Source: an optimization exercise on an open RTL-to-GDS flow (aim: small area and a short achievable clock period). Production flows keep margins and buffers that such runs may drop.
RTL that was checked went through simulation tests only; none was proved equivalent to the original.
The series may have gaps, and a smaller design here may also do less where the tests do not look.
Only the layout flow was run in runs 4 and 5; the RTL was not checked for function there.
No activity file was given, so power comes from the tool's default toggle rates.

--- design/flow/config.mk ---
export PLATFORM = sky130hd
export DESIGN_NAME = processor
export DESIGN_NICKNAME = processor
export VERILOG_FILES = /design/flow/design.v
export SDC_FILE = /design/flow/constraint.sdc
export NUM_CORES = 4
export LEC_CHECK = 0
export CAP_MARGIN = 20
export CORE_MARGIN = 2
export CORE_UTILIZATION = 30
export SLEW_MARGIN = 20
--- design/flow/constraint.sdc ---
create_clock -name core_clock -period 11.0 [get_ports {CLK}]
set_input_delay 2.2000 -clock core_clock [delete_from_list [all_inputs] [get_ports {CLK}]]
set_output_delay 2.2000 -clock core_clock [all_outputs]
set_load 0.01 [all_outputs]
--- design/flow/design.v ---
module processor ( 
		  input         CLK, RESET,
                  output [31:0] PCcurrent, 
                  input  [31:0] instruction, 
                  output        WEmem, 
                  output [31:0] Adres_mem, 
                  output [31:0] WriteData, 
                  input  [31:0] ReadData 
                );
	wire [3:0]  ALUControl; 
   	wire       Destination   ;
   	wire       AluIMMe    ;
    	wire       WEreg;
    	wire       PCSrcJal ;
    	wire       PCSrcJr   ;
	wire	   PCSrcBQ;
	wire MemToReg;
    controller controller_inst (
			instruction,
			ALUControl,
			Destination, 
			AluIMMe, 
			WEmem, 
			MemToReg, 
			WEreg,
			PCSrcJal, 
			PCSrcJr,
			PCSrcBQ
    );
	datapath compliting_instr (
			instruction,
			CLK,
			RESET,
			ReadData,
			ALUControl,
			Destination, 
			AluIMMe, 
			WEmem, 
			MemToReg, 
			WEreg,
			PCSrcJal, 
			PCSrcJr,
			PCSrcBQ,
			PCcurrent,
			Adres_mem,
			WriteData
    );
endmodule
module datapath (
	input [31:0]instruction,
	input CLK,
	input RESET,
	input [31:0]ReadData,
	input [3:0]ALUControl,
	input Destination, 
	input AluIMMe, 
	input WEmem, 
	input MemToReg, 
	input WEreg,
	input PCSrcJal, 
	input PCSrcJr,
	input PCSrcBQ,
	output [31:0]PCcurrent,
	output [31:0]Adres_mem,
	output [31:0]WriteData
);
wire [31:0] PCnext;
wire [31:0] PCjal;
wire [31:0] extimm;
wire [31:0] PCbeq;
wire [31:0] SrcA;
wire [31:0] SrcBtoAlu;
wire [31:0] PCSrcPC;
wire [31:0] ReadDataToReg;
wire [31:0] toWriteReg;
wire [4:0] CurrentRegD;
wire [4:0] defiRegD;
wire Zero;
wire PCSrcBeq;
PCAdder incCouter ( PCcurrent, PCnext);
jaladresmaker makeJaladres ( PCnext, instruction[25:0], PCjal);
signext extention ( instruction[15:0], extimm );
PCbranc makeBQadr ( extimm, PCnext, CLK, PCbeq );
mux2x1_5_dest choose_dest ( instruction[20:16], instruction[15:11], Destination, defiRegD );
mux2x1_JALdest Jal_dest (defiRegD, PCSrcJal, CurrentRegD);
mux2x1_32_ALUBSrc choose_ALUsrc( WriteData, extimm, AluIMMe, SrcBtoAlu); 
Registers redfile( instruction[25:21], instruction[20:16], CurrentRegD, ReadDataToReg, WEreg, CLK, SrcA, WriteData );
ALU32Bit Alu( ALUControl, SrcA, SrcBtoAlu, Adres_mem, Zero );
andbeq detectedBEQflag( Zero, PCSrcBeq);
mux_4to1_32toPC choose_new_PC( PCnext, PCjal, SrcA, PCbeq, PCSrcBeq, PCSrcBQ, PCSrcJr, PCSrcJal, PCSrcPC);
programcounter PC( PCSrcPC, RESET, CLK, PCcurrent );
mux2x1_32tomem choose_SRC_to_reg( Adres_mem, ReadData, MemToReg, toWriteReg);
mux_2x1_32jalwrite choose_normaly_or_JAL_reg( toWriteReg, PCnext, PCSrcJal, ReadDataToReg);
endmodule
module controller(
	input  [31:0] instruction,
	output  [3:0]  ALUControl, 
	output  Destination,
	output  AluIMMe,
	output  WEmem,
	output  MemToReg,
	output  WEreg,
	output  PCSrcJal,
	output  PCSrcJr,
	output  PCSrcBQ
);
decoder decod_inst (
			instruction,
			Destination, 
			AluIMMe, 
			WEmem, 
			MemToReg, 
			WEreg,
			PCSrcJal, 
			PCSrcJr,
			PCSrcBQ
    );
alu_dec alu_comand(
			instruction,
			ALUControl
   );	
endmodule
module alu_dec (
	input  [31:0] instruction     ,
	output reg [ 3:0] ALUControl
);
	always @(*) begin
		casex ({instruction[31:26], instruction[10:0]})
			17'b00000000000100000  : ALUControl = 4'b0010;
			17'b00000000000100010  : ALUControl = 4'b0110;
			17'b00000000000100100  : ALUControl = 4'b0000;
			17'b00000000000100101  : ALUControl = 4'b0001;
			17'b00000000000101010  : ALUControl = 4'b0111;
			17'b001000xxxxxxxxxxx  : ALUControl = 4'b0010; 
			17'b100011xxxxxxxxxxx  : ALUControl = 4'b0010; 
			17'b101011xxxxxxxxxxx  : ALUControl = 4'b0010; 
			17'b000100xxxxxxxxxxx  : ALUControl = 4'b0110;
			17'b01111100000010000  : ALUControl = 4'b1000;
			17'b01111100100010000  : ALUControl = 4'b1001;
			17'b000000xxxxx000100  : ALUControl = 4'b1010;
			17'b00000000000000110  : ALUControl = 4'b1011;
			17'b00000000000000111  : ALUControl = 4'b1100;
			default          : ALUControl = 4'b0010;
		endcase
	end
endmodule
module decoder(
	input  [31:0] instruction, 
	output  Destination,
	output  AluIMMe,
	output  WEmem,
	output  MemToReg,
	output  WEreg,
	output  PCSrcJal,
	output  PCSrcJr,
	output  PCSrcBQ
);
	wire [5:0] opcode;
	assign opcode = instruction[31:26];
	wire [5:0] func;
	assign func = instruction[5:0];
	wire [4:0] sramt;
	assign sramt = instruction[10:6];
	wire is_add = ((opcode == 6'h00) & (func == 6'h20));
	wire is_sub = ((opcode == 6'h00) & (func == 6'h22));
	wire is_and = ((opcode == 6'h00) & (func == 6'h24));
	wire is_or  = ((opcode == 6'h00) & (func == 6'h25));
	wire is_slt = ((opcode == 6'h00) & (func == 6'h2A));
	wire is_sllv = ((opcode == 6'h00) & (func == 6'h04));
	wire is_srlv = ((opcode == 6'h00) & (func == 6'h06));
	wire is_srav = ((opcode == 6'h00) & (func == 6'h07));
	wire is_addu_s = (( opcode == 6'h1f ) & (sramt == 5'h04));			
	wire is_addu = (( opcode == 6'h1f ) & (sramt == 5'h00));
	wire is_lw = (opcode == 6'h23);
	wire is_sw = (opcode == 6'h2B);
	wire is_beq  = (opcode == 6'h04);
	wire is_addi = (opcode == 6'h08);
	wire is_jr    = ( opcode == 6'h07 );
	wire is_jal   = ( opcode == 6'h03 );
	assign PCSrcBQ    = is_beq;
	assign PCSrcJr    = is_jr;
	assign PCSrcJal   = is_jal;
	assign MemToReg = is_lw;
	assign WEmem  = is_sw ;
	assign Destination    = is_add | is_sub | is_and | is_or | is_slt | is_sllv | is_srlv | is_srav | is_addu_s | is_addu;
	assign WEreg  = is_add | is_sub | is_and | is_or | is_slt | is_sllv | is_srlv | is_srav | is_addu_s | is_addu | is_lw  | is_addi | is_jal;
	assign AluIMMe    = is_addi | is_lw | is_sw;
endmodule	
module ALU32Bit(
	input   [3:0]   ALUControl,   
	input   [31:0]  SrcA, SrcB,	    
	output  reg [31:0]  ALUResult,	
	output  reg     Zero
	);	   
    always @(*)	
    begin
		case (ALUControl)
			4'b0000:  
				ALUResult = SrcA & SrcB;				
			4'b0001:  
				ALUResult = SrcA | SrcB;
			4'b0010:  
				begin					
					ALUResult = SrcA + SrcB;
				end
			4'b0011:  
				ALUResult = SrcA ^ SrcB;
			4'b0110:  
					begin
						ALUResult = SrcA - SrcB;
					end
			4'b0111:   
				begin 
						if (SrcA < SrcB)
						begin
							ALUResult = 1 ;
						end
						else
						begin
							ALUResult = 0 ;
						end
				end
			4'b1000:  
				begin
					ALUResult[7:0] = SrcA[6:0] + SrcB[6:0];
					ALUResult[7] = ALUResult[7] ^  (SrcA[7] ^ SrcB[7]);
					ALUResult[15:8] = SrcA[14:8] + SrcB[14:8];
					ALUResult[15] = ALUResult[15] ^  (SrcA[15] ^ SrcB[15]);
					ALUResult[23:16] = SrcA[22:16] + SrcB[22:16];
					ALUResult[23] = ALUResult[23] ^  (SrcA[23] ^ SrcB[23]);
					ALUResult[31:24] = SrcA[30:24] + SrcB[30:24];
					ALUResult[31] = ALUResult[31] ^  (SrcA[31] ^ SrcB[31]);			
				end
			4'b1001: 
				begin
					ALUResult[7:0] = SrcA[6:0] + SrcB[6:0];
					ALUResult[7] = ALUResult[7] ^  (SrcA[7] ^ SrcB[7]);
						if (SrcB[7:0] > ALUResult[7:0] || SrcA[7:0] > ALUResult[7:0])
						begin
						ALUResult[7:0]=8'hff;
						end
					ALUResult[15:8] = SrcA[14:8] + SrcB[14:8];
					ALUResult[15] = ALUResult[15] ^  (SrcA[15] ^ SrcB[15]);
						if (SrcB[15:8] > ALUResult[15:8] || SrcA[15:8] > ALUResult[15:8])
						begin
						ALUResult[15:8]=8'hff;
						end
					ALUResult[23:16] = SrcA[22:16] + SrcB[22:16];
					ALUResult[23] = ALUResult[23] ^  (SrcA[23] ^ SrcB[23]);
						if (SrcB[23:16] > ALUResult[23:16] || SrcA[23:16] > ALUResult[23:16])
						begin
						ALUResult[23:16]=8'hff;
						end
					ALUResult[31:24] = SrcA[30:24] + SrcB[30:24];
					ALUResult[31] = ALUResult[31] ^  (SrcA[31] ^ SrcB[31]);		
						if (SrcB[31:24] > ALUResult[31:24] || SrcA[31:24] > ALUResult[31:24])
						begin
						ALUResult[31:24]=8'hff;
						end
				end
			4'b1010:  
				begin
					ALUResult = SrcB << (SrcA[4:0]);
				end
			4'b1011:  
				begin
					ALUResult = SrcB >> (SrcA[4:0]);
				end
			4'b1100:  
				begin
					case (SrcA[4:0])
					5'b00000: ALUResult = SrcB;
					5'b00001: ALUResult =  { SrcB[31] , SrcB[31:1] };
					5'b00010: ALUResult =  { {2{SrcB[31]}} , SrcB[31:2] };
					5'b00011: ALUResult =  { {3{SrcB[31]}} , SrcB[31:3] };
					5'b00100: ALUResult =  { {4{SrcB[31]}} , SrcB[31:4] };
					5'b00101: ALUResult =  { {5{SrcB[31]}} , SrcB[31:5] };
					5'b00110: ALUResult =  { {6{SrcB[31]}} , SrcB[31:6] };
					5'b00111: ALUResult =  { {7{SrcB[31]}} , SrcB[31:7] };
					5'b01000: ALUResult =  { {8{SrcB[31]}} , SrcB[31:8] };
					5'b01001: ALUResult =  { {9{SrcB[31]}} , SrcB[31:9] };
					5'b01010: ALUResult =  { {10{SrcB[31]}} , SrcB[31:10] };
					5'b01011: ALUResult =  { {11{SrcB[31]}} , SrcB[31:11] };
					5'b01100: ALUResult =  { {12{SrcB[31]}} , SrcB[31:12] };
					5'b01101: ALUResult =  { {13{SrcB[31]}} , SrcB[31:13] };
					5'b01110: ALUResult =  { {14{SrcB[31]}} , SrcB[31:14] };
					5'b01111: ALUResult =  { {15{SrcB[31]}} , SrcB[31:15] };
					5'b10000: ALUResult =  { {16{SrcB[31]}} , SrcB[31:16] };
					5'b10001: ALUResult =  { {17{SrcB[31]}} , SrcB[31:17] };
					5'b10010: ALUResult =  { {18{SrcB[31]}} , SrcB[31:18] };
					5'b10011: ALUResult =  { {19{SrcB[31]}} , SrcB[31:19] };
					5'b10100: ALUResult =  { {20{SrcB[31]}} , SrcB[31:20] };
					5'b10101: ALUResult =  { {21{SrcB[31]}} , SrcB[31:21] };
					5'b10110: ALUResult =  { {22{SrcB[31]}} , SrcB[31:22] };
					5'b10111: ALUResult =  { {23{SrcB[31]}} , SrcB[31:23] };
					5'b11000: ALUResult =  { {24{SrcB[31]}} , SrcB[31:24] };
					5'b11001: ALUResult =  { {25{SrcB[31]}} , SrcB[31:25] };
					5'b11010: ALUResult =  { {26{SrcB[31]}} , SrcB[31:26] };
					5'b11011: ALUResult =  { {27{SrcB[31]}} , SrcB[31:27] };
					5'b11100: ALUResult =  { {28{SrcB[31]}} , SrcB[31:28] };
					5'b11101: ALUResult =  { {29{SrcB[31]}} , SrcB[31:29] };
					5'b11110: ALUResult =  { {30{SrcB[31]}} , SrcB[31:30] };
					5'b11111: ALUResult =  { {31{SrcB[31]}} , SrcB[31] };
					endcase
				end
			default:
				ALUResult = 32'h00000000;
			endcase
	end
        always @(ALUResult) 
		begin
		if (ALUResult == 0 )  
		begin
			Zero = 1;
		end else 
		begin
			Zero = 0;
		end
		end
endmodule
module andbeq(
    input   Zero,
    output reg PCSrcBeq
	); 
always@ ( Zero)
	begin
	PCSrcBeq = Zero & 1'b1;
	end
endmodule
module jaladresmaker (
	input [31:0] PCnext,
	input [25:0] JalAdres,
	output reg [31:0] PCjal
	);
always @(JalAdres,PCnext)
	begin	
	PCjal = {PCnext[31:28], JalAdres[25:0], 2'b00 };
	end
endmodule
module mux2x1_32tomem(
    input   [31:0] ALUResult,
    input   [31:0] RD,
    input          MemToReg,
    output reg [31:0] toWriteReg
	);
	 always@(ALUResult,RD,MemToReg)
	 begin
  		  if (MemToReg == 1)
	 		begin
	  		toWriteReg = RD;
			end
	 	  else 
			begin
     			toWriteReg = ALUResult;
	 	        end
	 end
endmodule
module mux2x1_5_dest(
    input   [4:0] regT,
    input   [4:0] regD,
    input          Destination,
    output reg [4:0] defiRegD
	);
	 always@(regT,regD,Destination)
	 begin
  		  if (Destination == 1)
	 		begin
	  		defiRegD = regD;
			end
	 	  else 
			begin
     			defiRegD = regT;
	 	        end
	 end
endmodule
module mux2x1_32_ALUBSrc(
    input   [31:0] SrcB,
    input   [31:0] extimm,
    input          AlluIMMe,
    output reg [31:0] SrcBtoAlu
	);
	 always@(SrcB,extimm,AlluIMMe)
	 begin
  		  if (AlluIMMe == 1)
	 		begin
	  		SrcBtoAlu = extimm;
			end
	 	  else 
			begin
     			SrcBtoAlu = SrcB;
	 	        end
	 end
endmodule
module mux_4to1_32toPC(
    input   [31:0] PCnext, PCjal, PCjr, PCbeq,
    input    PCSrcBeq, PCSrcBQ, PCSrcJr, PCSrcJal,
    output reg [31:0] PCcurrent
	); 
reg [2:0] key;
	 always@(*)
	 begin
	key=0;
	if(PCSrcBeq == 1 && PCSrcBQ == 1)
			begin	
			key = 1;
			end	
	else if ( PCSrcJr == 1 )
			begin	
			key = 2;
			end        
	else if (PCSrcJal == 1)
			begin
			key = 3;
			end	
		case (key) 
			0:
				PCcurrent = PCnext;
			1:
				PCcurrent = PCbeq;
			2:
				PCcurrent = PCjr;
			3:
				PCcurrent = PCjal;
			default:
				PCcurrent = PCnext;
		endcase
	 end
endmodule
module mux2x1_JALdest(
    input   [4:0] regD,
    input          PCSrcJal,
    output reg [4:0] CurrentRegD
	);
	 always@(regD,PCSrcJal)
	 begin
  		  if (PCSrcJal == 1)
	 		begin
	  		CurrentRegD = 5'b11111;
			end
	 	  else 
			begin
     			CurrentRegD = regD;
	 	        end
	 end
endmodule
module mux_2x1_32jalwrite(
    input   [31:0] toWriteReg, PCnext,
    input          PCSrcJal,
    output reg [31:0] WD3
	);
	 always@(PCnext,PCSrcJal,toWriteReg)
	 begin
  		  if (PCSrcJal == 1)
	 		begin
	  		WD3 = PCnext;
			end
	 	  else 
			begin
     			WD3 = toWriteReg;
	 	        end
	 end
endmodule
module programcounter(
	input       [31:0]  PCNext,
	input               RESET, CLK,
	output reg  [31:0]  PCcurrent
);
    always @(posedge CLK)
    begin
    	PCcurrent = PCNext;
	if (RESET == 1)
	    	begin
    		PCcurrent = 32'h00000000;
		end
    end
endmodule
module PCAdder(
    input   [31:0]  PCcurrent,
    output reg [31:0]  PCnext
);
    always @(PCcurrent)
    begin
    	PCnext = PCcurrent + 32'h00000004;
    end
endmodule
module PCbranc(
input [31:0] extimm, PCnext, 
input CLK,
output reg [31:0] PCbeq
		);
wire [31:0] temp;
assign temp = extimm<<2;
always@(*)
	 begin
	PCbeq = temp + PCnext;
	end
endmodule
module Registers(
	input [4:0] A1, A2, A3,
	input [31:0] WD3,
	input WEreg,CLK,
	output reg [31:0] SrcA,SrcB );
	reg [31:0] Registersmem [0:31];
	always  @(*)
		begin
	SrcA = (A1 == 5'd0) ? 32'h00000000 : Registersmem[A1];
	SrcB = (A2 == 5'd0) ? 32'h00000000 : Registersmem[A2];
		end
	always @(posedge CLK)
	begin
		if (WEreg == 1) 
		begin
			Registersmem[A3] = WD3;
		end
	end
endmodule
module signext(
      input   [15:0] imm,
      output reg [31:0] extimm
		);
        always@(imm)
	 begin
			extimm = {{16{imm[15]}}, imm};
	end
endmodule
--- design/flow/run.sh ---
#!/bin/bash
# synth_recipe.tcl (not shown) runs the flow's synth.tcl, then flattens the netlist and writes it again
# the make line also repeats each setting of config.mk as NAME=value (left out here)
make -C /OpenROAD-flow-scripts/flow DESIGN_CONFIG=/design/flow/config.mk WORK_HOME=/design/flow/orfs CLKGATE_MAP_FILE= SYNTH_SCRIPT=/design/flow/synth_recipe.tcl finish
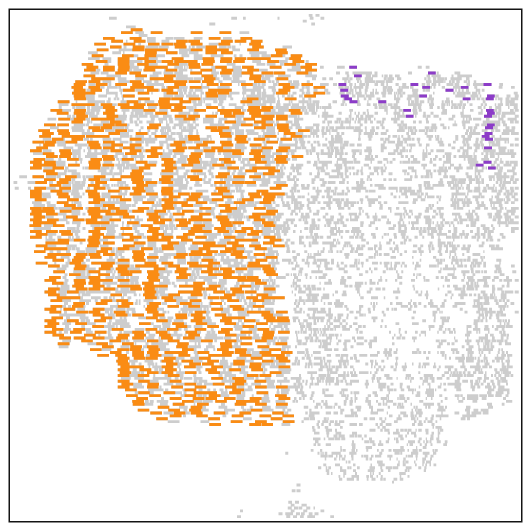
Fig. 1. Sequential cells coloured by netlist name (run 1).
[compliting_instr.redfile.Registersmem] orange | sequential cells: 1,024
[compliting_instr.PC.PCcurrent] purple | sequential cells: 32 | where: upper right

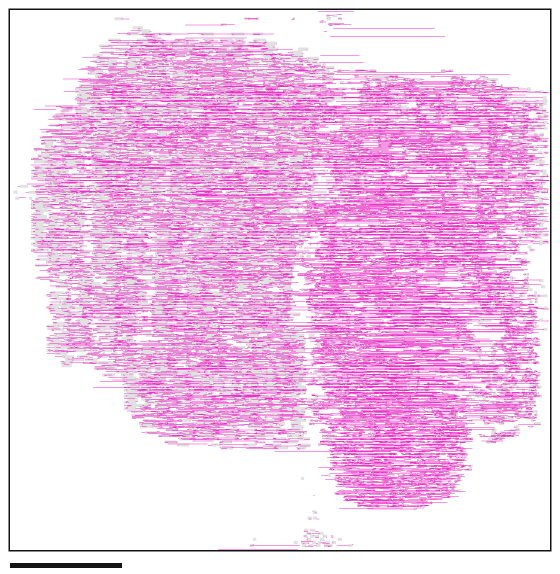
Fig. 2. The metal 1 layer (run 1).
Scale bar: 100 µm.
main direction: horizontal
share of all routed wire: 38%
nets with wire on the layer: 6,434
wire length on this layer: 136 mm
longest straight run: 156 µm
total number of vias: 61,700
final wirelength: 360,000 µm
grt met1 use: 0.390

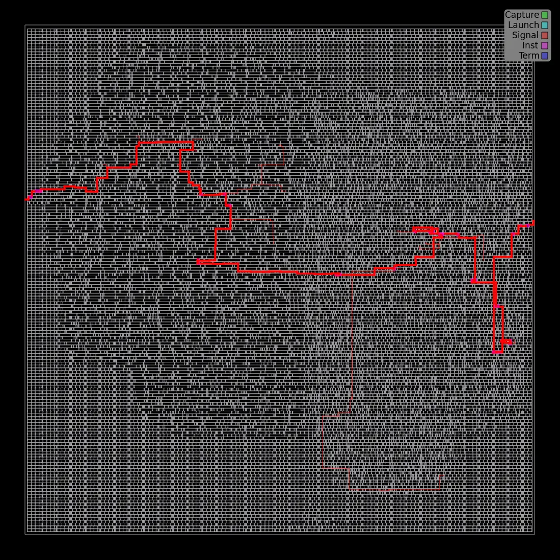
Fig. 3. Worst path highlighted (run 1).
setup slack after layout: 155 ps
Setup TNS: 0 ps

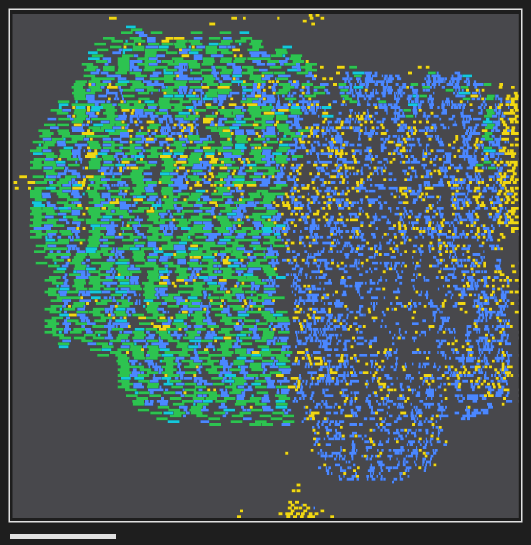
Fig. 4. Cell classes on the final placement (run 1).
Scale bar: 100 µm. Fill, decap, tap and diode cells in grey.
[registers] green | cells: 1,056 | share of their area: 38%
[remaining buffers and delay cells] yellow | cells: 1,195 | share of their area: 13%
[remaining logic cells] blue | cells: 4,192 | share of their area: 44%
[clock drivers and dummy loads] cyan | cells: 206 | share of their area: 4.7%

==> run 1: worst paths after layout <==
path / end / cells after the start / slack, ps
worst max register to register: compliting_instr.PC.PCcurrent[31] / 32 / 2950
worst min register to register: compliting_instr.PC.PCcurrent[0] / 2 / 580
worst max-delay path: Adres_mem[25] / 23 / 160
worst min-delay path: compliting_instr.PC.PCcurrent[0] / 2 / 580
==> run 1: worst max-delay path: cells and delay by family <==
family / cells / cell delay (ps)
adders and majority gates: 1 / 420
buffers and inverters: 10 / 2520
and+or+nand+nor: 4 / 1240
AOI/OAI and AO/OA: 8 / 2230
==> run 1: per-layer routing <==
metal / share of wire / vias to the layer above
li1: - / 24700
met1: 0.38 / 31300
met2: 0.42 / 4589
met3: 0.12 / 1090
met4: 0.082 / 12
met5: 0.00020 / -
==> run 1: report_power, final <==
group | internal [mW] | switching (mW)
combinational | 1.96 | 3.58
sequential | 4.93 | 0.00680
clock | 2.28 | 1.66
==> run 1: state kept, by name, indices dropped and copies added (netlist names) <==
register	count
compliting_instr.redfile.Registersmem	1024
compliting_instr.PC.PCcurrent	32
==> run 1: final cells by class <==
class / instances / area, µm²
clock inverter: 78 / 976
timing repair buffer: 1195 / 10400
multi-input combinational: 4050 / 35400
sequential: 1056 / 31400
fill: 21900 / 142000
clock buffer: 128 / 2820
tap: 3009 / 3760
antenna: 6 / 15.0
inverter: 142 / 547
==> run 1: metrics by stage <==
step | util | TNS, ps
CTS | 0.372 | 0
global placement | 0.354 | -3600
finish | 0.375 | 0
detailed placement | 0.355 | -3640
global route | 0.375 | -59.2
floorplan | - | -56.7
==> run 1: timing repair <==
action / CTS / global route
cloned: 1 / 3
pin swaps: 3 / 13
hold endpoints to repair: 0 / 0
buffers inserted: 2 / 18
endpoints found under the setup margin: 18 / 23
resized for setup: 30 / 93
==> run 1: cell families after synthesis <==
| family | after synthesis | synth area share |
|---|---|---|
| compound gates | 1524 | 0.155 |
| fa+ha+maj | 192 | 0.0356 |
| simple gates | 1348 | 0.0942 |
| buf+inv | 603 | 0.0417 |
| xor+xnor | 93 | 0.0119 |
| flops | 1056 | 0.457 |
| mux | 893 | 0.204 |
==> impl_metrics.csv, run 1 <==
group,metric,value,unit
final_layout,syn2layout_area_growth,24.3,%
power_and_ir_drop,p_total,14.4,mW
logic_synthesis,synth_edf_count,1024,
critical_path,cpPeakStageDelay,630,ps
floorplan,dieWidth,482,µm
power_and_ir_drop,power_leakage,30.8,nW
logic_synthesis,yosysUniqueCellTypes,118,
status,status,"complete, no violations",
final_layout,final_cell_mix,"1,024 x edfxtp_1, 952 x buf_4, 444 x mux2i_1",
routing,ant_nets,0,
cts,clock_path_buffers,3,
logic_synthesis,synth-seq-cells,1056,
timing,max_slew.worst_pin.slew,1120,ps
routing,drt_pass1_iterations,9,
timing,period_share,0.986,
critical_path,critPathArrivalTime,8640,ps
critical_path,cp_cell_sequence,"clkdlybuf4s50_1 -> buf_12 -> nand3b_1 -> buf_4 -> buf_4 -> o22ai_1 -> a21o_1 -> o41ai_2 -> buf_4 -> inv_1 -> ha_1 -> or3_1 -> o41ai_2 -> buf_4 -> a221oi_2 -> o31ai_2 -> nand2_1 -> a221oi_1 -> a21oi_1 -> nor4b_4 -> buf_4 -> inv_1 -> clkdlybuf4s50_1",
floorplan,std_cell_rows,175,
cts,cts_hold_buf,0,
routing,via_per_inst,6.39,
floorplan,ios,163,
power_and_ir_drop,ir_drop,0.137,mV
critical_path,cp.required,8800,ps
timing,final_max_slew_viol_count,0,
routing,drc,0,
worst_hold_path,min_path_type,"register to register",
floorplan,start_util,0.302,
floorplan,die_area,0.233,mm²
routing,drt_first_iter_violations,10200,
logic_synthesis,syn_inst,5709,
critical_path,worst_path_most_repeated_cell,"buf_4",
critical_path,cp-startpoint,"instruction[20]",
timing,hold_viol_final,0,
critical_path,cp-start-kind,"input port",
cts,cts_htree_levels,3,
critical_path,crit_path_top_delay_cell,"o41ai_2",
logic_synthesis,synth_area_leaders,"edfxtp_1 45%, mux4_2 13%, mux2i_1 6.5%",
grt,grt_usage,0.299,
cts,cts_tree,"built",
grt,top_usage_layer,"met2",
worst_hold_path,hold_start,"compliting_instr.PC.PCcurrent[0]",
logic_synthesis,synth_nets,5966,
logic_synthesis,postSynthAreaPerCell,12.0,µm²
critical_path,r2r_start,"compliting_instr.redfile.Registersmem[22][0]",
cts,cts_made_buffers,110,
logic_synthesis,yosysTopAreaCellShare,0.448,
logic_synthesis,synth.largest_area_cell,"edfxtp_1",
final_layout,final_common_cell,"edfxtp_1",
place,portBuffers,162,
final_layout,drive_above_1_share,0.288,
grt,grt_overflow,0,
logic_synthesis,synth.most_common_cell,"edfxtp_1",
place,dp_cells,9427,
logic_synthesis,synth_warnings,15,
floorplan,die_h,482,µm
flow_run,drv_cap,0,
==> run 2: a larger rewrite; changed files in full <==
==> design/flow/design.v <==
module processor (
    input         CLK, RESET,
    output [31:0] PCcurrent,
    input  [31:0] instruction,
    output        WEmem,
    output [31:0] Adres_mem,
    output [31:0] WriteData,
    input  [31:0] ReadData
);
    wire [5:0]  op  = instruction[31:26];
    wire [4:0]  rs  = instruction[25:21];
    wire [4:0]  rt  = instruction[20:16];
    wire [4:0]  rd  = instruction[15:11];
    wire [5:0]  fn  = instruction[5:0];
    wire [15:0] imm = instruction[15:0];
    wire is_r    = ~op[5] & ~op[3] & ~op[2] & ~op[1];    
    wire is_qb   = op[4];                                
    wire is_imm  = op[5] | (op[3] & ~op[4]);             
    wire is_lw   = op[5] & ~op[3];                       
    wire is_beq  = op[2] & ~op[1];                       
    wire is_jr   = op[2] & op[1] & ~op[4];               
    wire is_jal  = op[1] & op[0] & ~op[5] & ~op[2];      
    wire is_rd   = is_r | is_qb;
    wire we      = op[5] ? ~op[3] : ~(op[2] & ~op[4]);
    assign WEmem = (op == 6'h2B);
    wire f_shift = ~fn[5];
    wire f_logic = fn[2];
    wire f_slt   = fn[3];
    wire sub     = is_r & fn[1];
    wire sat     = is_qb & instruction[8];
    reg  [31:0] regs [1:31];
    wire [4:0]  wa = is_jal ? 5'd31 : (is_rd ? rd : rt);
    wire [31:0] wd;
    integer k;
    wire [31:0] a, b;
    wire [31:1] sel_a, sel_b;
    wire [32*31-1:0] rflat;
    genvar gi;
    generate for (gi = 1; gi < 32; gi = gi + 1) begin : rdec
        assign sel_a[gi] = (rs == gi);
        assign sel_b[gi] = (rt == gi);
        assign rflat[(gi-1)*32 +: 32] = regs[gi];
    end endgenerate
    rdmux rd_a (.sel(sel_a), .d(rflat), .y(a));
    rdmux rd_b (.sel(sel_b), .d(rflat), .y(b));
    always @(posedge CLK) begin
        if (we && wa != 5'd0)
            regs[wa] <= wd;
    end
    wire [31:0] bx = is_imm ? {{16{imm[15]}}, imm} : (b ^ {32{sub}});
    wire        ps = ~is_qb;    
    wire [34:0] a35 = {a[31:24], ps, a[23:16], ps, a[15:8], ps, a[7:0]};
    wire [34:0] b35 = {bx[31:24], 1'b0, bx[23:16], 1'b0, bx[15:8], 1'b0, bx[7:0]};
    wire [35:0] s36 = {1'b0, a35} + {1'b0, b35} + {35'd0, sub};
    wire [31:0] sum = {s36[34:27], s36[25:18], s36[16:9], s36[7:0]};
    wire [3:0]  bc  = {s36[35], s36[26], s36[17], s36[8]};
    wire [31:0] sum_sat = sum | {{8{sat & bc[3]}}, {8{sat & bc[2]}}, {8{sat & bc[1]}}, {8{sat & bc[0]}}};
    wire        ltu = ~s36[35];
    assign Adres_mem = sum;
    assign WriteData = b;
    wire        left = ~fn[1];
    wire        fill = fn[0] & b[31];
    reg  [31:0] brev, srev;
    always @(*) begin
        for (k = 0; k < 32; k = k + 1) brev[k] = b[31 - k];
    end
    wire [31:0] sx = left ? brev : b;
    wire [31:0] sh1 = a[0] ? {fill, sx[31:1]}          : sx;
    wire [31:0] sh2 = a[1] ? {{2{fill}}, sh1[31:2]}    : sh1;
    wire [31:0] sh4 = a[2] ? {{4{fill}}, sh2[31:4]}    : sh2;
    wire [31:0] sh8 = a[3] ? {{8{fill}}, sh4[31:8]}    : sh4;
    wire [31:0] sr  = a[4] ? {{16{fill}}, sh8[31:16]}  : sh8;
    always @(*) begin
        for (k = 0; k < 32; k = k + 1) srev[k] = sr[31 - k];
    end
    wire [31:0] shres = left ? srev : sr;
    wire [31:0] logic_r = fn[0] ? (a | b) : (a & b);
    wire [31:0] alu = ~is_r      ? sum_sat :
                      f_shift    ? shres :
                      f_logic    ? logic_r :
                      f_slt      ? {31'd0, ltu} : sum;
    wire [31:0] pc4 = {PCcurrent[31:2] + 30'd1, PCcurrent[1:0]};
    assign wd = is_lw ? ReadData : (is_jal ? pc4 : alu);
    reg  [31:0] pc;
    assign PCcurrent = pc;
    wire [31:0] pcbr = {pc4[31:2] + {{14{imm[15]}}, imm}, pc[1:0]};
    wire [31:0] pcj  = {pc4[31:28], instruction[25:0], 2'b00};
    wire        eq   = (a == b);
    wire [31:0] npc  = is_jr ? a : is_jal ? pcj : (is_beq & eq) ? pcbr : pc4;
    always @(posedge CLK) begin
        if (RESET) pc <= 32'd0;
        else       pc <= npc;
    end
endmodule
module rdmux (
    input      [31:1]        sel,
    input      [32*31-1:0]   d,
    output reg [31:0]        y
);
    integer k;
    always @(*) begin
        y = 32'd0;
        for (k = 1; k < 32; k = k + 1)
            y = y | ({32{sel[k]}} & d[(k-1)*32 +: 32]);
    end
endmodule
==> design/flow/config.mk <==
export PLATFORM = sky130hd
export DESIGN_NAME = processor
export DESIGN_NICKNAME = processor
export VERILOG_FILES = /design/flow/design.v
export SDC_FILE = /design/flow/constraint.sdc
export NUM_CORES = 4
export LEC_CHECK = 0
export CAP_MARGIN = 20
export CORE_MARGIN = 2
export CORE_UTILIZATION = 45
export SETUP_SLACK_MARGIN = 3.0
export SLEW_MARGIN = 20
export SYNTH_HIERARCHICAL = 1
export SYNTH_MINIMUM_KEEP_SIZE = 0
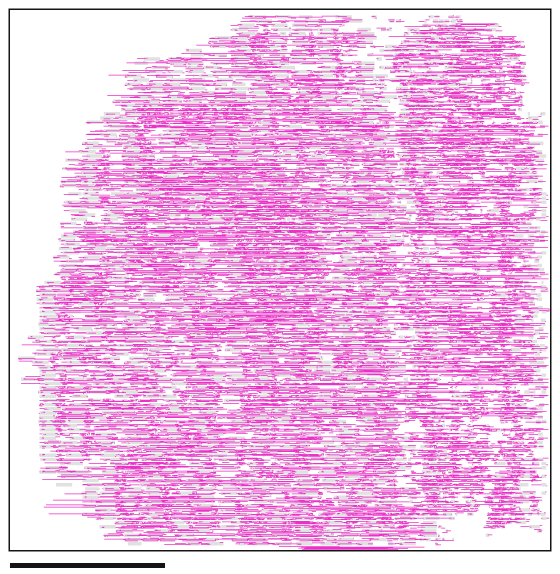
Fig. 5. The metal 1 layer (run 2).
Scale bar: 100 µm.
longest straight run: 125 µm
wire length on this layer: 81.7 mm
share of all routed wire: 37%
main direction: horizontal
nets with wire on the layer: 4,539
grt met1 use: 0.468
final wirelength: 222,000 µm

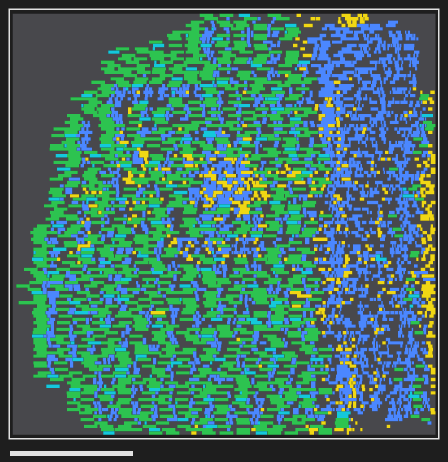
Fig. 6. Cell classes on the final placement (run 2).
Scale bar: 100 µm. Fill, decap, tap and diode cells in grey.
Rows: 126
core footprint: 0.118 mm²
final instance area: 0.0647 mm²

==> impl_metrics.csv, run 2 <==
group,metric,value,unit
timing,period_share,0.823,
logic_synthesis,synth_nets,4514,
routing,ant_nets,0,
place,portBuffers,162,
final_layout,fill_cells,9779,
grt,grt_usage,0.355,
worst_hold_path,hold-path-cell-count,2,
final_layout,largest_reg_flops,992,
critical_path,cp_top_family,"simple AND/OR/NAND/NOR gates",
logic_synthesis,yosysTopAreaCellShare,0.558,
critical_path,cp.required,8800,ps
routing,via_per_inst,7.10,
critical_path,path_buf_inv,6,
worst_hold_path,min_path_type,"register to register",
timing,hold_viol_final,0,
logic_synthesis,synth_warnings,8,
cts,cts_made_buffers,107,
timing,tns,0,ps
cts,clock_path_buffers,3,
place,dp_cells,5918,
flow_run,drv_cap,0,
critical_path,cp-start-kind,"input port",
logic_synthesis,synth_edf_count,992,
final_layout,syn2layout_area_growth,21.2,%
critical_path,rrSetupSlack,5160,ps
timing,final_max_slew_viol_count,0,
floorplan,start_util,0.453,
floorplan,dieWidth,349,µm
final_layout,multiInputGateArea,0.0233,mm²
floorplan,ios,163,
routing,drt_first_iter_violations,7236,
cts,cts_htree_levels,3,
power_and_ir_drop,power_leakage,22.0,nW
status,status,"complete, no violations",
final_layout,final_cell_mix,"992 x edfxtp_1, 766 x a22oi_1, 328 x buf_4",
logic_synthesis,syn_inst,4320,
worst_hold_path,hold_start,"pc[1]",
critical_path,cp_cell_sequence,"buf_12 -> buf_8 -> nand3b_1 -> buf_4 -> buf_6 -> nor2_4 -> a22oi_2 -> nand4_1 -> or4_4 -> xnor2_2 -> a21oi_2 -> fa_2 -> fa_2 -> a21o_1 -> a221o_1 -> a21oi_4 -> nor3_2 -> o21ai_1 -> buf_4 -> o21ai_4 -> nor4b_4 -> a311oi_4 -> buf_2",
timing,max_slew.worst_pin.slew,1300,ps
worst_hold_path,whs_endpoint,"pc[1]",
power_and_ir_drop,p_total,11.7,mW
logic_synthesis,synth.most_common_cell,"edfxtp_1",
power_and_ir_drop,ir_drop,0.127,mV
cts,cts_tree,"built",
critical_path,critPathArrivalTime,6850,ps
==> run 2: area by class of cell <==
type,instances,share of cell area
multi-input combinational,2837,0.360
clock inverter,70,0.0104
antenna,3,0.000116
clock buffer,127,0.0432
timing repair buffer,553,0.0792
tap,1536,0.0297
sequential,1024,0.470
inverter,123,0.00713
==> run 2: per-stage QoR <==
stage | utilization | worst slack, ps | cell area [µm²]
2_1_floorplan | - | 2650 | 53900
3_3_place_gp | 0.495 | 271 | 58400
3_5_place_dp | 0.495 | 212 | 58400
4_1_cts | 0.543 | 2140 | 64000
5_1_grt | 0.549 | 1910 | 64700
6_report | 0.549 | 1950 | 64700
==> run 2: per-layer routing <==
| metal | wire length (µm) | vias to the layer above | track usage | part of all wire |
|---|---|---|---|---|
| li1 | - | 18400 | - | - |
| met1 | 81700 | 22000 | 0.468 | 0.37 |
| met2 | 97500 | 3554 | 0.542 | 0.44 |
| met3 | 29200 | 571 | 0.0927 | 0.13 |
| met4 | 13800 | 6 | 0.184 | 0.062 |
| met5 | 43 | - | 0 | 0.00019 |
==> run 2: worst max-delay path by stage <==
stage	slack [ps]	depth (start not counted)	to	start
CTS	2140	21	Adres_mem[22]	instruction[20]
finish	1950	23	Adres_mem[31]	instruction[20]
floorplan	2650	18	Adres_mem[31]	instruction[16]
global route	1910	26	Adres_mem[26]	instruction[20]
global placement	270	20	Adres_mem[29]	instruction[25]
detailed placement	210	20	Adres_mem[29]	instruction[19]
==> run 2: what timing repair did <==
action	4_1_cts	5_1_grt
resized for setup	361	107
pin swaps	117	74
buffers inserted	112	34
setup endpoints to repair	1069	152
endpoints found under the hold margin	0	0
gates cloned	7	2
hold buffers	0	0
==> run 2: cell families after synthesis <==
| logic type | synth area share |
|---|---|
| buffers and inverters | 0.0361 |
| and+or+nand+nor | 0.0876 |
| xor gates and xnor gates | 0.0185 |
| muxes | 0.0434 |
| AOI/OAI and AO/OA | 0.214 |
| DFF | 0.570 |
| adders and majority gates | 0.0304 |
==> run 2: Yosys stat by module, one instance, submodules excluded <==
module | flip-flops and latches | cell area [µm²] | copies in the design
processor | 1024 | 42700 | 1
rdmux | 0 | 5340 | 2
==> run 2: power breakdown <==
part	switching [mW]	leakage, nW	total, mW	internal, mW
clock	1.58	1.70	3.63	2.05
sequential	0.0504	9.19	4.85	4.80
combinational	2.08	11.1	3.20	1.13
total	3.71	22.0	11.7	7.97
==> run 3, diff against run 2 <==
--- a/design/flow/config.mk
+++ b/design/flow/config.mk
@@ -8,7 +8,6 @@
 export CAP_MARGIN = 20
 export CORE_MARGIN = 2
 export CORE_UTILIZATION = 45
-export SETUP_SLACK_MARGIN = 3.0
 export SLEW_MARGIN = 20
 export SYNTH_HIERARCHICAL = 1
 export SYNTH_MINIMUM_KEEP_SIZE = 0
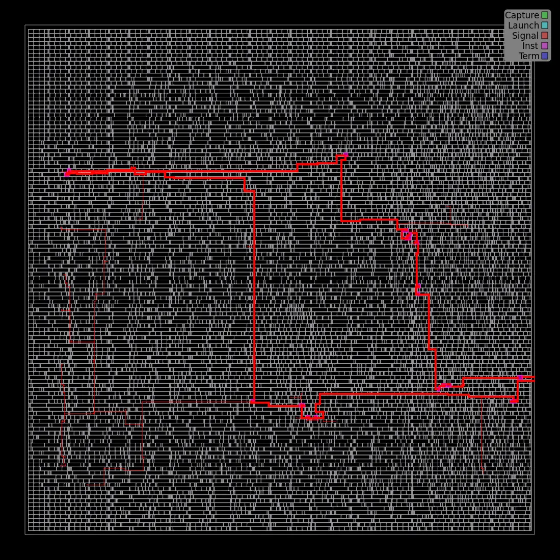
Fig. 7. Worst path highlighted (run 3).
setup slack after layout: 184 ps
Final min period: 10,820 ps
non-filler cells, final: 6,116
fin util: 0.523

==> impl_metrics.csv, run 3 <==
group,metric,value,unit
cts,cts_tree,"built",
timing,tns,0,ps
worst_hold_path,min_path_type,"register to register",
floorplan,coreArea,0.118,mm²
grt,grt_overflow,0,
routing,vias,43500,
timing,hold_viol_final,0,
routing,drc,0,
logic_synthesis,yosys-top-cells-count,"992 x edfxtp_1, 777 x a22oi_1, 277 x clkbuf_1",
routing,drt_first_iter_violations,7169,
final_layout,largest_reg_flops,992,
timing,period_share,0.983,
final_layout,final_common_cell,"edfxtp_1",
cts,cts_hold_buf,0,
timing,max_slew.worst_pin.slew,1170,ps
logic_synthesis,synth.largest_area_cell,"edfxtp_1",
critical_path,crit_path_top_delay_cell,"clkdlybuf4s50_1",
floorplan,die_h,349,µm
logic_synthesis,synth-seq-cells,1024,
logic_synthesis,synth_area_leaders,"edfxtp_1 56%, a22oi_1 11%, ha_1 2.9%",
power_and_ir_drop,power_leakage,20.6,nW
critical_path,cp.required,8800,ps
floorplan,dieWidth,349,µm
timing,relSlewSlack,0.212,
logic_synthesis,postSynthAreaPerCell,12.4,µm²
critical_path,worst_path_most_repeated_cell,"buf_4",
grt,grt_usage,0.353,
final_layout,syn2layout_area_growth,15.6,%
routing,ant_nets,0,
floorplan,die_area,0.121,mm²
logic_synthesis,yosysTopAreaCellShare,0.558,
floorplan,std_cell_rows,126,
floorplan,start_util,0.453,
flow_run,drv_cap,0,
timing,final_max_slew_viol_count,0,
routing,via_per_inst,7.12,
status,status,"complete, no violations",
floorplan,ios,163,
final_layout,final_cell_mix,"992 x edfxtp_1, 777 x a22oi_1, 227 x buf_4",
final_layout,fin_nets,4683,
logic_synthesis,synth_edf_count,992,
logic_synthesis,synth_nets,4514,
logic_synthesis,synth_warnings,8,
place,post-place-ws,64.1,ps
power_and_ir_drop,p_per_area,185,mW/mm²
grt,grtUsageMet2,0.524,
routing,drt_pass1_iterations,9,
cts,clock_path_buffers,3,
power_and_ir_drop,ir_drop,0.157,mV
place,portBuffers,162,
critical_path,cp-start-kind,"input port",
logic_synthesis,syn_inst,4320,
grt,grt_use_met3,0.107,
cts,cts_made_buffers,107,
final_layout,drive_above_1_share,0.146,
grt,top_usage_layer,"met2",
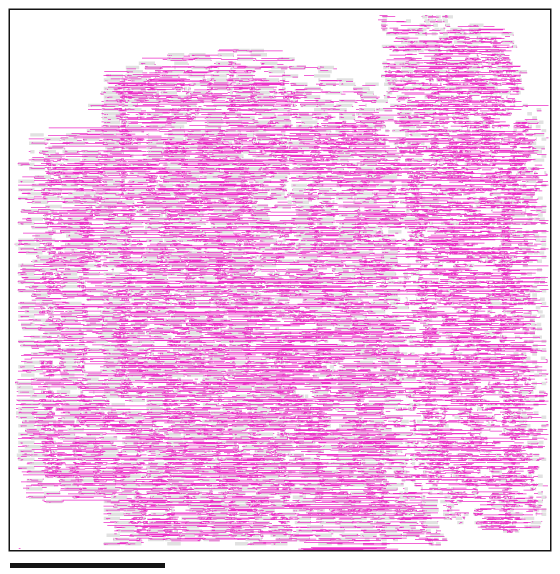
Fig. 8. The metal 1 layer (run 3).
Scale bar: 100 µm.
final wirelength: 220,000 µm
grt met1 use: 0.470

==> run 3: critical path, delay by kind of cell <==
family / cells / cell delay [ps]
buffers and inverters: 5 / 2350
AOI/OAI and AO/OA: 6 / 1560
adders and majority gates: 1 / 500
and+or+nand+nor: 7 / 2000
==> run 3: modules after synthesis (local to each module, per instance) <==
module | cells | flops+latches
rdmux | 733 | 0
processor | 2854 | 1024
==> run 3: where the power goes <==
| group | switching (mW) | internal, mW |
|---|---|---|
| registers | 0.0505 | 4.80 |
| clock network | 1.57 | 2.12 |
| logic | 1.96 | 0.908 |
| total | 3.58 | 7.82 |
==> run 3: what timing repair did <==
item	in CTS	in global routing
setup buffers	0	1
endpoints found under the setup margin	0	6
gates resized for setup	0	8
==> run 3: cells by family after synthesis <==
family	count (synthesis)	share of synthesized area
simple gates	930	0.0876
buf+inv	461	0.0361
xor+xnor	113	0.0185
flops	1024	0.570
compound gates	1514	0.214
fa+ha+maj	128	0.0304
mux	150	0.0434
==> run 3: cell type report <==
| class | count | area [µm²] | share of cell area |
|---|---|---|---|
| Sequential cell | 1024 | 30400 | 0.493 |
| Tap cell | 1536 | 1920 | 0.0311 |
| Clock inverter | 62 | 708 | 0.0115 |
| Inverter | 123 | 462 | 0.00748 |
| Clock buffer | 132 | 2810 | 0.0456 |
| Antenna cell | 6 | 15.0 | 0.000243 |
| Multi-Input combinational cell | 2835 | 21800 | 0.354 |
| Timing Repair Buffer | 398 | 3530 | 0.0572 |
==> run 3: stage by stage <==
step / total power, mW / hold WS [ps] / instances / area (µm²)
floorplan: 6.36 / 556 / 4320 / 53400
global placement: 7.67 / 534 / 5910 / 58000
detailed placement: 7.70 / 526 / 5915 / 58200
CTS: 11.3 / 542 / 6109 / 61700
global route: 11.7 / 558 / 6110 / 61700
finish: 11.4 / 547 / 6116 / 61700
==> run 3: per-layer routing <==
layer | share of wire | vias to the layer above
met5 | 0.00024 | -
met4 | 0.057 | 8
met3 | 0.14 | 527
met2 | 0.43 | 3281
met1 | 0.38 | 21600
li1 | - | 18100
==> run 3: path summary, 6_finish.rpt <==
kind | start | end | slack [ps] | cells past startpoint
setup / recovery | instruction[24] | Adres_mem[31] | 180 | 19
hold / removal | pc[1] | pc[1] | 550 | 2
setup reg to reg | regs[2][0] | regs[5][18] | 4860 | 20
hold reg to reg | pc[1] | pc[1] | 550 | 2
==> run 4, diff against run 3 <==
--- a/design/flow/design.v
+++ b/design/flow/design.v
@@ -26,7 +26,7 @@
     wire f_shift = ~fn[5];
     wire f_logic = fn[2];
     wire f_slt   = fn[3];
-    wire sub     = is_r & fn[1];
+    wire sub     = (is_r & fn[1]) | is_beq;    
     wire sat     = is_qb & instruction[8];
     reg  [31:0] regs [1:31];
     wire [4:0]  wa = is_jal ? 5'd31 : (is_rd ? rd : rt);
@@ -51,12 +51,13 @@
     wire        ps = ~is_qb;    
     wire [34:0] a35 = {a[31:24], ps, a[23:16], ps, a[15:8], ps, a[7:0]};
     wire [34:0] b35 = {bx[31:24], 1'b0, bx[23:16], 1'b0, bx[15:8], 1'b0, bx[7:0]};
-    wire [35:0] s36 = {1'b0, a35} + {1'b0, b35} + {35'd0, sub};
+    wire [36:0] s37 = {1'b0, a35, 1'b1} + {1'b0, b35, sub};
+    wire [35:0] s36 = s37[36:1];
     wire [31:0] sum = {s36[34:27], s36[25:18], s36[16:9], s36[7:0]};
     wire [3:0]  bc  = {s36[35], s36[26], s36[17], s36[8]};
     wire [31:0] sum_sat = sum | {{8{sat & bc[3]}}, {8{sat & bc[2]}}, {8{sat & bc[1]}}, {8{sat & bc[0]}}};
     wire        ltu = ~s36[35];
-    assign Adres_mem = sum;
+    assign Adres_mem = a + {{16{imm[15]}}, imm};
     assign WriteData = b;
     wire        left = ~fn[1];
     wire        fill = fn[0] & b[31];
@@ -85,7 +86,7 @@
     assign PCcurrent = pc;
     wire [31:0] pcbr = {pc4[31:2] + {{14{imm[15]}}, imm}, pc[1:0]};
     wire [31:0] pcj  = {pc4[31:28], instruction[25:0], 2'b00};
-    wire        eq   = (a == b);
+    wire        eq   = &(a ^ bx);    
     wire [31:0] npc  = is_jr ? a : is_jal ? pcj : (is_beq & eq) ? pcbr : pc4;
     always @(posedge CLK) begin
         if (RESET) pc <= 32'd0;
--- a/design/flow/config.mk
+++ b/design/flow/config.mk
@@ -8,6 +8,7 @@
 export CAP_MARGIN = 20
 export CORE_MARGIN = 2
 export CORE_UTILIZATION = 45
+export SETUP_SLACK_MARGIN = 3.5
 export SLEW_MARGIN = 20
 export SYNTH_HIERARCHICAL = 1
 export SYNTH_MINIMUM_KEEP_SIZE = 0
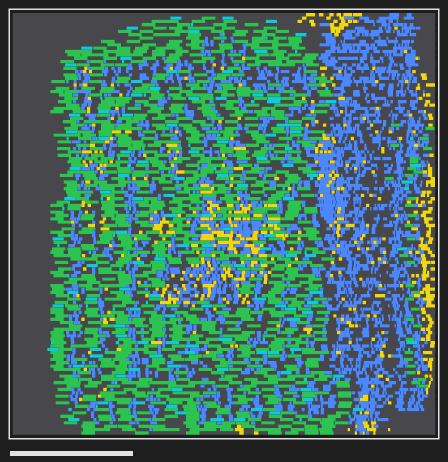
Fig. 9. Cell classes on the final placement (run 4).
Scale bar: 100 µm. Fill, decap, tap and diode cells in grey.
final instance area: 0.0645 mm²
core footprint: 0.118 mm²

==> impl_metrics.csv, run 4 <==
group,metric,value,unit
cts,clock_path_buffers,3,
routing,drc,0,
final_layout,postLayoutCoreUtil,0.549,
cts,cts_made_buffers,105,
timing,period_needed,8940,ps
logic_synthesis,synth.largest_area_cell,"edfxtp_1",
power_and_ir_drop,power_leakage,21.6,nW
power_and_ir_drop,p_total,11.5,mW
routing,ant_nets,0,
cts,cts_htree_levels,3,
logic_synthesis,synth-simple-area-share,0.0914,
routing,wl_met2,97200,µm
logic_synthesis,syn_inst,4300,
routing,wl_met1,81700,µm
final_layout,final_cells,6296,
logic_synthesis,synth_area_leaders,"edfxtp_1 56%, a22oi_1 11%, mux4_2 2.3%",
logic_synthesis,synth-seq-cells,1024,
routing,dr.max_layer_used,"met5",
timing,hold_viol_final,0,
place,dp_cells,5886,
final_layout,largest_reg_flops,992,
routing,vias,45100,
critical_path,r2r_cells,19,
grt,grt_use_met3,0.0980,
routing,met3WireLength,28800,µm
critical_path,cp.required,8800,ps
cts,cts_hold_buf,0,
power_and_ir_drop,p_per_area,178,mW/mm²
critical_path,cp-startpoint,"instruction[21]",
status,status,"complete, no violations",
final_layout,final_common_cell,"edfxtp_1",
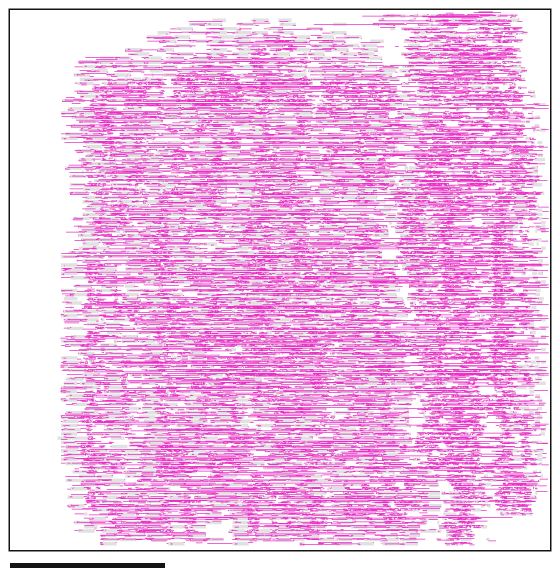
Fig. 10. The metal 1 layer (run 4).
Scale bar: 100 µm.
main direction: horizontal
nets with wire on the layer: 4,575

[run 4: cell types whose count changed in the layout (fill, tap and decap cells not counted), moves of 38 or more]
cell             change
buf_4              +112
buf_6               +38
clkdlybuf4s50_1     -39
ha_1                -51
inv_1               -77
or4_1               -48
or4_4               +49
[run 4: worst max-delay path, cell delays in order]
cell      delay (ps)
buf_12           130
buf_8            140
nand3b_1         190
buf_4            160
nor2_4            60
buf_12           150
buf_4            140
a22oi_2          150
nand4_1          360
or4_4            600
ha_4             310
and3_4           190
nand3_2           70
nor2_1           120
o211a_1          250
o31ai_2           80
buf_4            170
a311oi_4         350
o31ai_4          100
buf_4            150
o21bai_1         220
a21oi_2          100
xnor2_1          160
buf_2            150
[run 4: what timing repair did]
| item | 4_1_cts | 5_1_grt |
|---|---|---|
| hold endpoints to repair | 0 | 0 |
| setup endpoints to repair | 1086 | 850 |
| gates resized for setup | 339 | 155 |
| pin swaps | 102 | 118 |
| buffers inserted | 161 | 42 |
| gates cloned | 9 | 5 |
[run 4: power by group]
group | internal, mW | leakage [nW] | switching (mW)
clock network | 1.97 | 1.61 | 1.55
logic | 1.04 | 10.8 | 2.06
registers | 4.81 | 9.20 | 0.0525
total | 7.82 | 21.6 | 3.66
[run 4: per-stage QoR]
stage | setup slack [ps] | area [µm²]
after CTS | 2170 | 63600
after floorplan | 2610 | 53500
after detailed placement | 287 | 57800
final | 2060 | 64500
after global placement | 424 | 57800
after global routing | 2000 | 64500
[run 4: per-module statistics from Yosys (local to each module, per instance)]
module,cells inside,flops+latches,times used,area (µm²)
processor,2834,1024,1,42500
rdmux,733,0,2,5340
[run 4: worst max-delay path by stage]
stage / end / cells after the start / slack [ps]
3_5_place_dp: Adres_mem[28] / 21 / 290
3_3_place_gp: Adres_mem[28] / 21 / 420
4_1_cts: Adres_mem[28] / 22 / 2170
5_1_grt: Adres_mem[28] / 24 / 2000
2_1_floorplan: Adres_mem[28] / 24 / 2610
6_report: Adres_mem[28] / 24 / 2060
[run 4: final cells by class]
class,instances,area [µm²]
Tap cell,1536,1920
Antenna cell,3,7.51
Clock buffer,121,2710
Inverter,44,168
Fill cell,9635,53100
Timing Repair Buffer,577,5320
Clock inverter,69,631
Multi-Input combinational cell,2922,23300
Sequential cell,1024,30400
==> run 5, diff against run 4 <==
--- a/design/flow/config.mk
+++ b/design/flow/config.mk
@@ -7,7 +7,8 @@
 export LEC_CHECK = 0
 export CAP_MARGIN = 20
 export CORE_MARGIN = 2
-export CORE_UTILIZATION = 45
+export CORE_UTILIZATION = 55
+export CTS_BUF_LIST = sky130_fd_sc_hd__clkbuf_8 sky130_fd_sc_hd__clkbuf_4
 export SETUP_SLACK_MARGIN = 3.5
 export SLEW_MARGIN = 20
 export SYNTH_HIERARCHICAL = 1
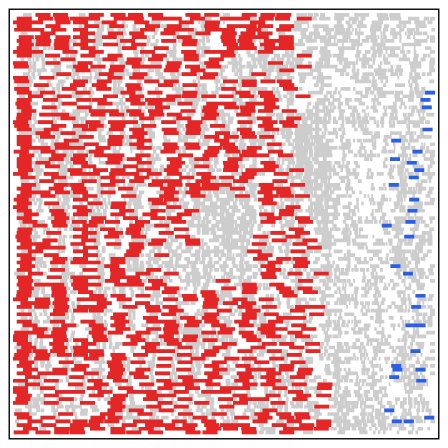
Fig. 11. Sequential cells coloured by netlist name (run 5).
Seq/total area: 0.475
FF/Latch Area: 0.0304 mm²

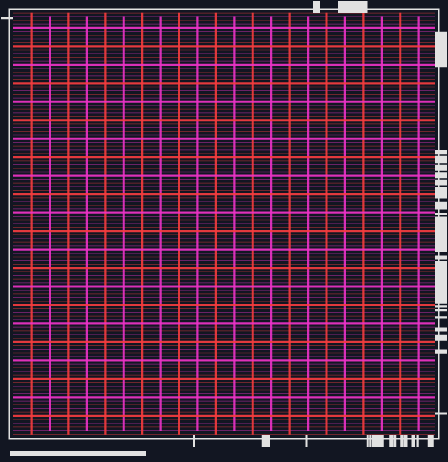
Fig. 12. Supply network (run 5).
Scale bar: 100 µm. Pins as bars on the die edge.
[VSS] red
[VDD] magenta
met5 straps: 22
signal pins: 163
rows: 114

==> impl_metrics.csv, run 5 <==
group,metric,value,unit
status,status,"complete, no violations",
final_layout,fill_cells,7106,
critical_path,rrSetupSlack,5210,ps
critical_path,cp_top_family,"compound AO/OA/AOI/OAI gates",
timing,period_share,0.794,
logic_synthesis,syn_inst,4300,
critical_path,cp.required,8800,ps
place,portBuffers,162,
cts,cts_tree,"built",
logic_synthesis,yosysTopAreaCellShare,0.560,
timing,tns,0,ps
power_and_ir_drop,p_per_area,178,mW/mm²
final_layout,fin_nets,4860,
timing,max_slew.worst_pin.slew,1270,ps
grt,grt_usage,0.431,
power_and_ir_drop,comb_power_share,0.275,
worst_hold_path,min_path_type,"register to register",
logic_synthesis,synth_edf_count,992,
power_and_ir_drop,ir_drop,0.154,mV
power_and_ir_drop,power_leakage,21.5,nW
timing,relSlewSlack,0.149,
power_and_ir_drop,p_total,11.4,mW
place,dp_cells,5627,
power_and_ir_drop,p_sw,3.68,mW
routing,routed_wl,220000,µm
routing,dr.max_layer_used,"met5",
routing,drc,0,
routing,drt_pass1_iterations,10,
critical_path,r2r_cells,25,
critical_path,worstReg2RegEnd,"regs[16][23]",
routing,wl_met2,94400,µm
routing,vias,45400,
logic_synthesis,postSynthAreaPerCell,12.4,µm²
power_and_ir_drop,p_sw_frac,0.323,
floorplan,std_cell_rows,114,
cts,cts_made_buffers,168,
routing,via_per_inst,7.43,
cts,cts_htree_levels,4,
logic_synthesis,yosysUniqueCellTypes,84,
power_and_ir_drop,power_frac_clock,0.298,
critical_path,cp-start-kind,"input port",
worst_hold_path,hold-path-cell-count,2,
power_and_ir_drop,seq_power_share,0.427,
logic_synthesis,synth.most_common_cell,"edfxtp_1",
floorplan,die_h,315,µm
timing,final_max_slew_viol_count,0,
final_layout,syn2layout_area_growth,20.3,%
routing,wl_met1,78100,µm
worst_hold_path,hold_start,"pc[0]",
timing,hold_viol_final,0,
final_layout,final_cells,6112,
logic_synthesis,synth-seq-cells,1024,
critical_path,cpPeakStageDelay,690,ps
-- run 5: cell counts after synthesis --
Identical to the previous run, type by type.
-- run 5: modules after synthesis (local to each module, per instance) --
module | cells inside | area (µm²) | times used | flip-flops and latches
rdmux | 733 | 5340 | 2 | 0
processor | 2834 | 42500 | 1 | 1024
-- run 5: worst max-delay path by stage --
stage,start,endpoint,slack (ps),depth (start not counted)
finish,instruction[22],Adres_mem[28],2260,24
global route,instruction[24],Adres_mem[28],2180,22
CTS,instruction[22],Adres_mem[27],2350,21
detailed placement,instruction[21],Adres_mem[28],340,21
global placement,instruction[21],Adres_mem[28],400,21
floorplan,instruction[23],Adres_mem[28],2610,24
-- run 5: power groups by stage --
stage / Sequential [mW] / Clock, mW / Combinational, mW
after floorplan: 4.94 / 0 / 1.52
after global placement: 4.94 / 0 / 2.74
after detailed placement: 4.94 / 0 / 2.75
after CTS: 4.86 / 3.40 / 2.92
after global routing: 4.87 / 3.57 / 3.26
final: 4.86 / 3.40 / 3.14
-- run 5: worst min-delay path: stages, from the launching register on --
cell,delay [ps]
dfxtp_1,320
nand3_1,60
a21oi_1,60
-- run 5: cell type report --
cell class / instances / area share
tap: 1276 / 0.0249
multi-input combinational: 2918 / 0.365
sequential: 1024 / 0.475
inverter: 44 / 0.00258
clock buffer: 217 / 0.0422
clock inverter: 85 / 0.0101
timing repair buffer: 542 / 0.0801
antenna: 6 / 0.000234
-- run 5: timing repair --
action                      CTS  global route
gates cloned                  6             1
gates resized for setup     430            92
setup endpoints to repair  1081           916
setup buffers               128            42
pin swaps                    97            69
-- run 5: stage by stage --
step	hold slack (ps)	setup slack (ps)	utilization	area, µm²
final	486	2260	0.665	64000
after detailed placement	479	337	0.598	57500
after global placement	475	400	0.597	57500
after global routing	528	2180	0.665	64000
after floorplan	505	2610	-	53500
after CTS	487	2350	0.658	63300
-- run 5: per-layer routing --
metal | vias to the layer above | track usage
met4 | 10 | 0.246
met3 | 737 | 0.159
met5 | - | 0
met1 | 22200 | 0.556
li1 | 18600 | -
met2 | 3756 | 0.626
-- run 5: kinds of logic (layout without fill, tap and decap cells) --
kind of cell	count (synthesis)	in the layout	synth area share
adders and majority gates	126	126	0.0286
and+or+nand+nor	970	971	0.0914
xor gates and xnor gates	133	133	0.0219
AOI/OAI and AO/OA	1569	1569	0.222
other	0	6	0
muxes	119	119	0.0356
buffers and inverters	359	888	0.0290
DFF	1024	1024	0.572
Fig. 13: run 5, cell classes on the final placement
Scale bar: 100 µm. Fill, decap, tap and diode cells in grey.
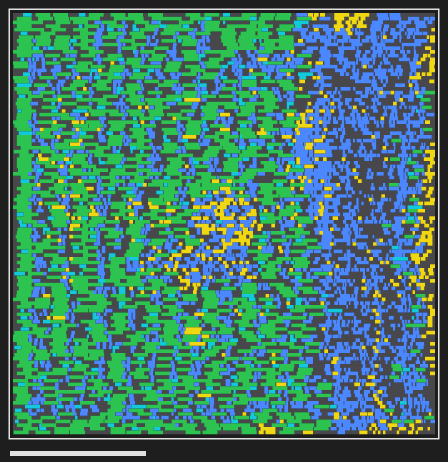

## Run 6: files that changed since run 5, shown whole
==> design/flow/design.v <==
module processor (
    input         CLK, RESET,
    output [31:0] PCcurrent,
    input  [31:0] instruction,
    output        WEmem,
    output [31:0] Adres_mem,
    output [31:0] WriteData,
    input  [31:0] ReadData
);
    wire [5:0]  op  = instruction[31:26];
    wire [4:0]  rs  = instruction[25:21];
    wire [4:0]  rt  = instruction[20:16];
    wire [4:0]  rd  = instruction[15:11];
    wire [5:0]  fn  = instruction[5:0];
    wire [15:0] imm = instruction[15:0];
    wire [31:0] simm = {{16{imm[15]}}, imm};
    wire is_r    = ~op[5] & ~op[3] & ~op[2] & ~op[1];    
    wire is_qb   = op[4];                                
    wire is_imm  = op[5] | (op[3] & ~op[4]);             
    wire is_lw   = op[5] & ~op[3];                       
    wire is_beq  = op[2] & ~op[1];                       
    wire is_jr   = op[2] & op[1] & ~op[4];               
    wire is_jal  = op[1] & op[0] & ~op[5] & ~op[2];      
    wire is_rd   = is_r | is_qb;
    wire we      = op[5] ? ~op[3] : ~(op[2] & ~op[4]);
    assign WEmem = (op == 6'h2B);
    wire sub     = (is_r & fn[1]) | is_beq;    
    wire sat     = is_qb & instruction[8];     
    reg  [31:0] regs [1:31];
    wire [4:0]  wa = is_jal ? 5'd31 : (is_rd ? rd : rt);
    wire [31:0] wd;
    always @(posedge CLK) begin
        if (we && wa != 5'd0)
            regs[wa] <= wd;
    end
    wire [32*32-1:0] rflat;
    wire [7:0] a_lo, b_lo;
    wire [3:0] a_hi, b_hi;
    assign rflat[31:0] = 32'd0;
    genvar gi;
    generate
        for (gi = 1; gi < 32; gi = gi + 1) begin : rdat
            assign rflat[gi*32 +: 32] = regs[gi];
        end
        for (gi = 0; gi < 8; gi = gi + 1) begin : rdlo
            assign a_lo[gi] = (rs[2:0] == gi);
            assign b_lo[gi] = (rt[2:0] == gi);
        end
        for (gi = 0; gi < 4; gi = gi + 1) begin : rdhi
            assign a_hi[gi] = (rs[4:3] == gi);
            assign b_hi[gi] = (rt[4:3] == gi);
        end
    endgenerate
    wire [31:0] a, b;
    rdmux rd_a (.lo(a_lo), .hi(a_hi), .d(rflat), .y(a));
    rdmux rd_b (.lo(b_lo), .hi(b_hi), .d(rflat), .y(b));
    assign WriteData = b;
    ksadd32 addr_add (.a(a), .b(simm), .s(Adres_mem));
    wire [31:0] bx = is_imm ? simm : (b ^ {32{sub}});
    wire        ps = ~is_qb;    
    wire [34:0] a35 = {a[31:24], ps, a[23:16], ps, a[15:8], ps, a[7:0]};
    wire [34:0] b35 = {bx[31:24], 1'b0, bx[23:16], 1'b0, bx[15:8], 1'b0, bx[7:0]};
    wire [36:0] s37 = {1'b0, a35, 1'b1} + {1'b0, b35, sub};
    wire [35:0] s36 = s37[36:1];
    wire [31:0] sum = {s36[34:27], s36[25:18], s36[16:9], s36[7:0]};
    wire [3:0]  bc  = {s36[35], s36[26], s36[17], s36[8]};
    wire [31:0] sum_sat = sum | {{8{sat & bc[3]}}, {8{sat & bc[2]}}, {8{sat & bc[1]}}, {8{sat & bc[0]}}};
    wire        ltu = ~s36[35];
    integer k;
    wire        left = ~fn[1];
    wire        fill = fn[0] & b[31];
    reg  [31:0] brev, srev;
    always @(*) begin
        for (k = 0; k < 32; k = k + 1) brev[k] = b[31 - k];
    end
    wire [31:0] sx  = left ? brev : b;
    wire [31:0] sh1 = a[0] ? {fill, sx[31:1]}          : sx;
    wire [31:0] sh2 = a[1] ? {{2{fill}}, sh1[31:2]}    : sh1;
    wire [31:0] sh4 = a[2] ? {{4{fill}}, sh2[31:4]}    : sh2;
    wire [31:0] sh8 = a[3] ? {{8{fill}}, sh4[31:8]}    : sh4;
    wire [31:0] sr  = a[4] ? {{16{fill}}, sh8[31:16]}  : sh8;
    always @(*) begin
        for (k = 0; k < 32; k = k + 1) srev[k] = sr[31 - k];
    end
    wire [31:0] shres = left ? srev : sr;
    wire [31:0] pc4 = {PCcurrent[31:2] + 30'd1, PCcurrent[1:0]};
    wire r_alu   = is_r & fn[5];
    wire w_sum   = ~is_r ? ~(is_lw | is_jal) : (r_alu & ~fn[2] & ~fn[3]);
    wire w_shift = is_r & ~fn[5];
    wire w_and   = r_alu & fn[2] & ~fn[0];
    wire w_or    = r_alu & fn[2] & fn[0];
    wire w_slt   = r_alu & ~fn[2] & fn[3];
    assign wd = ({32{w_sum}}   & sum_sat)
              | ({32{w_shift}} & shres)
              | ({32{w_and}}   & (a & b))
              | ({32{w_or}}    & (a | b))
              | {31'd0, w_slt & ltu}
              | ({32{is_lw}}   & ReadData)
              | ({32{is_jal}}  & pc4);
    reg  [31:0] pc;
    assign PCcurrent = pc;
    wire [31:0] pcbr = {pc4[31:2] + simm[29:0], pc[1:0]};
    wire [31:0] pcj  = {pc4[31:28], instruction[25:0], 2'b00};
    wire        eq   = &(a ^ bx);    
    wire [31:0] npc  = is_jr ? a : is_jal ? pcj : (is_beq & eq) ? pcbr : pc4;
    always @(posedge CLK) begin
        if (RESET) pc <= 32'd0;
        else       pc <= npc;
    end
endmodule
module rdmux (
    input      [7:0]         lo,
    input      [3:0]         hi,
    input      [32*32-1:0]   d,
    output reg [31:0]        y
);
    integer g, l;
    reg [31:0] t;
    always @(*) begin
        y = 32'd0;
        for (g = 0; g < 4; g = g + 1) begin
            t = 32'd0;
            for (l = 0; l < 8; l = l + 1)
                if (g * 8 + l != 0)
                    t = t | ({32{lo[l]}} & d[(g * 8 + l) * 32 +: 32]);
            y = y | ({32{hi[g]}} & t);
        end
    end
endmodule
module ksadd32 (
    input  [31:0] a, b,
    output [31:0] s
);
    wire [31:0] g0 = a & b, p0 = a ^ b;
    wire [31:0] g1, p1, g2, p2, g3, p3, g4, p4, g5, p5;
    kslevel #(1)  l1 (.gi(g0), .pi(p0), .go(g1), .po(p1));
    kslevel #(2)  l2 (.gi(g1), .pi(p1), .go(g2), .po(p2));
    kslevel #(4)  l3 (.gi(g2), .pi(p2), .go(g3), .po(p3));
    kslevel #(8)  l4 (.gi(g3), .pi(p3), .go(g4), .po(p4));
    kslevel #(16) l5 (.gi(g4), .pi(p4), .go(g5), .po(p5));
    assign s = p0 ^ {g5[30:0], 1'b0};
endmodule
module kslevel #(parameter D = 1) (
    input  [31:0] gi, pi,
    output [31:0] go, po
);
    assign go = gi | (pi & {gi[31-D:0], {D{1'b0}}});
    assign po = pi & {pi[31-D:0], {D{1'b1}}};
endmodule
==> design/flow/config.mk <==
export PLATFORM = sky130hd
export DESIGN_NAME = processor
export DESIGN_NICKNAME = processor
export VERILOG_FILES = /design/flow/design.v
export SDC_FILE = /design/flow/constraint.sdc
export NUM_CORES = 4
export LEC_CHECK = 0
export CAP_MARGIN = 20
export CORE_MARGIN = 2
export CORE_UTILIZATION = 55
export CTS_BUF_LIST = sky130_fd_sc_hd__clkbuf_8 sky130_fd_sc_hd__clkbuf_4
export SETUP_SLACK_MARGIN = 4.0
export SLEW_MARGIN = 20
export SYNTH_HIERARCHICAL = 1
export SYNTH_MINIMUM_KEEP_SIZE = 0
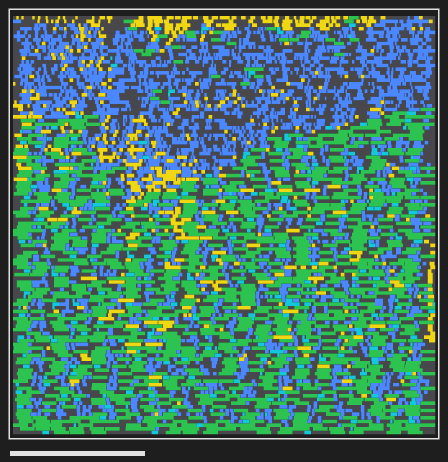
Fig. 14. Cell classes on the final placement (run 6).
Scale bar: 100 µm. Fill, decap, tap and diode cells in grey.
[remaining logic cells] blue | cells: 2,869 | share of their area: 37%
[remaining buffers and delay cells] yellow | cells: 563 | share of their area: 10%
[registers] green | cells: 1,024 | share of their area: 48%
[clock drivers and dummy loads] cyan | cells: 302 | share of their area: 4.9%
Seq/total area: 0.467
core footprint: 0.0970 mm²
fin util: 0.671
final instance area: 0.0651 mm²
Rows: 114

==> impl_metrics.csv, run 6 <==
group,metric,value,unit
final_layout,largest_reg_flops,992,
status,status,"complete, no violations",
flow_run,drv_cap,0,
place,place_area,0.0579,mm²
critical_path,critPathArrivalTime,5750,ps
timing,period_share,0.722,
timing,max_slew.worst_pin.slew,1080,ps
routing,vias,48100,
cts,cts_tree,"built",
timing,final_max_slew_viol_count,0,
floorplan,dieWidth,317,µm
critical_path,worst_path_most_repeated_cell,"a21o_1",
final_layout,regArea,0.0304,mm²
logic_synthesis,postSynthAreaPerCell,12.7,µm²
routing,drt_pass1_iterations,14,
routing,ant_nets,0,
cts,cts_hold_buf,0,
worst_hold_path,min_path_type,"register to register",
power_and_ir_drop,p_total,11.0,mW
critical_path,cpPeakStageDelay,410,ps
routing,drt_first_iter_violations,10400,
critical_path,cp.required,8800,ps
final_layout,fill_cells,7136,
power_and_ir_drop,ir_drop,0.126,mV
timing,relSlewSlack,0.279,
final_layout,final_common_cell,"edfxtp_1",
place,post-place-ws,1490,ps
floorplan,ios,163,
routing,drc,0,
logic_synthesis,synth_warnings,8,
timing,whs,518,ps
floorplan,die_h,317,µm
logic_synthesis,synth_nets,4424,
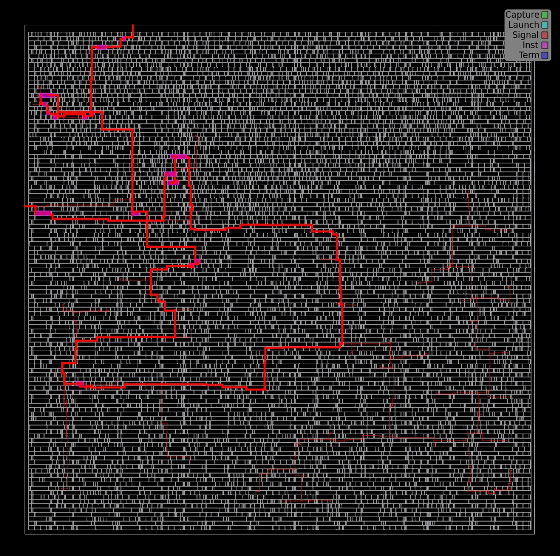
Fig. 15. Worst path highlighted (run 6).
setup slack after layout: 3050 ps
non-filler cells, final: 6,057
Final min period: 7950 ps

[run 6: changes by cell type in the layout (fill, tap and decap cells not counted), sizes merged, moves of 64 or more]
cell    delta
a21o     +118
a21oi     -76
a221oi    -69
a22oi    +118
a31oi     +64
a41oi    +127
and2      +95
nand3    -136
nor2      -86
[run 6: routing by layer]
| layer | GRT usage | up-vias | part of all wire |
|---|---|---|---|
| met1 | 0.613 | 23300 | 0.34 |
| met4 | 0.336 | 16 | 0.081 |
| met3 | 0.182 | 1209 | 0.17 |
| met5 | 0 | - | 0.00080 |
| li1 | - | 18700 | - |
| met2 | 0.681 | 4888 | 0.41 |
[run 6: worst paths after layout]
path                         to            start  slack, ps  cells past startpoint
setup / recovery  Adres_mem[31]  instruction[21]       3050                     16
hold / removal            pc[1]            pc[1]        520                      2
setup reg to reg   regs[14][16]      regs[18][0]       5730                     15
hold reg to reg           pc[1]            pc[1]        520                      2
[run 6: per-stage QoR]
stage               instances  utilization
finish                   6057        0.671
global placement         5491        0.597
global route             6038        0.671
detailed placement       5492        0.597
CTS                      5990        0.661
floorplan                4262            -
[run 6: worst max-delay path, delay by kind of cell]
kind	cells	cell delay (ps)
AO/OA/AOI/OAI	6	1360
buffers and inverters	5	1020
AND/OR/NAND/NOR	3	630
adder cells (fa/ha/maj)	1	240
XOR/XNOR	1	150
[run 6: area by class of cell]
cell class	instances	area share
Sequential cell	1024	0.467
Multi-Input combinational cell	2830	0.357
Timing Repair Buffer	563	0.0985
Clock buffer	216	0.0416
Tap cell	1276	0.0245
Clock inverter	86	0.00648
Inverter	38	0.00292
Antenna cell	23	0.000884
Timing Repair inverter	1	0.0000961
[run 6: report_power, final]
| group | leakage, nW | switching (mW) | internal (mW) | total [mW] |
|---|---|---|---|---|
| clock network | 1.65 | 1.60 | 1.63 | 3.24 |
| logic | 11.2 | 1.94 | 1.03 | 2.97 |
| registers | 9.23 | 0.0496 | 4.76 | 4.81 |
[run 6: repair_timing]
item / 4_1_cts / 5_1_grt
setup endpoints to repair: 1086 / 497
gates resized for setup: 379 / 108
pin swaps: 162 / 101
gates cloned: 37 / 5
setup buffers: 159 / 38
Fig. 16: run 6, sequential cells coloured by netlist name
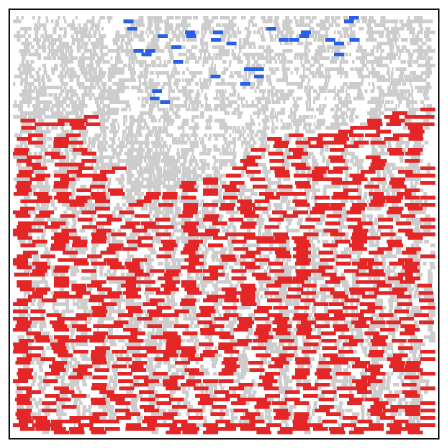

==> run 7: a larger rewrite; changed files in full <==
==> design/flow/design.v <==
module processor (
    input         CLK, RESET,
    output [31:0] PCcurrent,
    input  [31:0] instruction,
    output        WEmem,
    output [31:0] Adres_mem,
    output [31:0] WriteData,
    input  [31:0] ReadData
);
    wire [5:0]  op  = instruction[31:26];
    wire [4:0]  rs  = instruction[25:21];
    wire [4:0]  rt  = instruction[20:16];
    wire [4:0]  rd  = instruction[15:11];
    wire [5:0]  fn  = instruction[5:0];
    wire [15:0] imm = instruction[15:0];
    wire [31:0] simm = {{16{imm[15]}}, imm};
    wire is_r    = ~op[5] & ~op[3] & ~op[2] & ~op[1];    
    wire is_qb   = op[4];                                
    wire is_imm  = op[5] | (op[3] & ~op[4]);             
    wire is_lw   = op[5] & ~op[3];                       
    wire is_beq  = op[2] & ~op[1];                       
    wire is_jr   = op[2] & op[1] & ~op[4];               
    wire is_jal  = op[1] & op[0] & ~op[5] & ~op[2];      
    wire is_rd   = is_r | is_qb;
    wire we      = op[5] ? ~op[3] : ~(op[2] & ~op[4]);
    assign WEmem = (op == 6'h2B);
    wire sub     = (is_r & fn[1]) | is_beq;    
    wire sat     = is_qb & instruction[8];     
    reg  [31:0] regs [1:31];
    wire [4:0]  wa = is_jal ? 5'd31 : (is_rd ? rd : rt);
    wire [31:0] wd;
    always @(posedge CLK) begin
        if (we && wa != 5'd0)
            regs[wa] <= wd;
    end
    wire [32*32-1:0] rflat;
    assign rflat[31:0] = 32'd0;
    genvar gi;
    generate
        for (gi = 1; gi < 32; gi = gi + 1) begin : rdat
            assign rflat[gi*32 +: 32] = regs[gi];
        end
    endgenerate
    wire [31:0] a, b;
    rdport rd_a (.r(rs), .d(rflat), .y(a));
    rdport rd_b (.r(rt), .d(rflat), .y(b));
    assign WriteData = b;
    ksadd #(.W(32)) addr_add (.a(a), .b(simm), .s(Adres_mem));
    wire [31:0] bx = is_imm ? simm : (b ^ {32{sub}});
    wire        ps = ~is_qb;    
    wire [34:0] a35 = {a[31:24], ps, a[23:16], ps, a[15:8], ps, a[7:0]};
    wire [34:0] b35 = {bx[31:24], 1'b0, bx[23:16], 1'b0, bx[15:8], 1'b0, bx[7:0]};
    wire [36:0] s37 = {1'b0, a35, 1'b1} + {1'b0, b35, sub};
    wire [35:0] s36 = s37[36:1];
    wire [31:0] sum = {s36[34:27], s36[25:18], s36[16:9], s36[7:0]};
    wire [3:0]  bc  = {s36[35], s36[26], s36[17], s36[8]};
    wire [31:0] sum_sat = sum | {{8{sat & bc[3]}}, {8{sat & bc[2]}}, {8{sat & bc[1]}}, {8{sat & bc[0]}}};
    wire        ltu = ~s36[35];
    integer k;
    wire        left = ~fn[1];
    wire        fill = fn[0] & b[31];
    reg  [31:0] brev, srev;
    always @(*) begin
        for (k = 0; k < 32; k = k + 1) brev[k] = b[31 - k];
    end
    wire [31:0] sx  = left ? brev : b;
    wire [31:0] sh1 = a[0] ? {fill, sx[31:1]}          : sx;
    wire [31:0] sh2 = a[1] ? {{2{fill}}, sh1[31:2]}    : sh1;
    wire [31:0] sh4 = a[2] ? {{4{fill}}, sh2[31:4]}    : sh2;
    wire [31:0] sh8 = a[3] ? {{8{fill}}, sh4[31:8]}    : sh4;
    wire [31:0] sr  = a[4] ? {{16{fill}}, sh8[31:16]}  : sh8;
    always @(*) begin
        for (k = 0; k < 32; k = k + 1) srev[k] = sr[31 - k];
    end
    wire [31:0] shres = left ? srev : sr;
    wire [31:0] pc4 = {PCcurrent[31:2] + 30'd1, PCcurrent[1:0]};
    wire r_alu   = is_r & fn[5];
    wire w_sum   = ~is_r ? ~(is_lw | is_jal) : (r_alu & ~fn[2] & ~fn[3]);
    wire w_shift = is_r & ~fn[5];
    wire w_and   = r_alu & fn[2] & ~fn[0];
    wire w_or    = r_alu & fn[2] & fn[0];
    wire w_slt   = r_alu & ~fn[2] & fn[3];
    assign wd = ({32{w_sum}}   & sum_sat)
              | ({32{w_shift}} & shres)
              | ({32{w_and}}   & (a & b))
              | ({32{w_or}}    & (a | b))
              | {31'd0, w_slt & ltu}
              | ({32{is_lw}}   & ReadData)
              | ({32{is_jal}}  & pc4);
    reg  [31:0] pc;
    assign PCcurrent = pc;
    wire [31:0] pcbr = {pc4[31:2] + simm[29:0], pc[1:0]};
    wire [31:0] pcj  = {pc4[31:28], instruction[25:0], 2'b00};
    wire        eq   = &(a ^ bx);    
    wire [31:0] npc  = is_jr ? a : is_jal ? pcj : (is_beq & eq) ? pcbr : pc4;
    always @(posedge CLK) begin
        if (RESET) pc <= 32'd0;
        else       pc <= npc;
    end
endmodule
module rdport (
    input  [4:0]         r,
    input  [32*32-1:0]   d,
    output [31:0]        y
);
    genvar s, g;
    generate
        for (s = 0; s < 4; s = s + 1) begin : sl
            wire [7:0]    lo;
            wire [3:0]    hi;
            wire [32*8-1:0] ds;
            for (g = 0; g < 32; g = g + 1) begin : reg8
                assign ds[g*8 +: 8] = d[g*32 + s*8 +: 8];
            end
            rdec  dec (.r(r), .lo(lo), .hi(hi));
            rmux8 mux (.lo(lo), .hi(hi), .d(ds), .y(y[s*8 +: 8]));
        end
    endgenerate
endmodule
module rdec (
    input      [4:0] r,
    output reg [7:0] lo,
    output reg [3:0] hi
);
    integer i;
    always @(*) begin
        for (i = 0; i < 8; i = i + 1) lo[i] = (r[2:0] == i);
        for (i = 0; i < 4; i = i + 1) hi[i] = (r[4:3] == i);
    end
endmodule
module rmux8 (
    input      [7:0]        lo,
    input      [3:0]        hi,
    input      [32*8-1:0]   d,
    output reg [7:0]        y
);
    integer g, l;
    reg [7:0] t;
    always @(*) begin
        y = 8'd0;
        for (g = 0; g < 4; g = g + 1) begin
            t = 8'd0;
            for (l = 0; l < 8; l = l + 1)
                if (g * 8 + l != 0)
                    t = t | ({8{lo[l]}} & d[(g * 8 + l) * 8 +: 8]);
            y = y | ({8{hi[g]}} & t);
        end
    end
endmodule
module ksadd #(parameter W = 32) (
    input  [W-1:0] a, b,
    output [W-1:0] s
);
    localparam L = (W > 32) ? 6 : 5;            
    wire [W-1:0] g [0:L];
    wire [W-1:0] p [0:L];
    assign g[0] = a & b;
    assign p[0] = a ^ b;
    genvar i;
    generate
        for (i = 0; i < L; i = i + 1) begin : lev
            kslevel #(.W(W), .D(1 << i), .INV(i % 2), .LAST(i == L - 1))
                l (.gi(g[i]), .pi(p[i]), .go(g[i+1]), .po(p[i+1]));
        end
    endgenerate
    wire [W-1:0] c = (L % 2) ? ~g[L] : g[L];
    assign s = p[0] ^ {c[W-2:0], 1'b0};
endmodule
module kslevel #(parameter W = 32, parameter D = 1, parameter INV = 0, parameter LAST = 0) (
    input  [W-1:0] gi, pi,
    output [W-1:0] go, po
);
    wire [W-1:0] gt = INV ? ~gi : gi;
    wire [W-1:0] pt = INV ? ~pi : pi;
    wire [W-1:0] gn = gt | (pt & {gt[W-1-D:0], {D{1'b0}}});
    wire [W-1:0] pn = pt & {pt[W-1-D:0], {D{1'b1}}};
    assign go = INV ? gn : ~gn;
    assign po = LAST ? {W{1'b0}} : (INV ? pn : ~pn);
endmodule
==> design/flow/config.mk <==
export PLATFORM = sky130hd
export DESIGN_NAME = processor
export DESIGN_NICKNAME = processor
export VERILOG_FILES = /design/flow/design.v
export SDC_FILE = /design/flow/constraint.sdc
export NUM_CORES = 4
export LEC_CHECK = 0
export CAP_MARGIN = 20
export CORE_MARGIN = 2
export CORE_UTILIZATION = 45
export SETUP_SLACK_MARGIN = 4.0
export SLEW_MARGIN = 20
export SYNTH_HIERARCHICAL = 1
export SYNTH_MINIMUM_KEEP_SIZE = 0
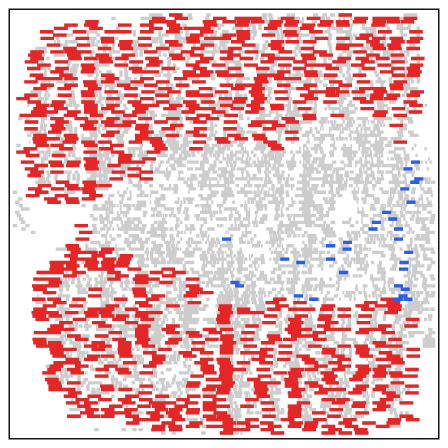
Fig. 17. Sequential cells coloured by netlist name (run 7).
fin util: 0.551
sequential cell power: 4.82 mW
Seq/total area: 0.469

==> impl_metrics.csv, run 7 <==
group,metric,value,unit
status,status,"failed layout checks",
status,violations,"max-slew violations",
floorplan,start_util,0.453,
cts,cts_tree,"built",
final_layout,fin_nets,4768,
routing,drt_first_iter_violations,9522,
timing,final_max_slew_viol_count,2,
timing,hold_viol_final,0,
place,portBuffers,162,
final_layout,final_common_cell,"edfxtp_1",
critical_path,cpPeakStageDelay,410,ps
floorplan,die_h,348,µm
cts,cts_htree_levels,3,
worst_hold_path,min_path_type,"register to register",
logic_synthesis,synth_nets,4462,
final_layout,final_cell_mix,"992 x edfxtp_1, 897 x a22oi_1, 219 x buf_4",
floorplan,die_area,0.121,mm²
final_layout,largest_reg_flops,992,
critical_path,crit_path_top_delay_cell,"ha_2",
routing,routed_wl,255000,µm
power_and_ir_drop,ir_drop,0.151,mV
logic_synthesis,synth_warnings,10,
grt,grt_overflow,0,
timing,whs,767,ps
timing,relSlewSlack,-0.113,
grt,grt_usage,0.398,
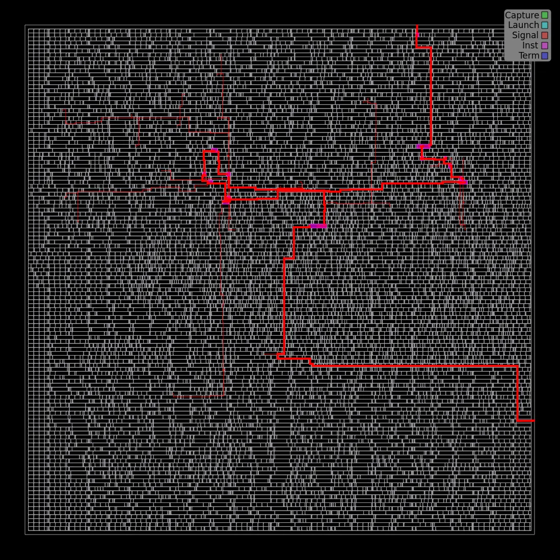
Fig. 18. Worst path highlighted (run 7).
non-filler cells, final: 6,238
setup slack after layout: 3290 ps
Final min period: 7710 ps

## run 7: stage by stage
stage	utilization	total power [mW]	area, µm²	instances	setup WS [ps]
finish	0.551	11.5	64900	6238	3290
floorplan	-	6.27	53400	4300	4010
global route	0.551	11.7	64900	6235	3240
global placement	0.486	7.37	57200	5866	1590
detailed placement	0.486	7.38	57300	5868	1600
CTS	0.540	11.2	63600	6181	3360
## run 7: layout make-up
class / count / area [µm²]
clock inverters: 75 / 637
well taps: 1536 / 1920
repair buffers: 453 / 4590
flip-flops and latches: 1024 / 30400
fillers: 9735 / 52800
clock buffers: 125 / 2770
multi-input cells: 2942 / 24300
diodes: 4 / 10.0
inverters: 79 / 332
## run 7: final timing paths
path / startpoint / slack [ps] / cells after the start / endpoint
min reg2reg: pc[1] / 770 / 2 / pc[1]
min: pc[1] / 770 / 2 / pc[1]
max reg2reg: regs[3][2] / 5810 / 14 / regs[13][14]
max: instruction[23] / 3290 / 15 / Adres_mem[31]
## run 7: what timing repair did
action	CTS	global route
gates resized for setup	588	196
setup endpoints to repair	1086	809
buffers inserted	85	36
hold endpoints to repair	0	0
hold buffers	0	0
gates cloned	28	17
pin swaps	145	109
## run 7: report_power, final
| part | switching [mW] | internal [mW] | leakage (nW) |
|---|---|---|---|
| Sequential | 0.0527 | 4.76 | 9.23 |
| Clock | 1.60 | 1.97 | 1.64 |
| Combinational | 2.07 | 1.04 | 9.77 |
## run 7: layer usage
layer,global-route usage,share of wire,up-vias
li1,-,-,18700
met1,0.544,0.37,23300
met2,0.557,0.41,4453
met3,0.131,0.16,908
met4,0.215,0.066,10
met5,0.00640,0.00032,-
## run 7: worst max-delay path: cells and delay by family
kind            cells  cell delay [ps]
xor+xnor            1              240
buf+inv             4              860
compound gates      5             1080
simple gates        4              680
fa+ha+maj           1              410
==> run 8, diff against run 7 <==
--- a/design/flow/config.mk
+++ b/design/flow/config.mk
@@ -7,8 +7,10 @@
 export LEC_CHECK = 0
 export CAP_MARGIN = 20
 export CORE_MARGIN = 2
-export CORE_UTILIZATION = 45
+export CORE_UTILIZATION = 50
+export CTS_BUF_LIST = sky130_fd_sc_hd__clkbuf_8 sky130_fd_sc_hd__clkbuf_4
 export SETUP_SLACK_MARGIN = 4.0
-export SLEW_MARGIN = 20
+export SLEW_MARGIN = 30
 export SYNTH_HIERARCHICAL = 1
 export SYNTH_MINIMUM_KEEP_SIZE = 0
+export TNS_END_PERCENT = 10
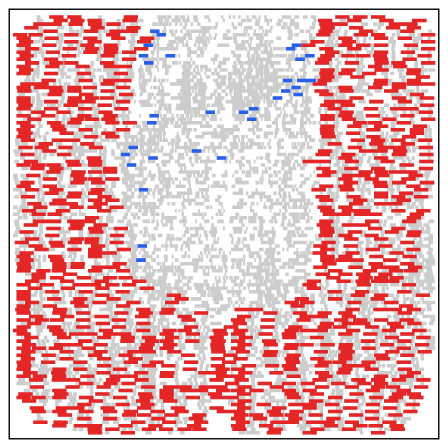
Fig. 19. Sequential cells coloured by netlist name (run 8).
[regs] red | sequential cells: 992 | where: spread over the die
[pc] blue | sequential cells: 32 | where: top centre
fin util: 0.611
Seq/total area: 0.472

==> impl_metrics.csv, run 8 <==
group,metric,value,unit
status,status,"complete, no violations",
power_and_ir_drop,p_sw,3.60,mW
routing,drt_pass1_iterations,11,
logic_synthesis,postSynthAreaPerCell,12.4,µm²
floorplan,coreArea,0.106,mm²
final_layout,final_common_cell,"edfxtp_1",
floorplan,die_h,331,µm
logic_synthesis,synth_nets,4462,
cts,cts_tree,"built",
routing,ant_nets,0,
final_layout,multiInputGateArea,0.0240,mm²
final_layout,fin_nets,4834,
timing,tns,0,ps
final_layout,drive_above_1_share,0.232,
cts,cts_htree_levels,4,
floorplan,dieWidth,331,µm
routing,vias,47700,
cts,clock_path_buffers,3,
timing,final_max_slew_viol_count,0,
floorplan,start_util,0.505,
power_and_ir_drop,power.internal,7.62,mW
final_layout,final_cell_mix,"992 x edfxtp_1, 875 x a22oi_1, 214 x buf_4",
flow_run,drv_cap,0,
floorplan,die_area,0.109,mm²
final_layout,regArea,0.0304,mm²
logic_synthesis,synth_warnings,10,
power_and_ir_drop,power_leakage,20.7,nW
timing,relSlewSlack,0.293,
power_and_ir_drop,comb_power_share,0.255,
power_and_ir_drop,power_frac_clock,0.316,
critical_path,cp-start-kind,"input port",
grt,grt_usage,0.443,
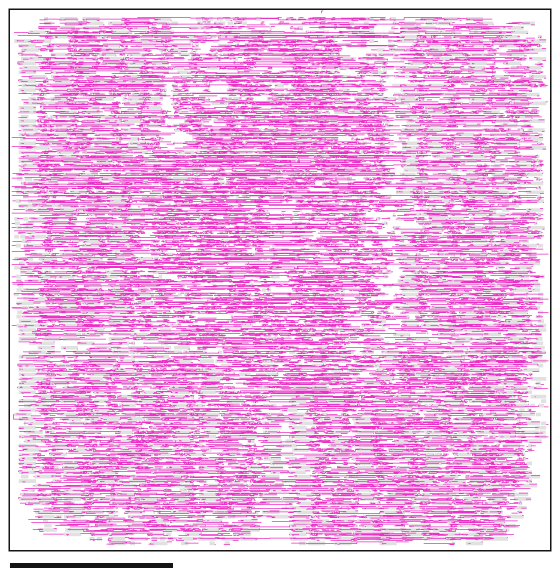
Fig. 20. The metal 1 layer (run 8).
Scale bar: 100 µm.
longest straight run: 105 µm
main direction: horizontal
share of all routed wire: 36%
wire length on this layer: 88.7 mm

[run 8: area by class of cell]
class,count,area share
Clock inverter,78,0.0106
Tap cell,1391,0.0270
Timing Repair Buffer,450,0.0705
Inverter,79,0.00510
Antenna cell,6,0.000233
Sequential cell,1024,0.472
Clock buffer,229,0.0436
Multi-Input combinational cell,2946,0.371
[run 8: final timing paths]
path,startpoint,end,slack (ps),depth (start not counted)
worst min register to register,pc[0],pc[0],680,2
worst max-delay path,instruction[23],Adres_mem[13],3340,16
worst min-delay path,pc[0],pc[0],680,2
worst max register to register,pc[4],pc[28],5530,15
[run 8: power by group through the flow]
| stage | Clock (mW) | Sequential (mW) | Combinational, mW |
|---|---|---|---|
| floorplan | 0 | 4.90 | 1.37 |
| global placement | 0 | 4.90 | 2.40 |
| detailed placement | 0 | 4.90 | 2.42 |
| CTS | 3.55 | 4.82 | 2.66 |
| global route | 3.72 | 4.83 | 2.96 |
| finish | 3.54 | 4.82 | 2.86 |
[run 8: critical path, stage by stage]
cell	delay, ps
buf_16	130
nor3b_4	160
buf_12	140
buf_12	120
buf_16	140
a222oi_1	380
a31oi_1	150
a2111o_2	520
ha_4	370
nand2_2	130
o21ai_4	210
a21oi_2	70
o21ai_2	240
inv_2	80
xnor2_2	210
buf_2	160
[run 8: repair_timing]
item	CTS	global route
pin swaps	132	62
buffers inserted	107	12
setup endpoints to repair	1081	882
resized for setup	529	130
gates cloned	41	6
hold buffers	0	0
[run 8: layer usage]
layer | GRT usage | wire (µm) | up-vias
met5 | 0 | 56 | -
met1 | 0.583 | 88700 | 23400
met2 | 0.637 | 104000 | 4333
met4 | 0.306 | 20000 | 8
li1 | - | - | 18900
met3 | 0.123 | 35800 | 1031
[run 8: stage by stage]
step / hold WS, ps / setup WS [ps]
after CTS: 665 / 3480
after global placement: 656 / 1740
final: 679 / 3340
after detailed placement: 649 / 1790
after floorplan: 551 / 3870
after global routing: 706 / 3350
==> run 9, diff against run 8 <==
--- a/design/flow/config.mk
+++ b/design/flow/config.mk
@@ -8,7 +8,9 @@
 export CAP_MARGIN = 20
 export CORE_MARGIN = 2
 export CORE_UTILIZATION = 50
-export CTS_BUF_LIST = sky130_fd_sc_hd__clkbuf_8 sky130_fd_sc_hd__clkbuf_4
+export CTS_BUF_LIST = sky130_fd_sc_hd__clkbuf_16 sky130_fd_sc_hd__clkbuf_8
+export CTS_CLUSTER_DIAMETER = 80
+export CTS_CLUSTER_SIZE = 30
 export SETUP_SLACK_MARGIN = 4.0
 export SLEW_MARGIN = 30
 export SYNTH_HIERARCHICAL = 1
==> impl_metrics.csv, run 9 <==
group,metric,value,unit
critical_path,worst_path_most_repeated_cell,"o21ai_4",
floorplan,coreArea,0.106,mm²
logic_synthesis,synth_warnings,10,
final_layout,largest_reg_flops,992,
routing,drt_pass1_iterations,8,
floorplan,start_util,0.505,
cts,clock_path_buffers,3,
flow_run,drv_cap,0,
power_and_ir_drop,p_sw_frac,0.336,
power_and_ir_drop,power_frac_clock,0.229,
critical_path,cp_cell_sequence,"buf_16 -> nor3b_4 -> clkbuf_16 -> buf_12 -> a22oi_2 -> a41oi_2 -> a2111o_2 -> ha_4 -> a21oi_4 -> buf_6 -> o21ai_4 -> a21oi_2 -> o21ai_4 -> buf_4 -> inv_2 -> xnor2_2 -> buf_2",
floorplan,dieWidth,331,µm
grt,grt_usage,0.443,
routing,vias,47500,
critical_path,critPathArrivalTime,5520,ps
power_and_ir_drop,p_per_area,158,mW/mm²
timing,max_slew.worst_pin.slew,1250,ps
logic_synthesis,synth_nets,4462,
routing,drt_first_iter_violations,9047,
critical_path,cp-startpoint,"instruction[22]",
critical_path,cpPeakStageDelay,520,ps
critical_path,r2r_cells,15,
cts,cts_made_buffers,49,
place,portBuffers,162,
place,place_area,0.0572,mm²
timing,final_max_slew_viol_count,0,
critical_path,endpoint,"Adres_mem[15]",
power_and_ir_drop,power.internal,6.74,mW
critical_path,r2r_start,"pc[4]",
power_and_ir_drop,p_sw,3.41,mW
timing,relSlewSlack,0.169,
status,status,"complete, no violations",
final_layout,syn2layout_area_growth,20.2,%
power_and_ir_drop,seq_power_share,0.474,
routing,ant_nets,0,
final_layout,final_common_cell,"edfxtp_1",
routing,routed_wl,251000,µm
timing,tns,0,ps
critical_path,crit_path_top_delay_cell,"nor3b_4",
timing,period_share,0.701,
floorplan,die_area,0.109,mm²
routing,drc,0,
cts,cts_tree,"built",
final_layout,final_cell_mix,"992 x edfxtp_1, 868 x a22oi_1, 257 x buf_4",
run 9: changes by cell type in the layout (fill, tap and decap cells not counted), moves of 8 or more:
cell,before,now
clkbuf_8,175,0
o21ai_4,11,20
nand2_2,11,19
clkinv_2,13,3
buf_12,29,49
clkinv_1,41,1
nor2_1,145,137
clkbuf_16,3,52
clkbuf_4,54,0
buf_6,29,42
nand2_1,170,156
buf_4,214,257
bufinv_16,10,2
run 9: power groups by stage:
| stage | registers (mW) | clock network, mW | logic (mW) |
|---|---|---|---|
| global route | 4.82 | 2.46 | 3.11 |
| global placement | 4.90 | 0 | 2.40 |
| detailed placement | 4.90 | 0 | 2.42 |
| floorplan | 4.90 | 0 | 1.37 |
| CTS | 4.81 | 2.33 | 2.75 |
| finish | 4.81 | 2.33 | 3.01 |
run 9: worst min-delay path by stage:
stage	startpoint	endpoint	slack, ps	cells after the start
finish	pc[1]	pc[1]	700	2
global route	pc[1]	pc[1]	710	2
CTS	pc[0]	pc[0]	670	2
detailed placement	pc[0]	pc[0]	650	2
global placement	pc[0]	pc[0]	660	2
floorplan	pc[0]	pc[0]	550	2
run 9: critical path: cells and delay by family:
| family | cells | cell delay (ps) |
|---|---|---|
| fa+ha+maj | 1 | 300 |
| buf+inv | 7 | 1060 |
| compound gates | 7 | 1270 |
| simple gates | 1 | 520 |
| xor+xnor | 1 | 120 |
run 9: repair_timing:
action,CTS,global route
gates cloned,42,7
setup endpoints to repair,1126,1088
setup buffers,137,57
pin swaps,197,69
gates resized for setup,669,109
hold buffers,0,0
run 9: per-layer routing:
metal  track usage  wire [µm]  vias to the layer above
li1              -          -                    18700
met1         0.584      89200                    23500
met2         0.642     106000                     4418
met3         0.128      36400                      931
met4         0.281      18800                        4
met5             0         23                        -
run 9: cell type report:
class	count	area [µm²]
fillers	8398	41500
flip-flops and latches	1024	30400
multi-input cells	2945	24300
repair buffers	527	5490
well taps	1391	1740
clock buffers	51	1280
clock inverters	33	442
inverters	79	325
diodes	7	17.5
run 9: stage by stage:
stage	setup slack (ps)	utilization	cells	hold WS, ps
2_1_floorplan	3870	-	4300	551
5_1_grt	3310	0.607	6051	712
4_1_cts	3390	0.596	5982	669
6_report	3280	0.607	6057	696
3_3_place_gp	1740	0.539	5711	656
3_5_place_dp	1790	0.541	5719	649
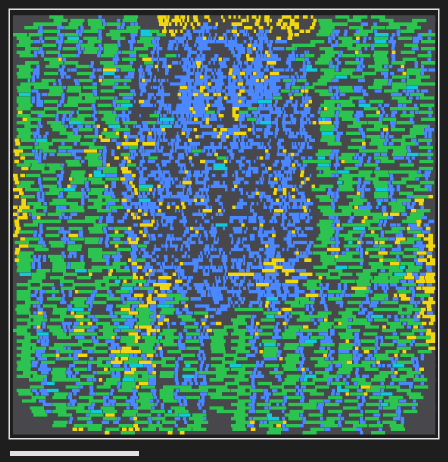
Fig. 21. Cell classes on the final placement (run 9).
Scale bar: 100 µm. Fill, decap, tap and diode cells in grey.
[remaining logic cells] blue | cells: 3,024 | share of their area: 40%
[registers] green | cells: 1,024 | share of their area: 49%
[clock drivers and dummy loads] cyan | cells: 84 | share of their area: 2.8%
[remaining buffers and delay cells] yellow | cells: 527 | share of their area: 8.8%
Rows: 119
final instance area: 0.0640 mm²
fin util: 0.607

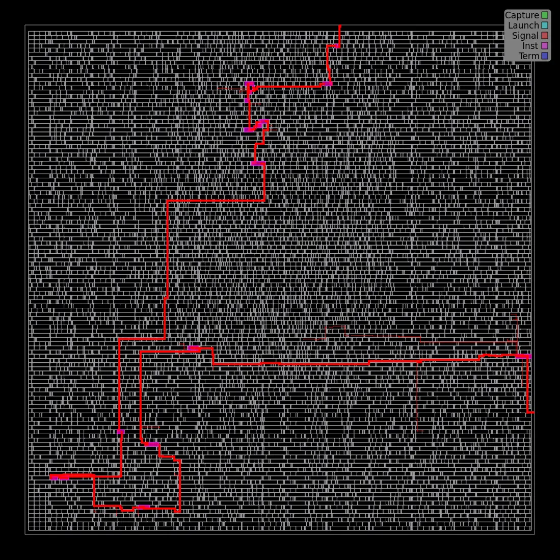
Fig. 22. Worst path highlighted (run 9).
setup slack after layout: 3280 ps
Final min period: 7720 ps
non-filler cells, final: 6,057

==> run 10, diff against run 9 <==
--- a/design/flow/config.mk
+++ b/design/flow/config.mk
@@ -9,8 +9,8 @@
 export CORE_MARGIN = 2
 export CORE_UTILIZATION = 50
 export CTS_BUF_LIST = sky130_fd_sc_hd__clkbuf_16 sky130_fd_sc_hd__clkbuf_8
-export CTS_CLUSTER_DIAMETER = 80
-export CTS_CLUSTER_SIZE = 30
+export CTS_CLUSTER_DIAMETER = 60
+export CTS_CLUSTER_SIZE = 20
 export SETUP_SLACK_MARGIN = 4.0
 export SLEW_MARGIN = 30
 export SYNTH_HIERARCHICAL = 1
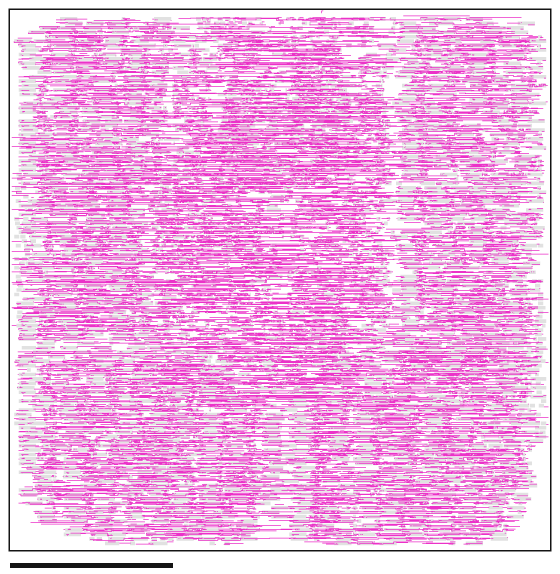
Fig. 23. The metal 1 layer (run 10).
Scale bar: 100 µm.
share of all routed wire: 35%
main direction: horizontal
wire length on this layer: 89.0 mm

==> impl_metrics.csv, run 10 <==
group,metric,value,unit
status,status,"complete, no violations",
final_layout,largest_reg_flops,992,
final_layout,final_cells,6101,
power_and_ir_drop,p_total,11.2,mW
routing,vias,47800,
logic_synthesis,synth_warnings,10,
power_and_ir_drop,p_per_area,172,mW/mm²
cts,cts_tree,"built",
critical_path,cp.required,8800,ps
floorplan,std_cell_rows,119,
timing,max_slew.worst_pin.slew,1090,ps
power_and_ir_drop,power_leakage,20.8,nW
floorplan,die_area,0.109,mm²
logic_synthesis,postSynthAreaPerCell,12.4,µm²
timing,whs,700,ps
cts,cts_made_buffers,88,
timing,final_max_slew_viol_count,0,
grt,grt_usage,0.449,
logic_synthesis,synth_nets,4462,
routing,drt_pass1_iterations,12,
floorplan,die_h,331,µm
final_layout,final_cell_area,0.0650,mm²
grt,grt_overflow,0,
place,place_area,0.0572,mm²
logic_synthesis,syn_inst,4300,
routing,via_per_inst,7.83,
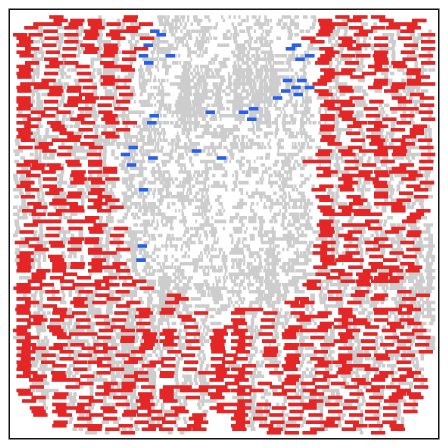
Fig. 24. Sequential cells coloured by netlist name (run 10).
[pc] blue | sequential cells: 32 | where: top centre
[regs] red | sequential cells: 992 | where: spread over the die
fin util: 0.616
sequential cell power: 4.81 mW
Seq/total area: 0.468

-- run 10: report_power, final --
| group | total, mW | internal, mW | leakage [nW] | switching (mW) |
|---|---|---|---|---|
| clock | 3.37 | 1.66 | 1.49 | 1.71 |
| sequential | 4.81 | 4.76 | 9.23 | 0.0528 |
| combinational | 2.97 | 0.994 | 10.0 | 1.97 |
| total | 11.2 | 7.42 | 20.8 | 3.73 |
-- run 10: layout make-up --
type	instances	area [µm²]
tap	1391	1740
antenna	10	25.0
sequential	1024	30400
multi-input combinational	2944	24200
timing repair buffer	493	5180
inverter	79	324
fill	8305	40600
clock inverter	69	793
clock buffer	91	2280
-- run 10: worst paths after layout --
path / start / end / slack [ps] / depth (start not counted)
setup / recovery: instruction[25] / Adres_mem[28] / 3360 / 13
hold reg to reg: pc[1] / pc[1] / 700 / 2
hold / removal: pc[1] / pc[1] / 700 / 2
setup reg to reg: pc[4] / pc[28] / 5620 / 15
-- run 10: what timing repair did --
item / in CTS / in global routing
gates cloned: 52 / 4
hold buffers: 0 / 0
setup endpoints to repair: 1132 / 866
pin swaps: 197 / 84
buffers inserted: 123 / 30
resized for setup: 663 / 70
-- run 10: critical path, stage by stage --
cell and delay [ps]:
buf_4 230, and2_1 220, inv_1 440, a41oi_1 110, a2111o_2 630, ha_4 340
a21oi_4 260, o21ai_4 110, a21oi_4 210, o21ai_2 100, a21oi_2 240, xnor2_1 150
buf_2 150
-- run 10: layer usage --
metal,vias up,global-route usage,wire [µm]
li1,18800,-,-
met1,23400,0.586,89000
met2,4466,0.645,107000
met3,1043,0.144,37700
met4,20,0.294,19400
met5,-,0,128
==> run 11, diff against run 10 <==
--- a/design/flow/design.v
+++ b/design/flow/design.v
@@ -154,8 +154,8 @@
     localparam L = (W > 32) ? 6 : 5;            
     wire [W-1:0] g [0:L];
     wire [W-1:0] p [0:L];
-    assign g[0] = a & b;
-    assign p[0] = a ^ b;
+    bitand #(.W(W)) ug (.a(a), .b(b), .y(g[0]));
+    bitxor #(.W(W)) up (.a(a), .b(b), .y(p[0]));
     genvar i;
     generate
         for (i = 0; i < L; i = i + 1) begin : lev
@@ -177,3 +177,9 @@
     assign go = INV ? gn : ~gn;
     assign po = LAST ? {W{1'b0}} : (INV ? pn : ~pn);
 endmodule
+module bitand #(parameter W = 32) (input [W-1:0] a, b, output [W-1:0] y);
+    assign y = a & b;
+endmodule
+module bitxor #(parameter W = 32) (input [W-1:0] a, b, output [W-1:0] y);
+    assign y = a ^ b;
+endmodule
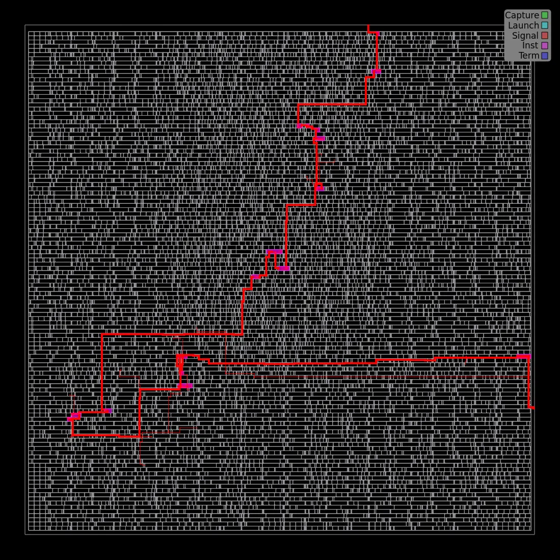
Fig. 25. Worst path highlighted (run 11).
Final min period: 7690 ps
fin util: 0.622
setup slack after layout: 3320 ps

==> impl_metrics.csv, run 11 <==
group,metric,value,unit
status,status,"complete, no violations",
cts,cts_hold_buf,0,
routing,via_per_inst,7.76,
floorplan,dieWidth,331,µm
final_layout,largest_reg_flops,992,
power_and_ir_drop,p_sw,3.66,mW
power_and_ir_drop,p_per_area,168,mW/mm²
floorplan,std_cell_rows,119,
critical_path,worstReg2RegEnd,"pc[24]",
final_layout,syn2layout_area_growth,23.0,%
power_and_ir_drop,comb_power_share,0.278,
timing,hold_viol_final,0,
critical_path,r2r_start,"regs[9][6]",
power_and_ir_drop,power_frac_clock,0.286,
timing,relSlewSlack,0.294,
place,portBuffers,162,
critical_path,rrSetupSlack,5640,ps
logic_synthesis,postSynthAreaPerCell,12.3,µm²
critical_path,cp-start-kind,"input port",
floorplan,die_h,331,µm
routing,routed_wl,249000,µm
final_layout,final_common_cell,"edfxtp_1",
power_and_ir_drop,power_leakage,21.1,nW
logic_synthesis,synth_nets,4460,
grt,grt_usage,0.442,
timing,tns,0,ps
power_and_ir_drop,power.internal,7.37,mW
logic_synthesis,synth_warnings,10,
critical_path,r2r_cells,15,
final_layout,drive_above_1_share,0.246,
timing,max_slew.worst_pin.slew,1050,ps
power_and_ir_drop,ir_drop,0.150,mV
cts,cts_tree,"built",
grt,grt_overflow,0,
routing,drc,0,
routing,drt_first_iter_violations,9159,
worst_hold_path,min_path_type,"register to register",
logic_synthesis,syn_inst,4330,
timing,whs,697,ps
worst_hold_path,whs_endpoint,"pc[1]",
timing,period_share,0.699,
floorplan,start_util,0.506,
worst_hold_path,hold_start,"pc[1]",
critical_path,critPathArrivalTime,5490,ps
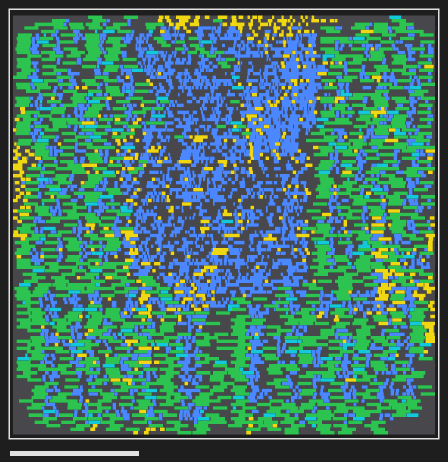
Fig. 26. Cell classes on the final placement (run 11).
Scale bar: 100 µm. Fill, decap, tap and diode cells in grey.
final instance area: 0.0657 mm²
Seq/total area: 0.463

[run 11: cell type report]
| type | count | area [µm²] |
|---|---|---|
| inverters | 79 | 327 |
| fillers | 8170 | 39900 |
| repair buffers | 543 | 5690 |
| clock buffers | 85 | 2130 |
| multi-input cells | 2975 | 24700 |
| clock inverters | 66 | 688 |
| well taps | 1391 | 1740 |
| diodes | 3 | 7.51 |
| flip-flops and latches | 1024 | 30400 |
[run 11: worst max path at each step]
| stage | startpoint | endpoint | slack, ps | cells after the start |
|---|---|---|---|---|
| floorplan | instruction[22] | regs[10][19] | 3850 | 20 |
| global placement | instruction[23] | Adres_mem[19] | 1750 | 15 |
| detailed placement | instruction[23] | Adres_mem[19] | 1710 | 15 |
| CTS | instruction[23] | Adres_mem[19] | 3470 | 18 |
| global route | instruction[21] | Adres_mem[30] | 3290 | 16 |
| finish | instruction[23] | Adres_mem[19] | 3320 | 17 |
[run 11: critical path, cell delays in order]
cell       delay (ps)
clkbuf_16         160
buf_4             170
nor3_4            460
clkbuf_16         270
a22oi_1           100
a41oi_2           230
a2111o_2          270
buf_6             160
xor2_4             70
buf_12            180
a21oi_4           210
o21ai_4           100
a21oi_2           170
o21ai_1           100
a21oi_2           270
xnor2_2           160
buf_2             150
[run 11: metal layers]
layer / share of wire / track usage / wire length (µm)
met1: 0.35 / 0.561 / 85900
met2: 0.42 / 0.638 / 105000
met4: 0.082 / 0.306 / 20400
met3: 0.15 / 0.148 / 37300
met5: 0.00018 / 0.000435 / 44
[run 11: through the flow]
stage / area (µm²) / setup slack (ps) / total power [mW] / std cells / util
after floorplan: 53400 / 3850 / 6.27 / 4330 / -
after global placement: 57100 / 1750 / 7.33 / 5750 / 0.541
after detailed placement: 57200 / 1710 / 7.35 / 5754 / 0.542
after CTS: 64600 / 3470 / 10.8 / 6118 / 0.612
after global routing: 65700 / 3290 / 11.3 / 6164 / 0.622
final: 65700 / 3320 / 11.0 / 6166 / 0.622
[run 11: repair_timing]
action                      CTS  global route
gates cloned                 50             6
gates resized for setup     737           137
pin swaps                   182            65
setup endpoints to repair  1147          1262
buffers inserted            163            36
[run 11: power groups by stage]
stage               registers, mW  clock network [mW]  logic, mW
finish                       4.81                3.15       3.07
global route                 4.82                3.30       3.17
CTS                          4.81                3.16       2.82
detailed placement           4.90                   0       2.45
global placement             4.90                   0       2.43
floorplan                    4.90                   0       1.37
==> run 12, diff against run 11 <==
--- a/design/flow/config.mk
+++ b/design/flow/config.mk
@@ -8,9 +8,7 @@
 export CAP_MARGIN = 20
 export CORE_MARGIN = 2
 export CORE_UTILIZATION = 50
-export CTS_BUF_LIST = sky130_fd_sc_hd__clkbuf_16 sky130_fd_sc_hd__clkbuf_8
-export CTS_CLUSTER_DIAMETER = 60
-export CTS_CLUSTER_SIZE = 20
+export CTS_BUF_LIST = sky130_fd_sc_hd__clkbuf_8 sky130_fd_sc_hd__clkbuf_4
 export SETUP_SLACK_MARGIN = 4.0
 export SLEW_MARGIN = 30
 export SYNTH_HIERARCHICAL = 1
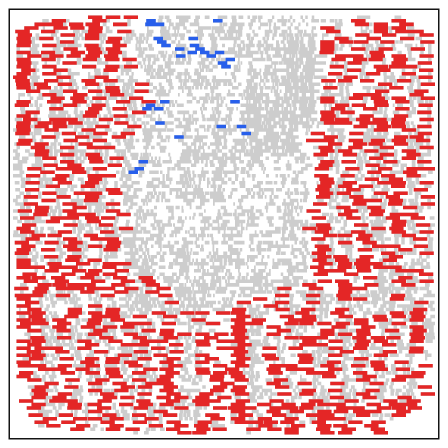
Fig. 27. Sequential cells coloured by netlist name (run 12).
Seq/total area: 0.464
sequential cell power: 4.82 mW
fin util: 0.621

==> impl_metrics.csv, run 12 <==
group,metric,value,unit
timing,period_share,0.705,
timing,relSlewSlack,0.305,
timing,final_max_slew_viol_count,0,
grt,grt_overflow,0,
final_layout,regArea,0.0304,mm²
floorplan,die_area,0.109,mm²
critical_path,rrSetupSlack,5450,ps
floorplan,std_cell_rows,119,
final_layout,largest_reg_flops,992,
power_and_ir_drop,power_leakage,21.1,nW
place,place_area,0.0572,mm²
routing,routed_wl,248000,µm
critical_path,worstReg2RegEnd,"regs[26][25]",
critical_path,cpPeakStageDelay,600,ps
critical_path,cp-start-kind,"input port",
final_layout,fill_cells,8334,
timing,max_slew.worst_pin.slew,1040,ps
final_layout,syn2layout_area_growth,22.8,%
floorplan,dieWidth,331,µm
cts,cts_made_buffers,171,
floorplan,start_util,0.506,
place,portBuffers,162,
floorplan,ios,163,
status,status,"complete, no violations",
routing,drt_pass1_iterations,10,
worst_hold_path,min_path_type,"register to register",
logic_synthesis,postSynthAreaPerCell,12.3,µm²
critical_path,path_buf_inv,4,
routing,drt_first_iter_violations,9040,
critical_path,r2r_start,"regs[3][3]",
critical_path,crit_cells,15,
grt,grt_usage,0.439,
critical_path,cp.required,8800,ps
critical_path,endpoint,"Adres_mem[30]",
logic_synthesis,synth_nets,4460,
logic_synthesis,synth_warnings,10,
critical_path,r2r_cells,16,
routing,via_per_inst,7.64,
final_layout,drive_above_1_share,0.257,
timing,tns,0,ps
final_layout,final_common_cell,"edfxtp_1",
final_layout,multiInputGateArea,0.0246,mm²
final_layout,final_cell_mix,"992 x edfxtp_1, 872 x a22oi_1, 250 x buf_4",
cts,cts_hold_buf,0,
cts,clock_path_buffers,3,
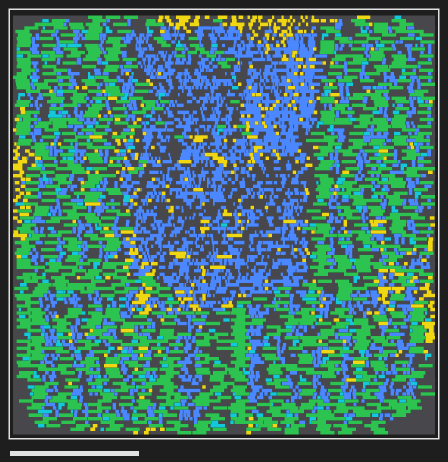
Fig. 28. Cell classes on the final placement (run 12).
Scale bar: 100 µm. Fill, decap, tap and diode cells in grey.
core footprint: 0.106 mm²
final instance area: 0.0655 mm²

## run 12: changes by cell type in the layout (fill, tap and decap cells not counted), moves of 6 or more
cell,delta
and2_1,+6
buf_12,-19
buf_4,-12
buf_6,-6
clkbuf_16,-85
clkbuf_4,+53
clkbuf_8,+173
clkinv_1,+32
clkinv_2,+16
inv_6,-12
inv_8,-7
nand2_2,+6
## run 12: worst min path at each step
stage / cells past startpoint / start / to / slack [ps]
CTS: 2 / pc[1] / pc[1] / 660
floorplan: 2 / pc[0] / pc[0] / 550
finish: 2 / pc[1] / pc[1] / 670
detailed placement: 2 / pc[1] / pc[1] / 640
global route: 2 / pc[1] / pc[1] / 680
global placement: 2 / pc[1] / pc[1] / 650
## run 12: tightest hold or removal path, cell delays in order (launching register included)
cell,delay (ps)
dfxtp_1,390
a22oi_1,180
nor2_1,60
## run 12: final cells by class
cell class,instances,share of cell area
Sequential cell,1024,0.464
Multi-Input combinational cell,2972,0.376
Timing Repair Buffer,505,0.0774
Clock buffer,227,0.0426
Tap cell,1391,0.0266
Clock inverter,80,0.00827
Inverter,79,0.00496
Antenna cell,4,0.000153
## run 12: per-layer routing
metal,global-route usage,vias up,share of wire
met3,0.155,1051,0.15
li1,-,19000,-
met2,0.635,4373,0.42
met4,0.298,6,0.082
met5,0,-,0.00020
met1,0.555,23500,0.35
## run 12: power by group
group | switching, mW | internal [mW]
registers | 0.0518 | 4.77
logic | 2.02 | 0.999
clock network | 1.59 | 1.78
total | 3.66 | 7.54
## run 12: stage by stage
| stage | hold slack [ps] | instances | worst slack (ps) | power [mW] |
|---|---|---|---|---|
| after detailed placement | 639 | 5754 | 1710 | 7.35 |
| after CTS | 658 | 6230 | 3400 | 11.0 |
| final | 674 | 6282 | 3250 | 11.2 |
| after global placement | 647 | 5750 | 1750 | 7.33 |
| after global routing | 678 | 6279 | 3230 | 11.5 |
| after floorplan | 551 | 4330 | 3850 | 6.27 |
## run 12: repair_timing
action,CTS,global route
endpoints found under the setup margin,1080,1087
pin swaps,150,101
resized for setup,680,152
cloned,40,7
setup buffers,129,38

## afterwards: timing with drivers on the ports
Ports are ideal in the flow. The routed layouts listed here were re-timed in OpenROAD. Step 1, drivers: a clkbuf_16 drives CLK and a buf_2 each remaining input, both assumed. Step 2, shift: input delay + t, output delay - t, t = (earliest + latest rising clock arrival at the registers) / 2. This alone moves slack from input paths to output paths. Slacks: no drivers / after step 1 / after step 2; pairs: no drivers / after step 1.
run	t, ns	setup WS [ns]	hold slack, ns	clock arrival spread, ns	worst register clock-pin slew, ns
run 1	0.834	0.155 / 0.106 / 0.106	0.582 / 0.582 / 0.582	0.056 / 0.056	0.07 / 0.07
run 2	0.776	1.946 / 1.778 / 1.778	0.552 / 0.552 / 0.552	0.062 / 0.062	0.07 / 0.07
run 3	0.802	0.184 / 0.140 / 0.140	0.547 / 0.547 / 0.547	0.036 / 0.036	0.07 / 0.07
run 4	0.788	2.060 / 2.011 / 2.011	0.517 / 0.517 / 0.517	0.044 / 0.043	0.07 / 0.07
run 5	0.922	2.261 / 2.201 / 2.201	0.486 / 0.486 / 0.486	0.057 / 0.057	0.07 / 0.07
run 6	0.944	3.053 / 2.864 / 2.863	0.518 / 0.518 / 0.518	0.070 / 0.070	0.08 / 0.08
run 7	0.797	3.288 / 2.868 / 2.868	0.767 / 0.767 / 0.767	0.044 / 0.044	0.07 / 0.07
run 8	0.953	3.342 / 3.004 / 2.572	0.679 / 0.679 / 0.679	0.079 / 0.079	0.07 / 0.07
run 9	0.779	3.285 / 2.829 / 2.757	0.696 / 0.696 / 0.696	0.069 / 0.069	0.12 / 0.12
run 10	0.786	3.364 / 2.909 / 2.760	0.700 / 0.700 / 0.700	0.043 / 0.043	0.09 / 0.09
run 11	0.770	3.315 / 2.987 / 2.789	0.697 / 0.697 / 0.697	0.049 / 0.049	0.08 / 0.08
run 12	0.941	3.246 / 2.893 / 2.691	0.674 / 0.674 / 0.674	0.043 / 0.043	0.07 / 0.07
For run 8, which loses most, drivers alone change the setup slack by -0.338 ns; drivers and shift together by -0.770 ns.
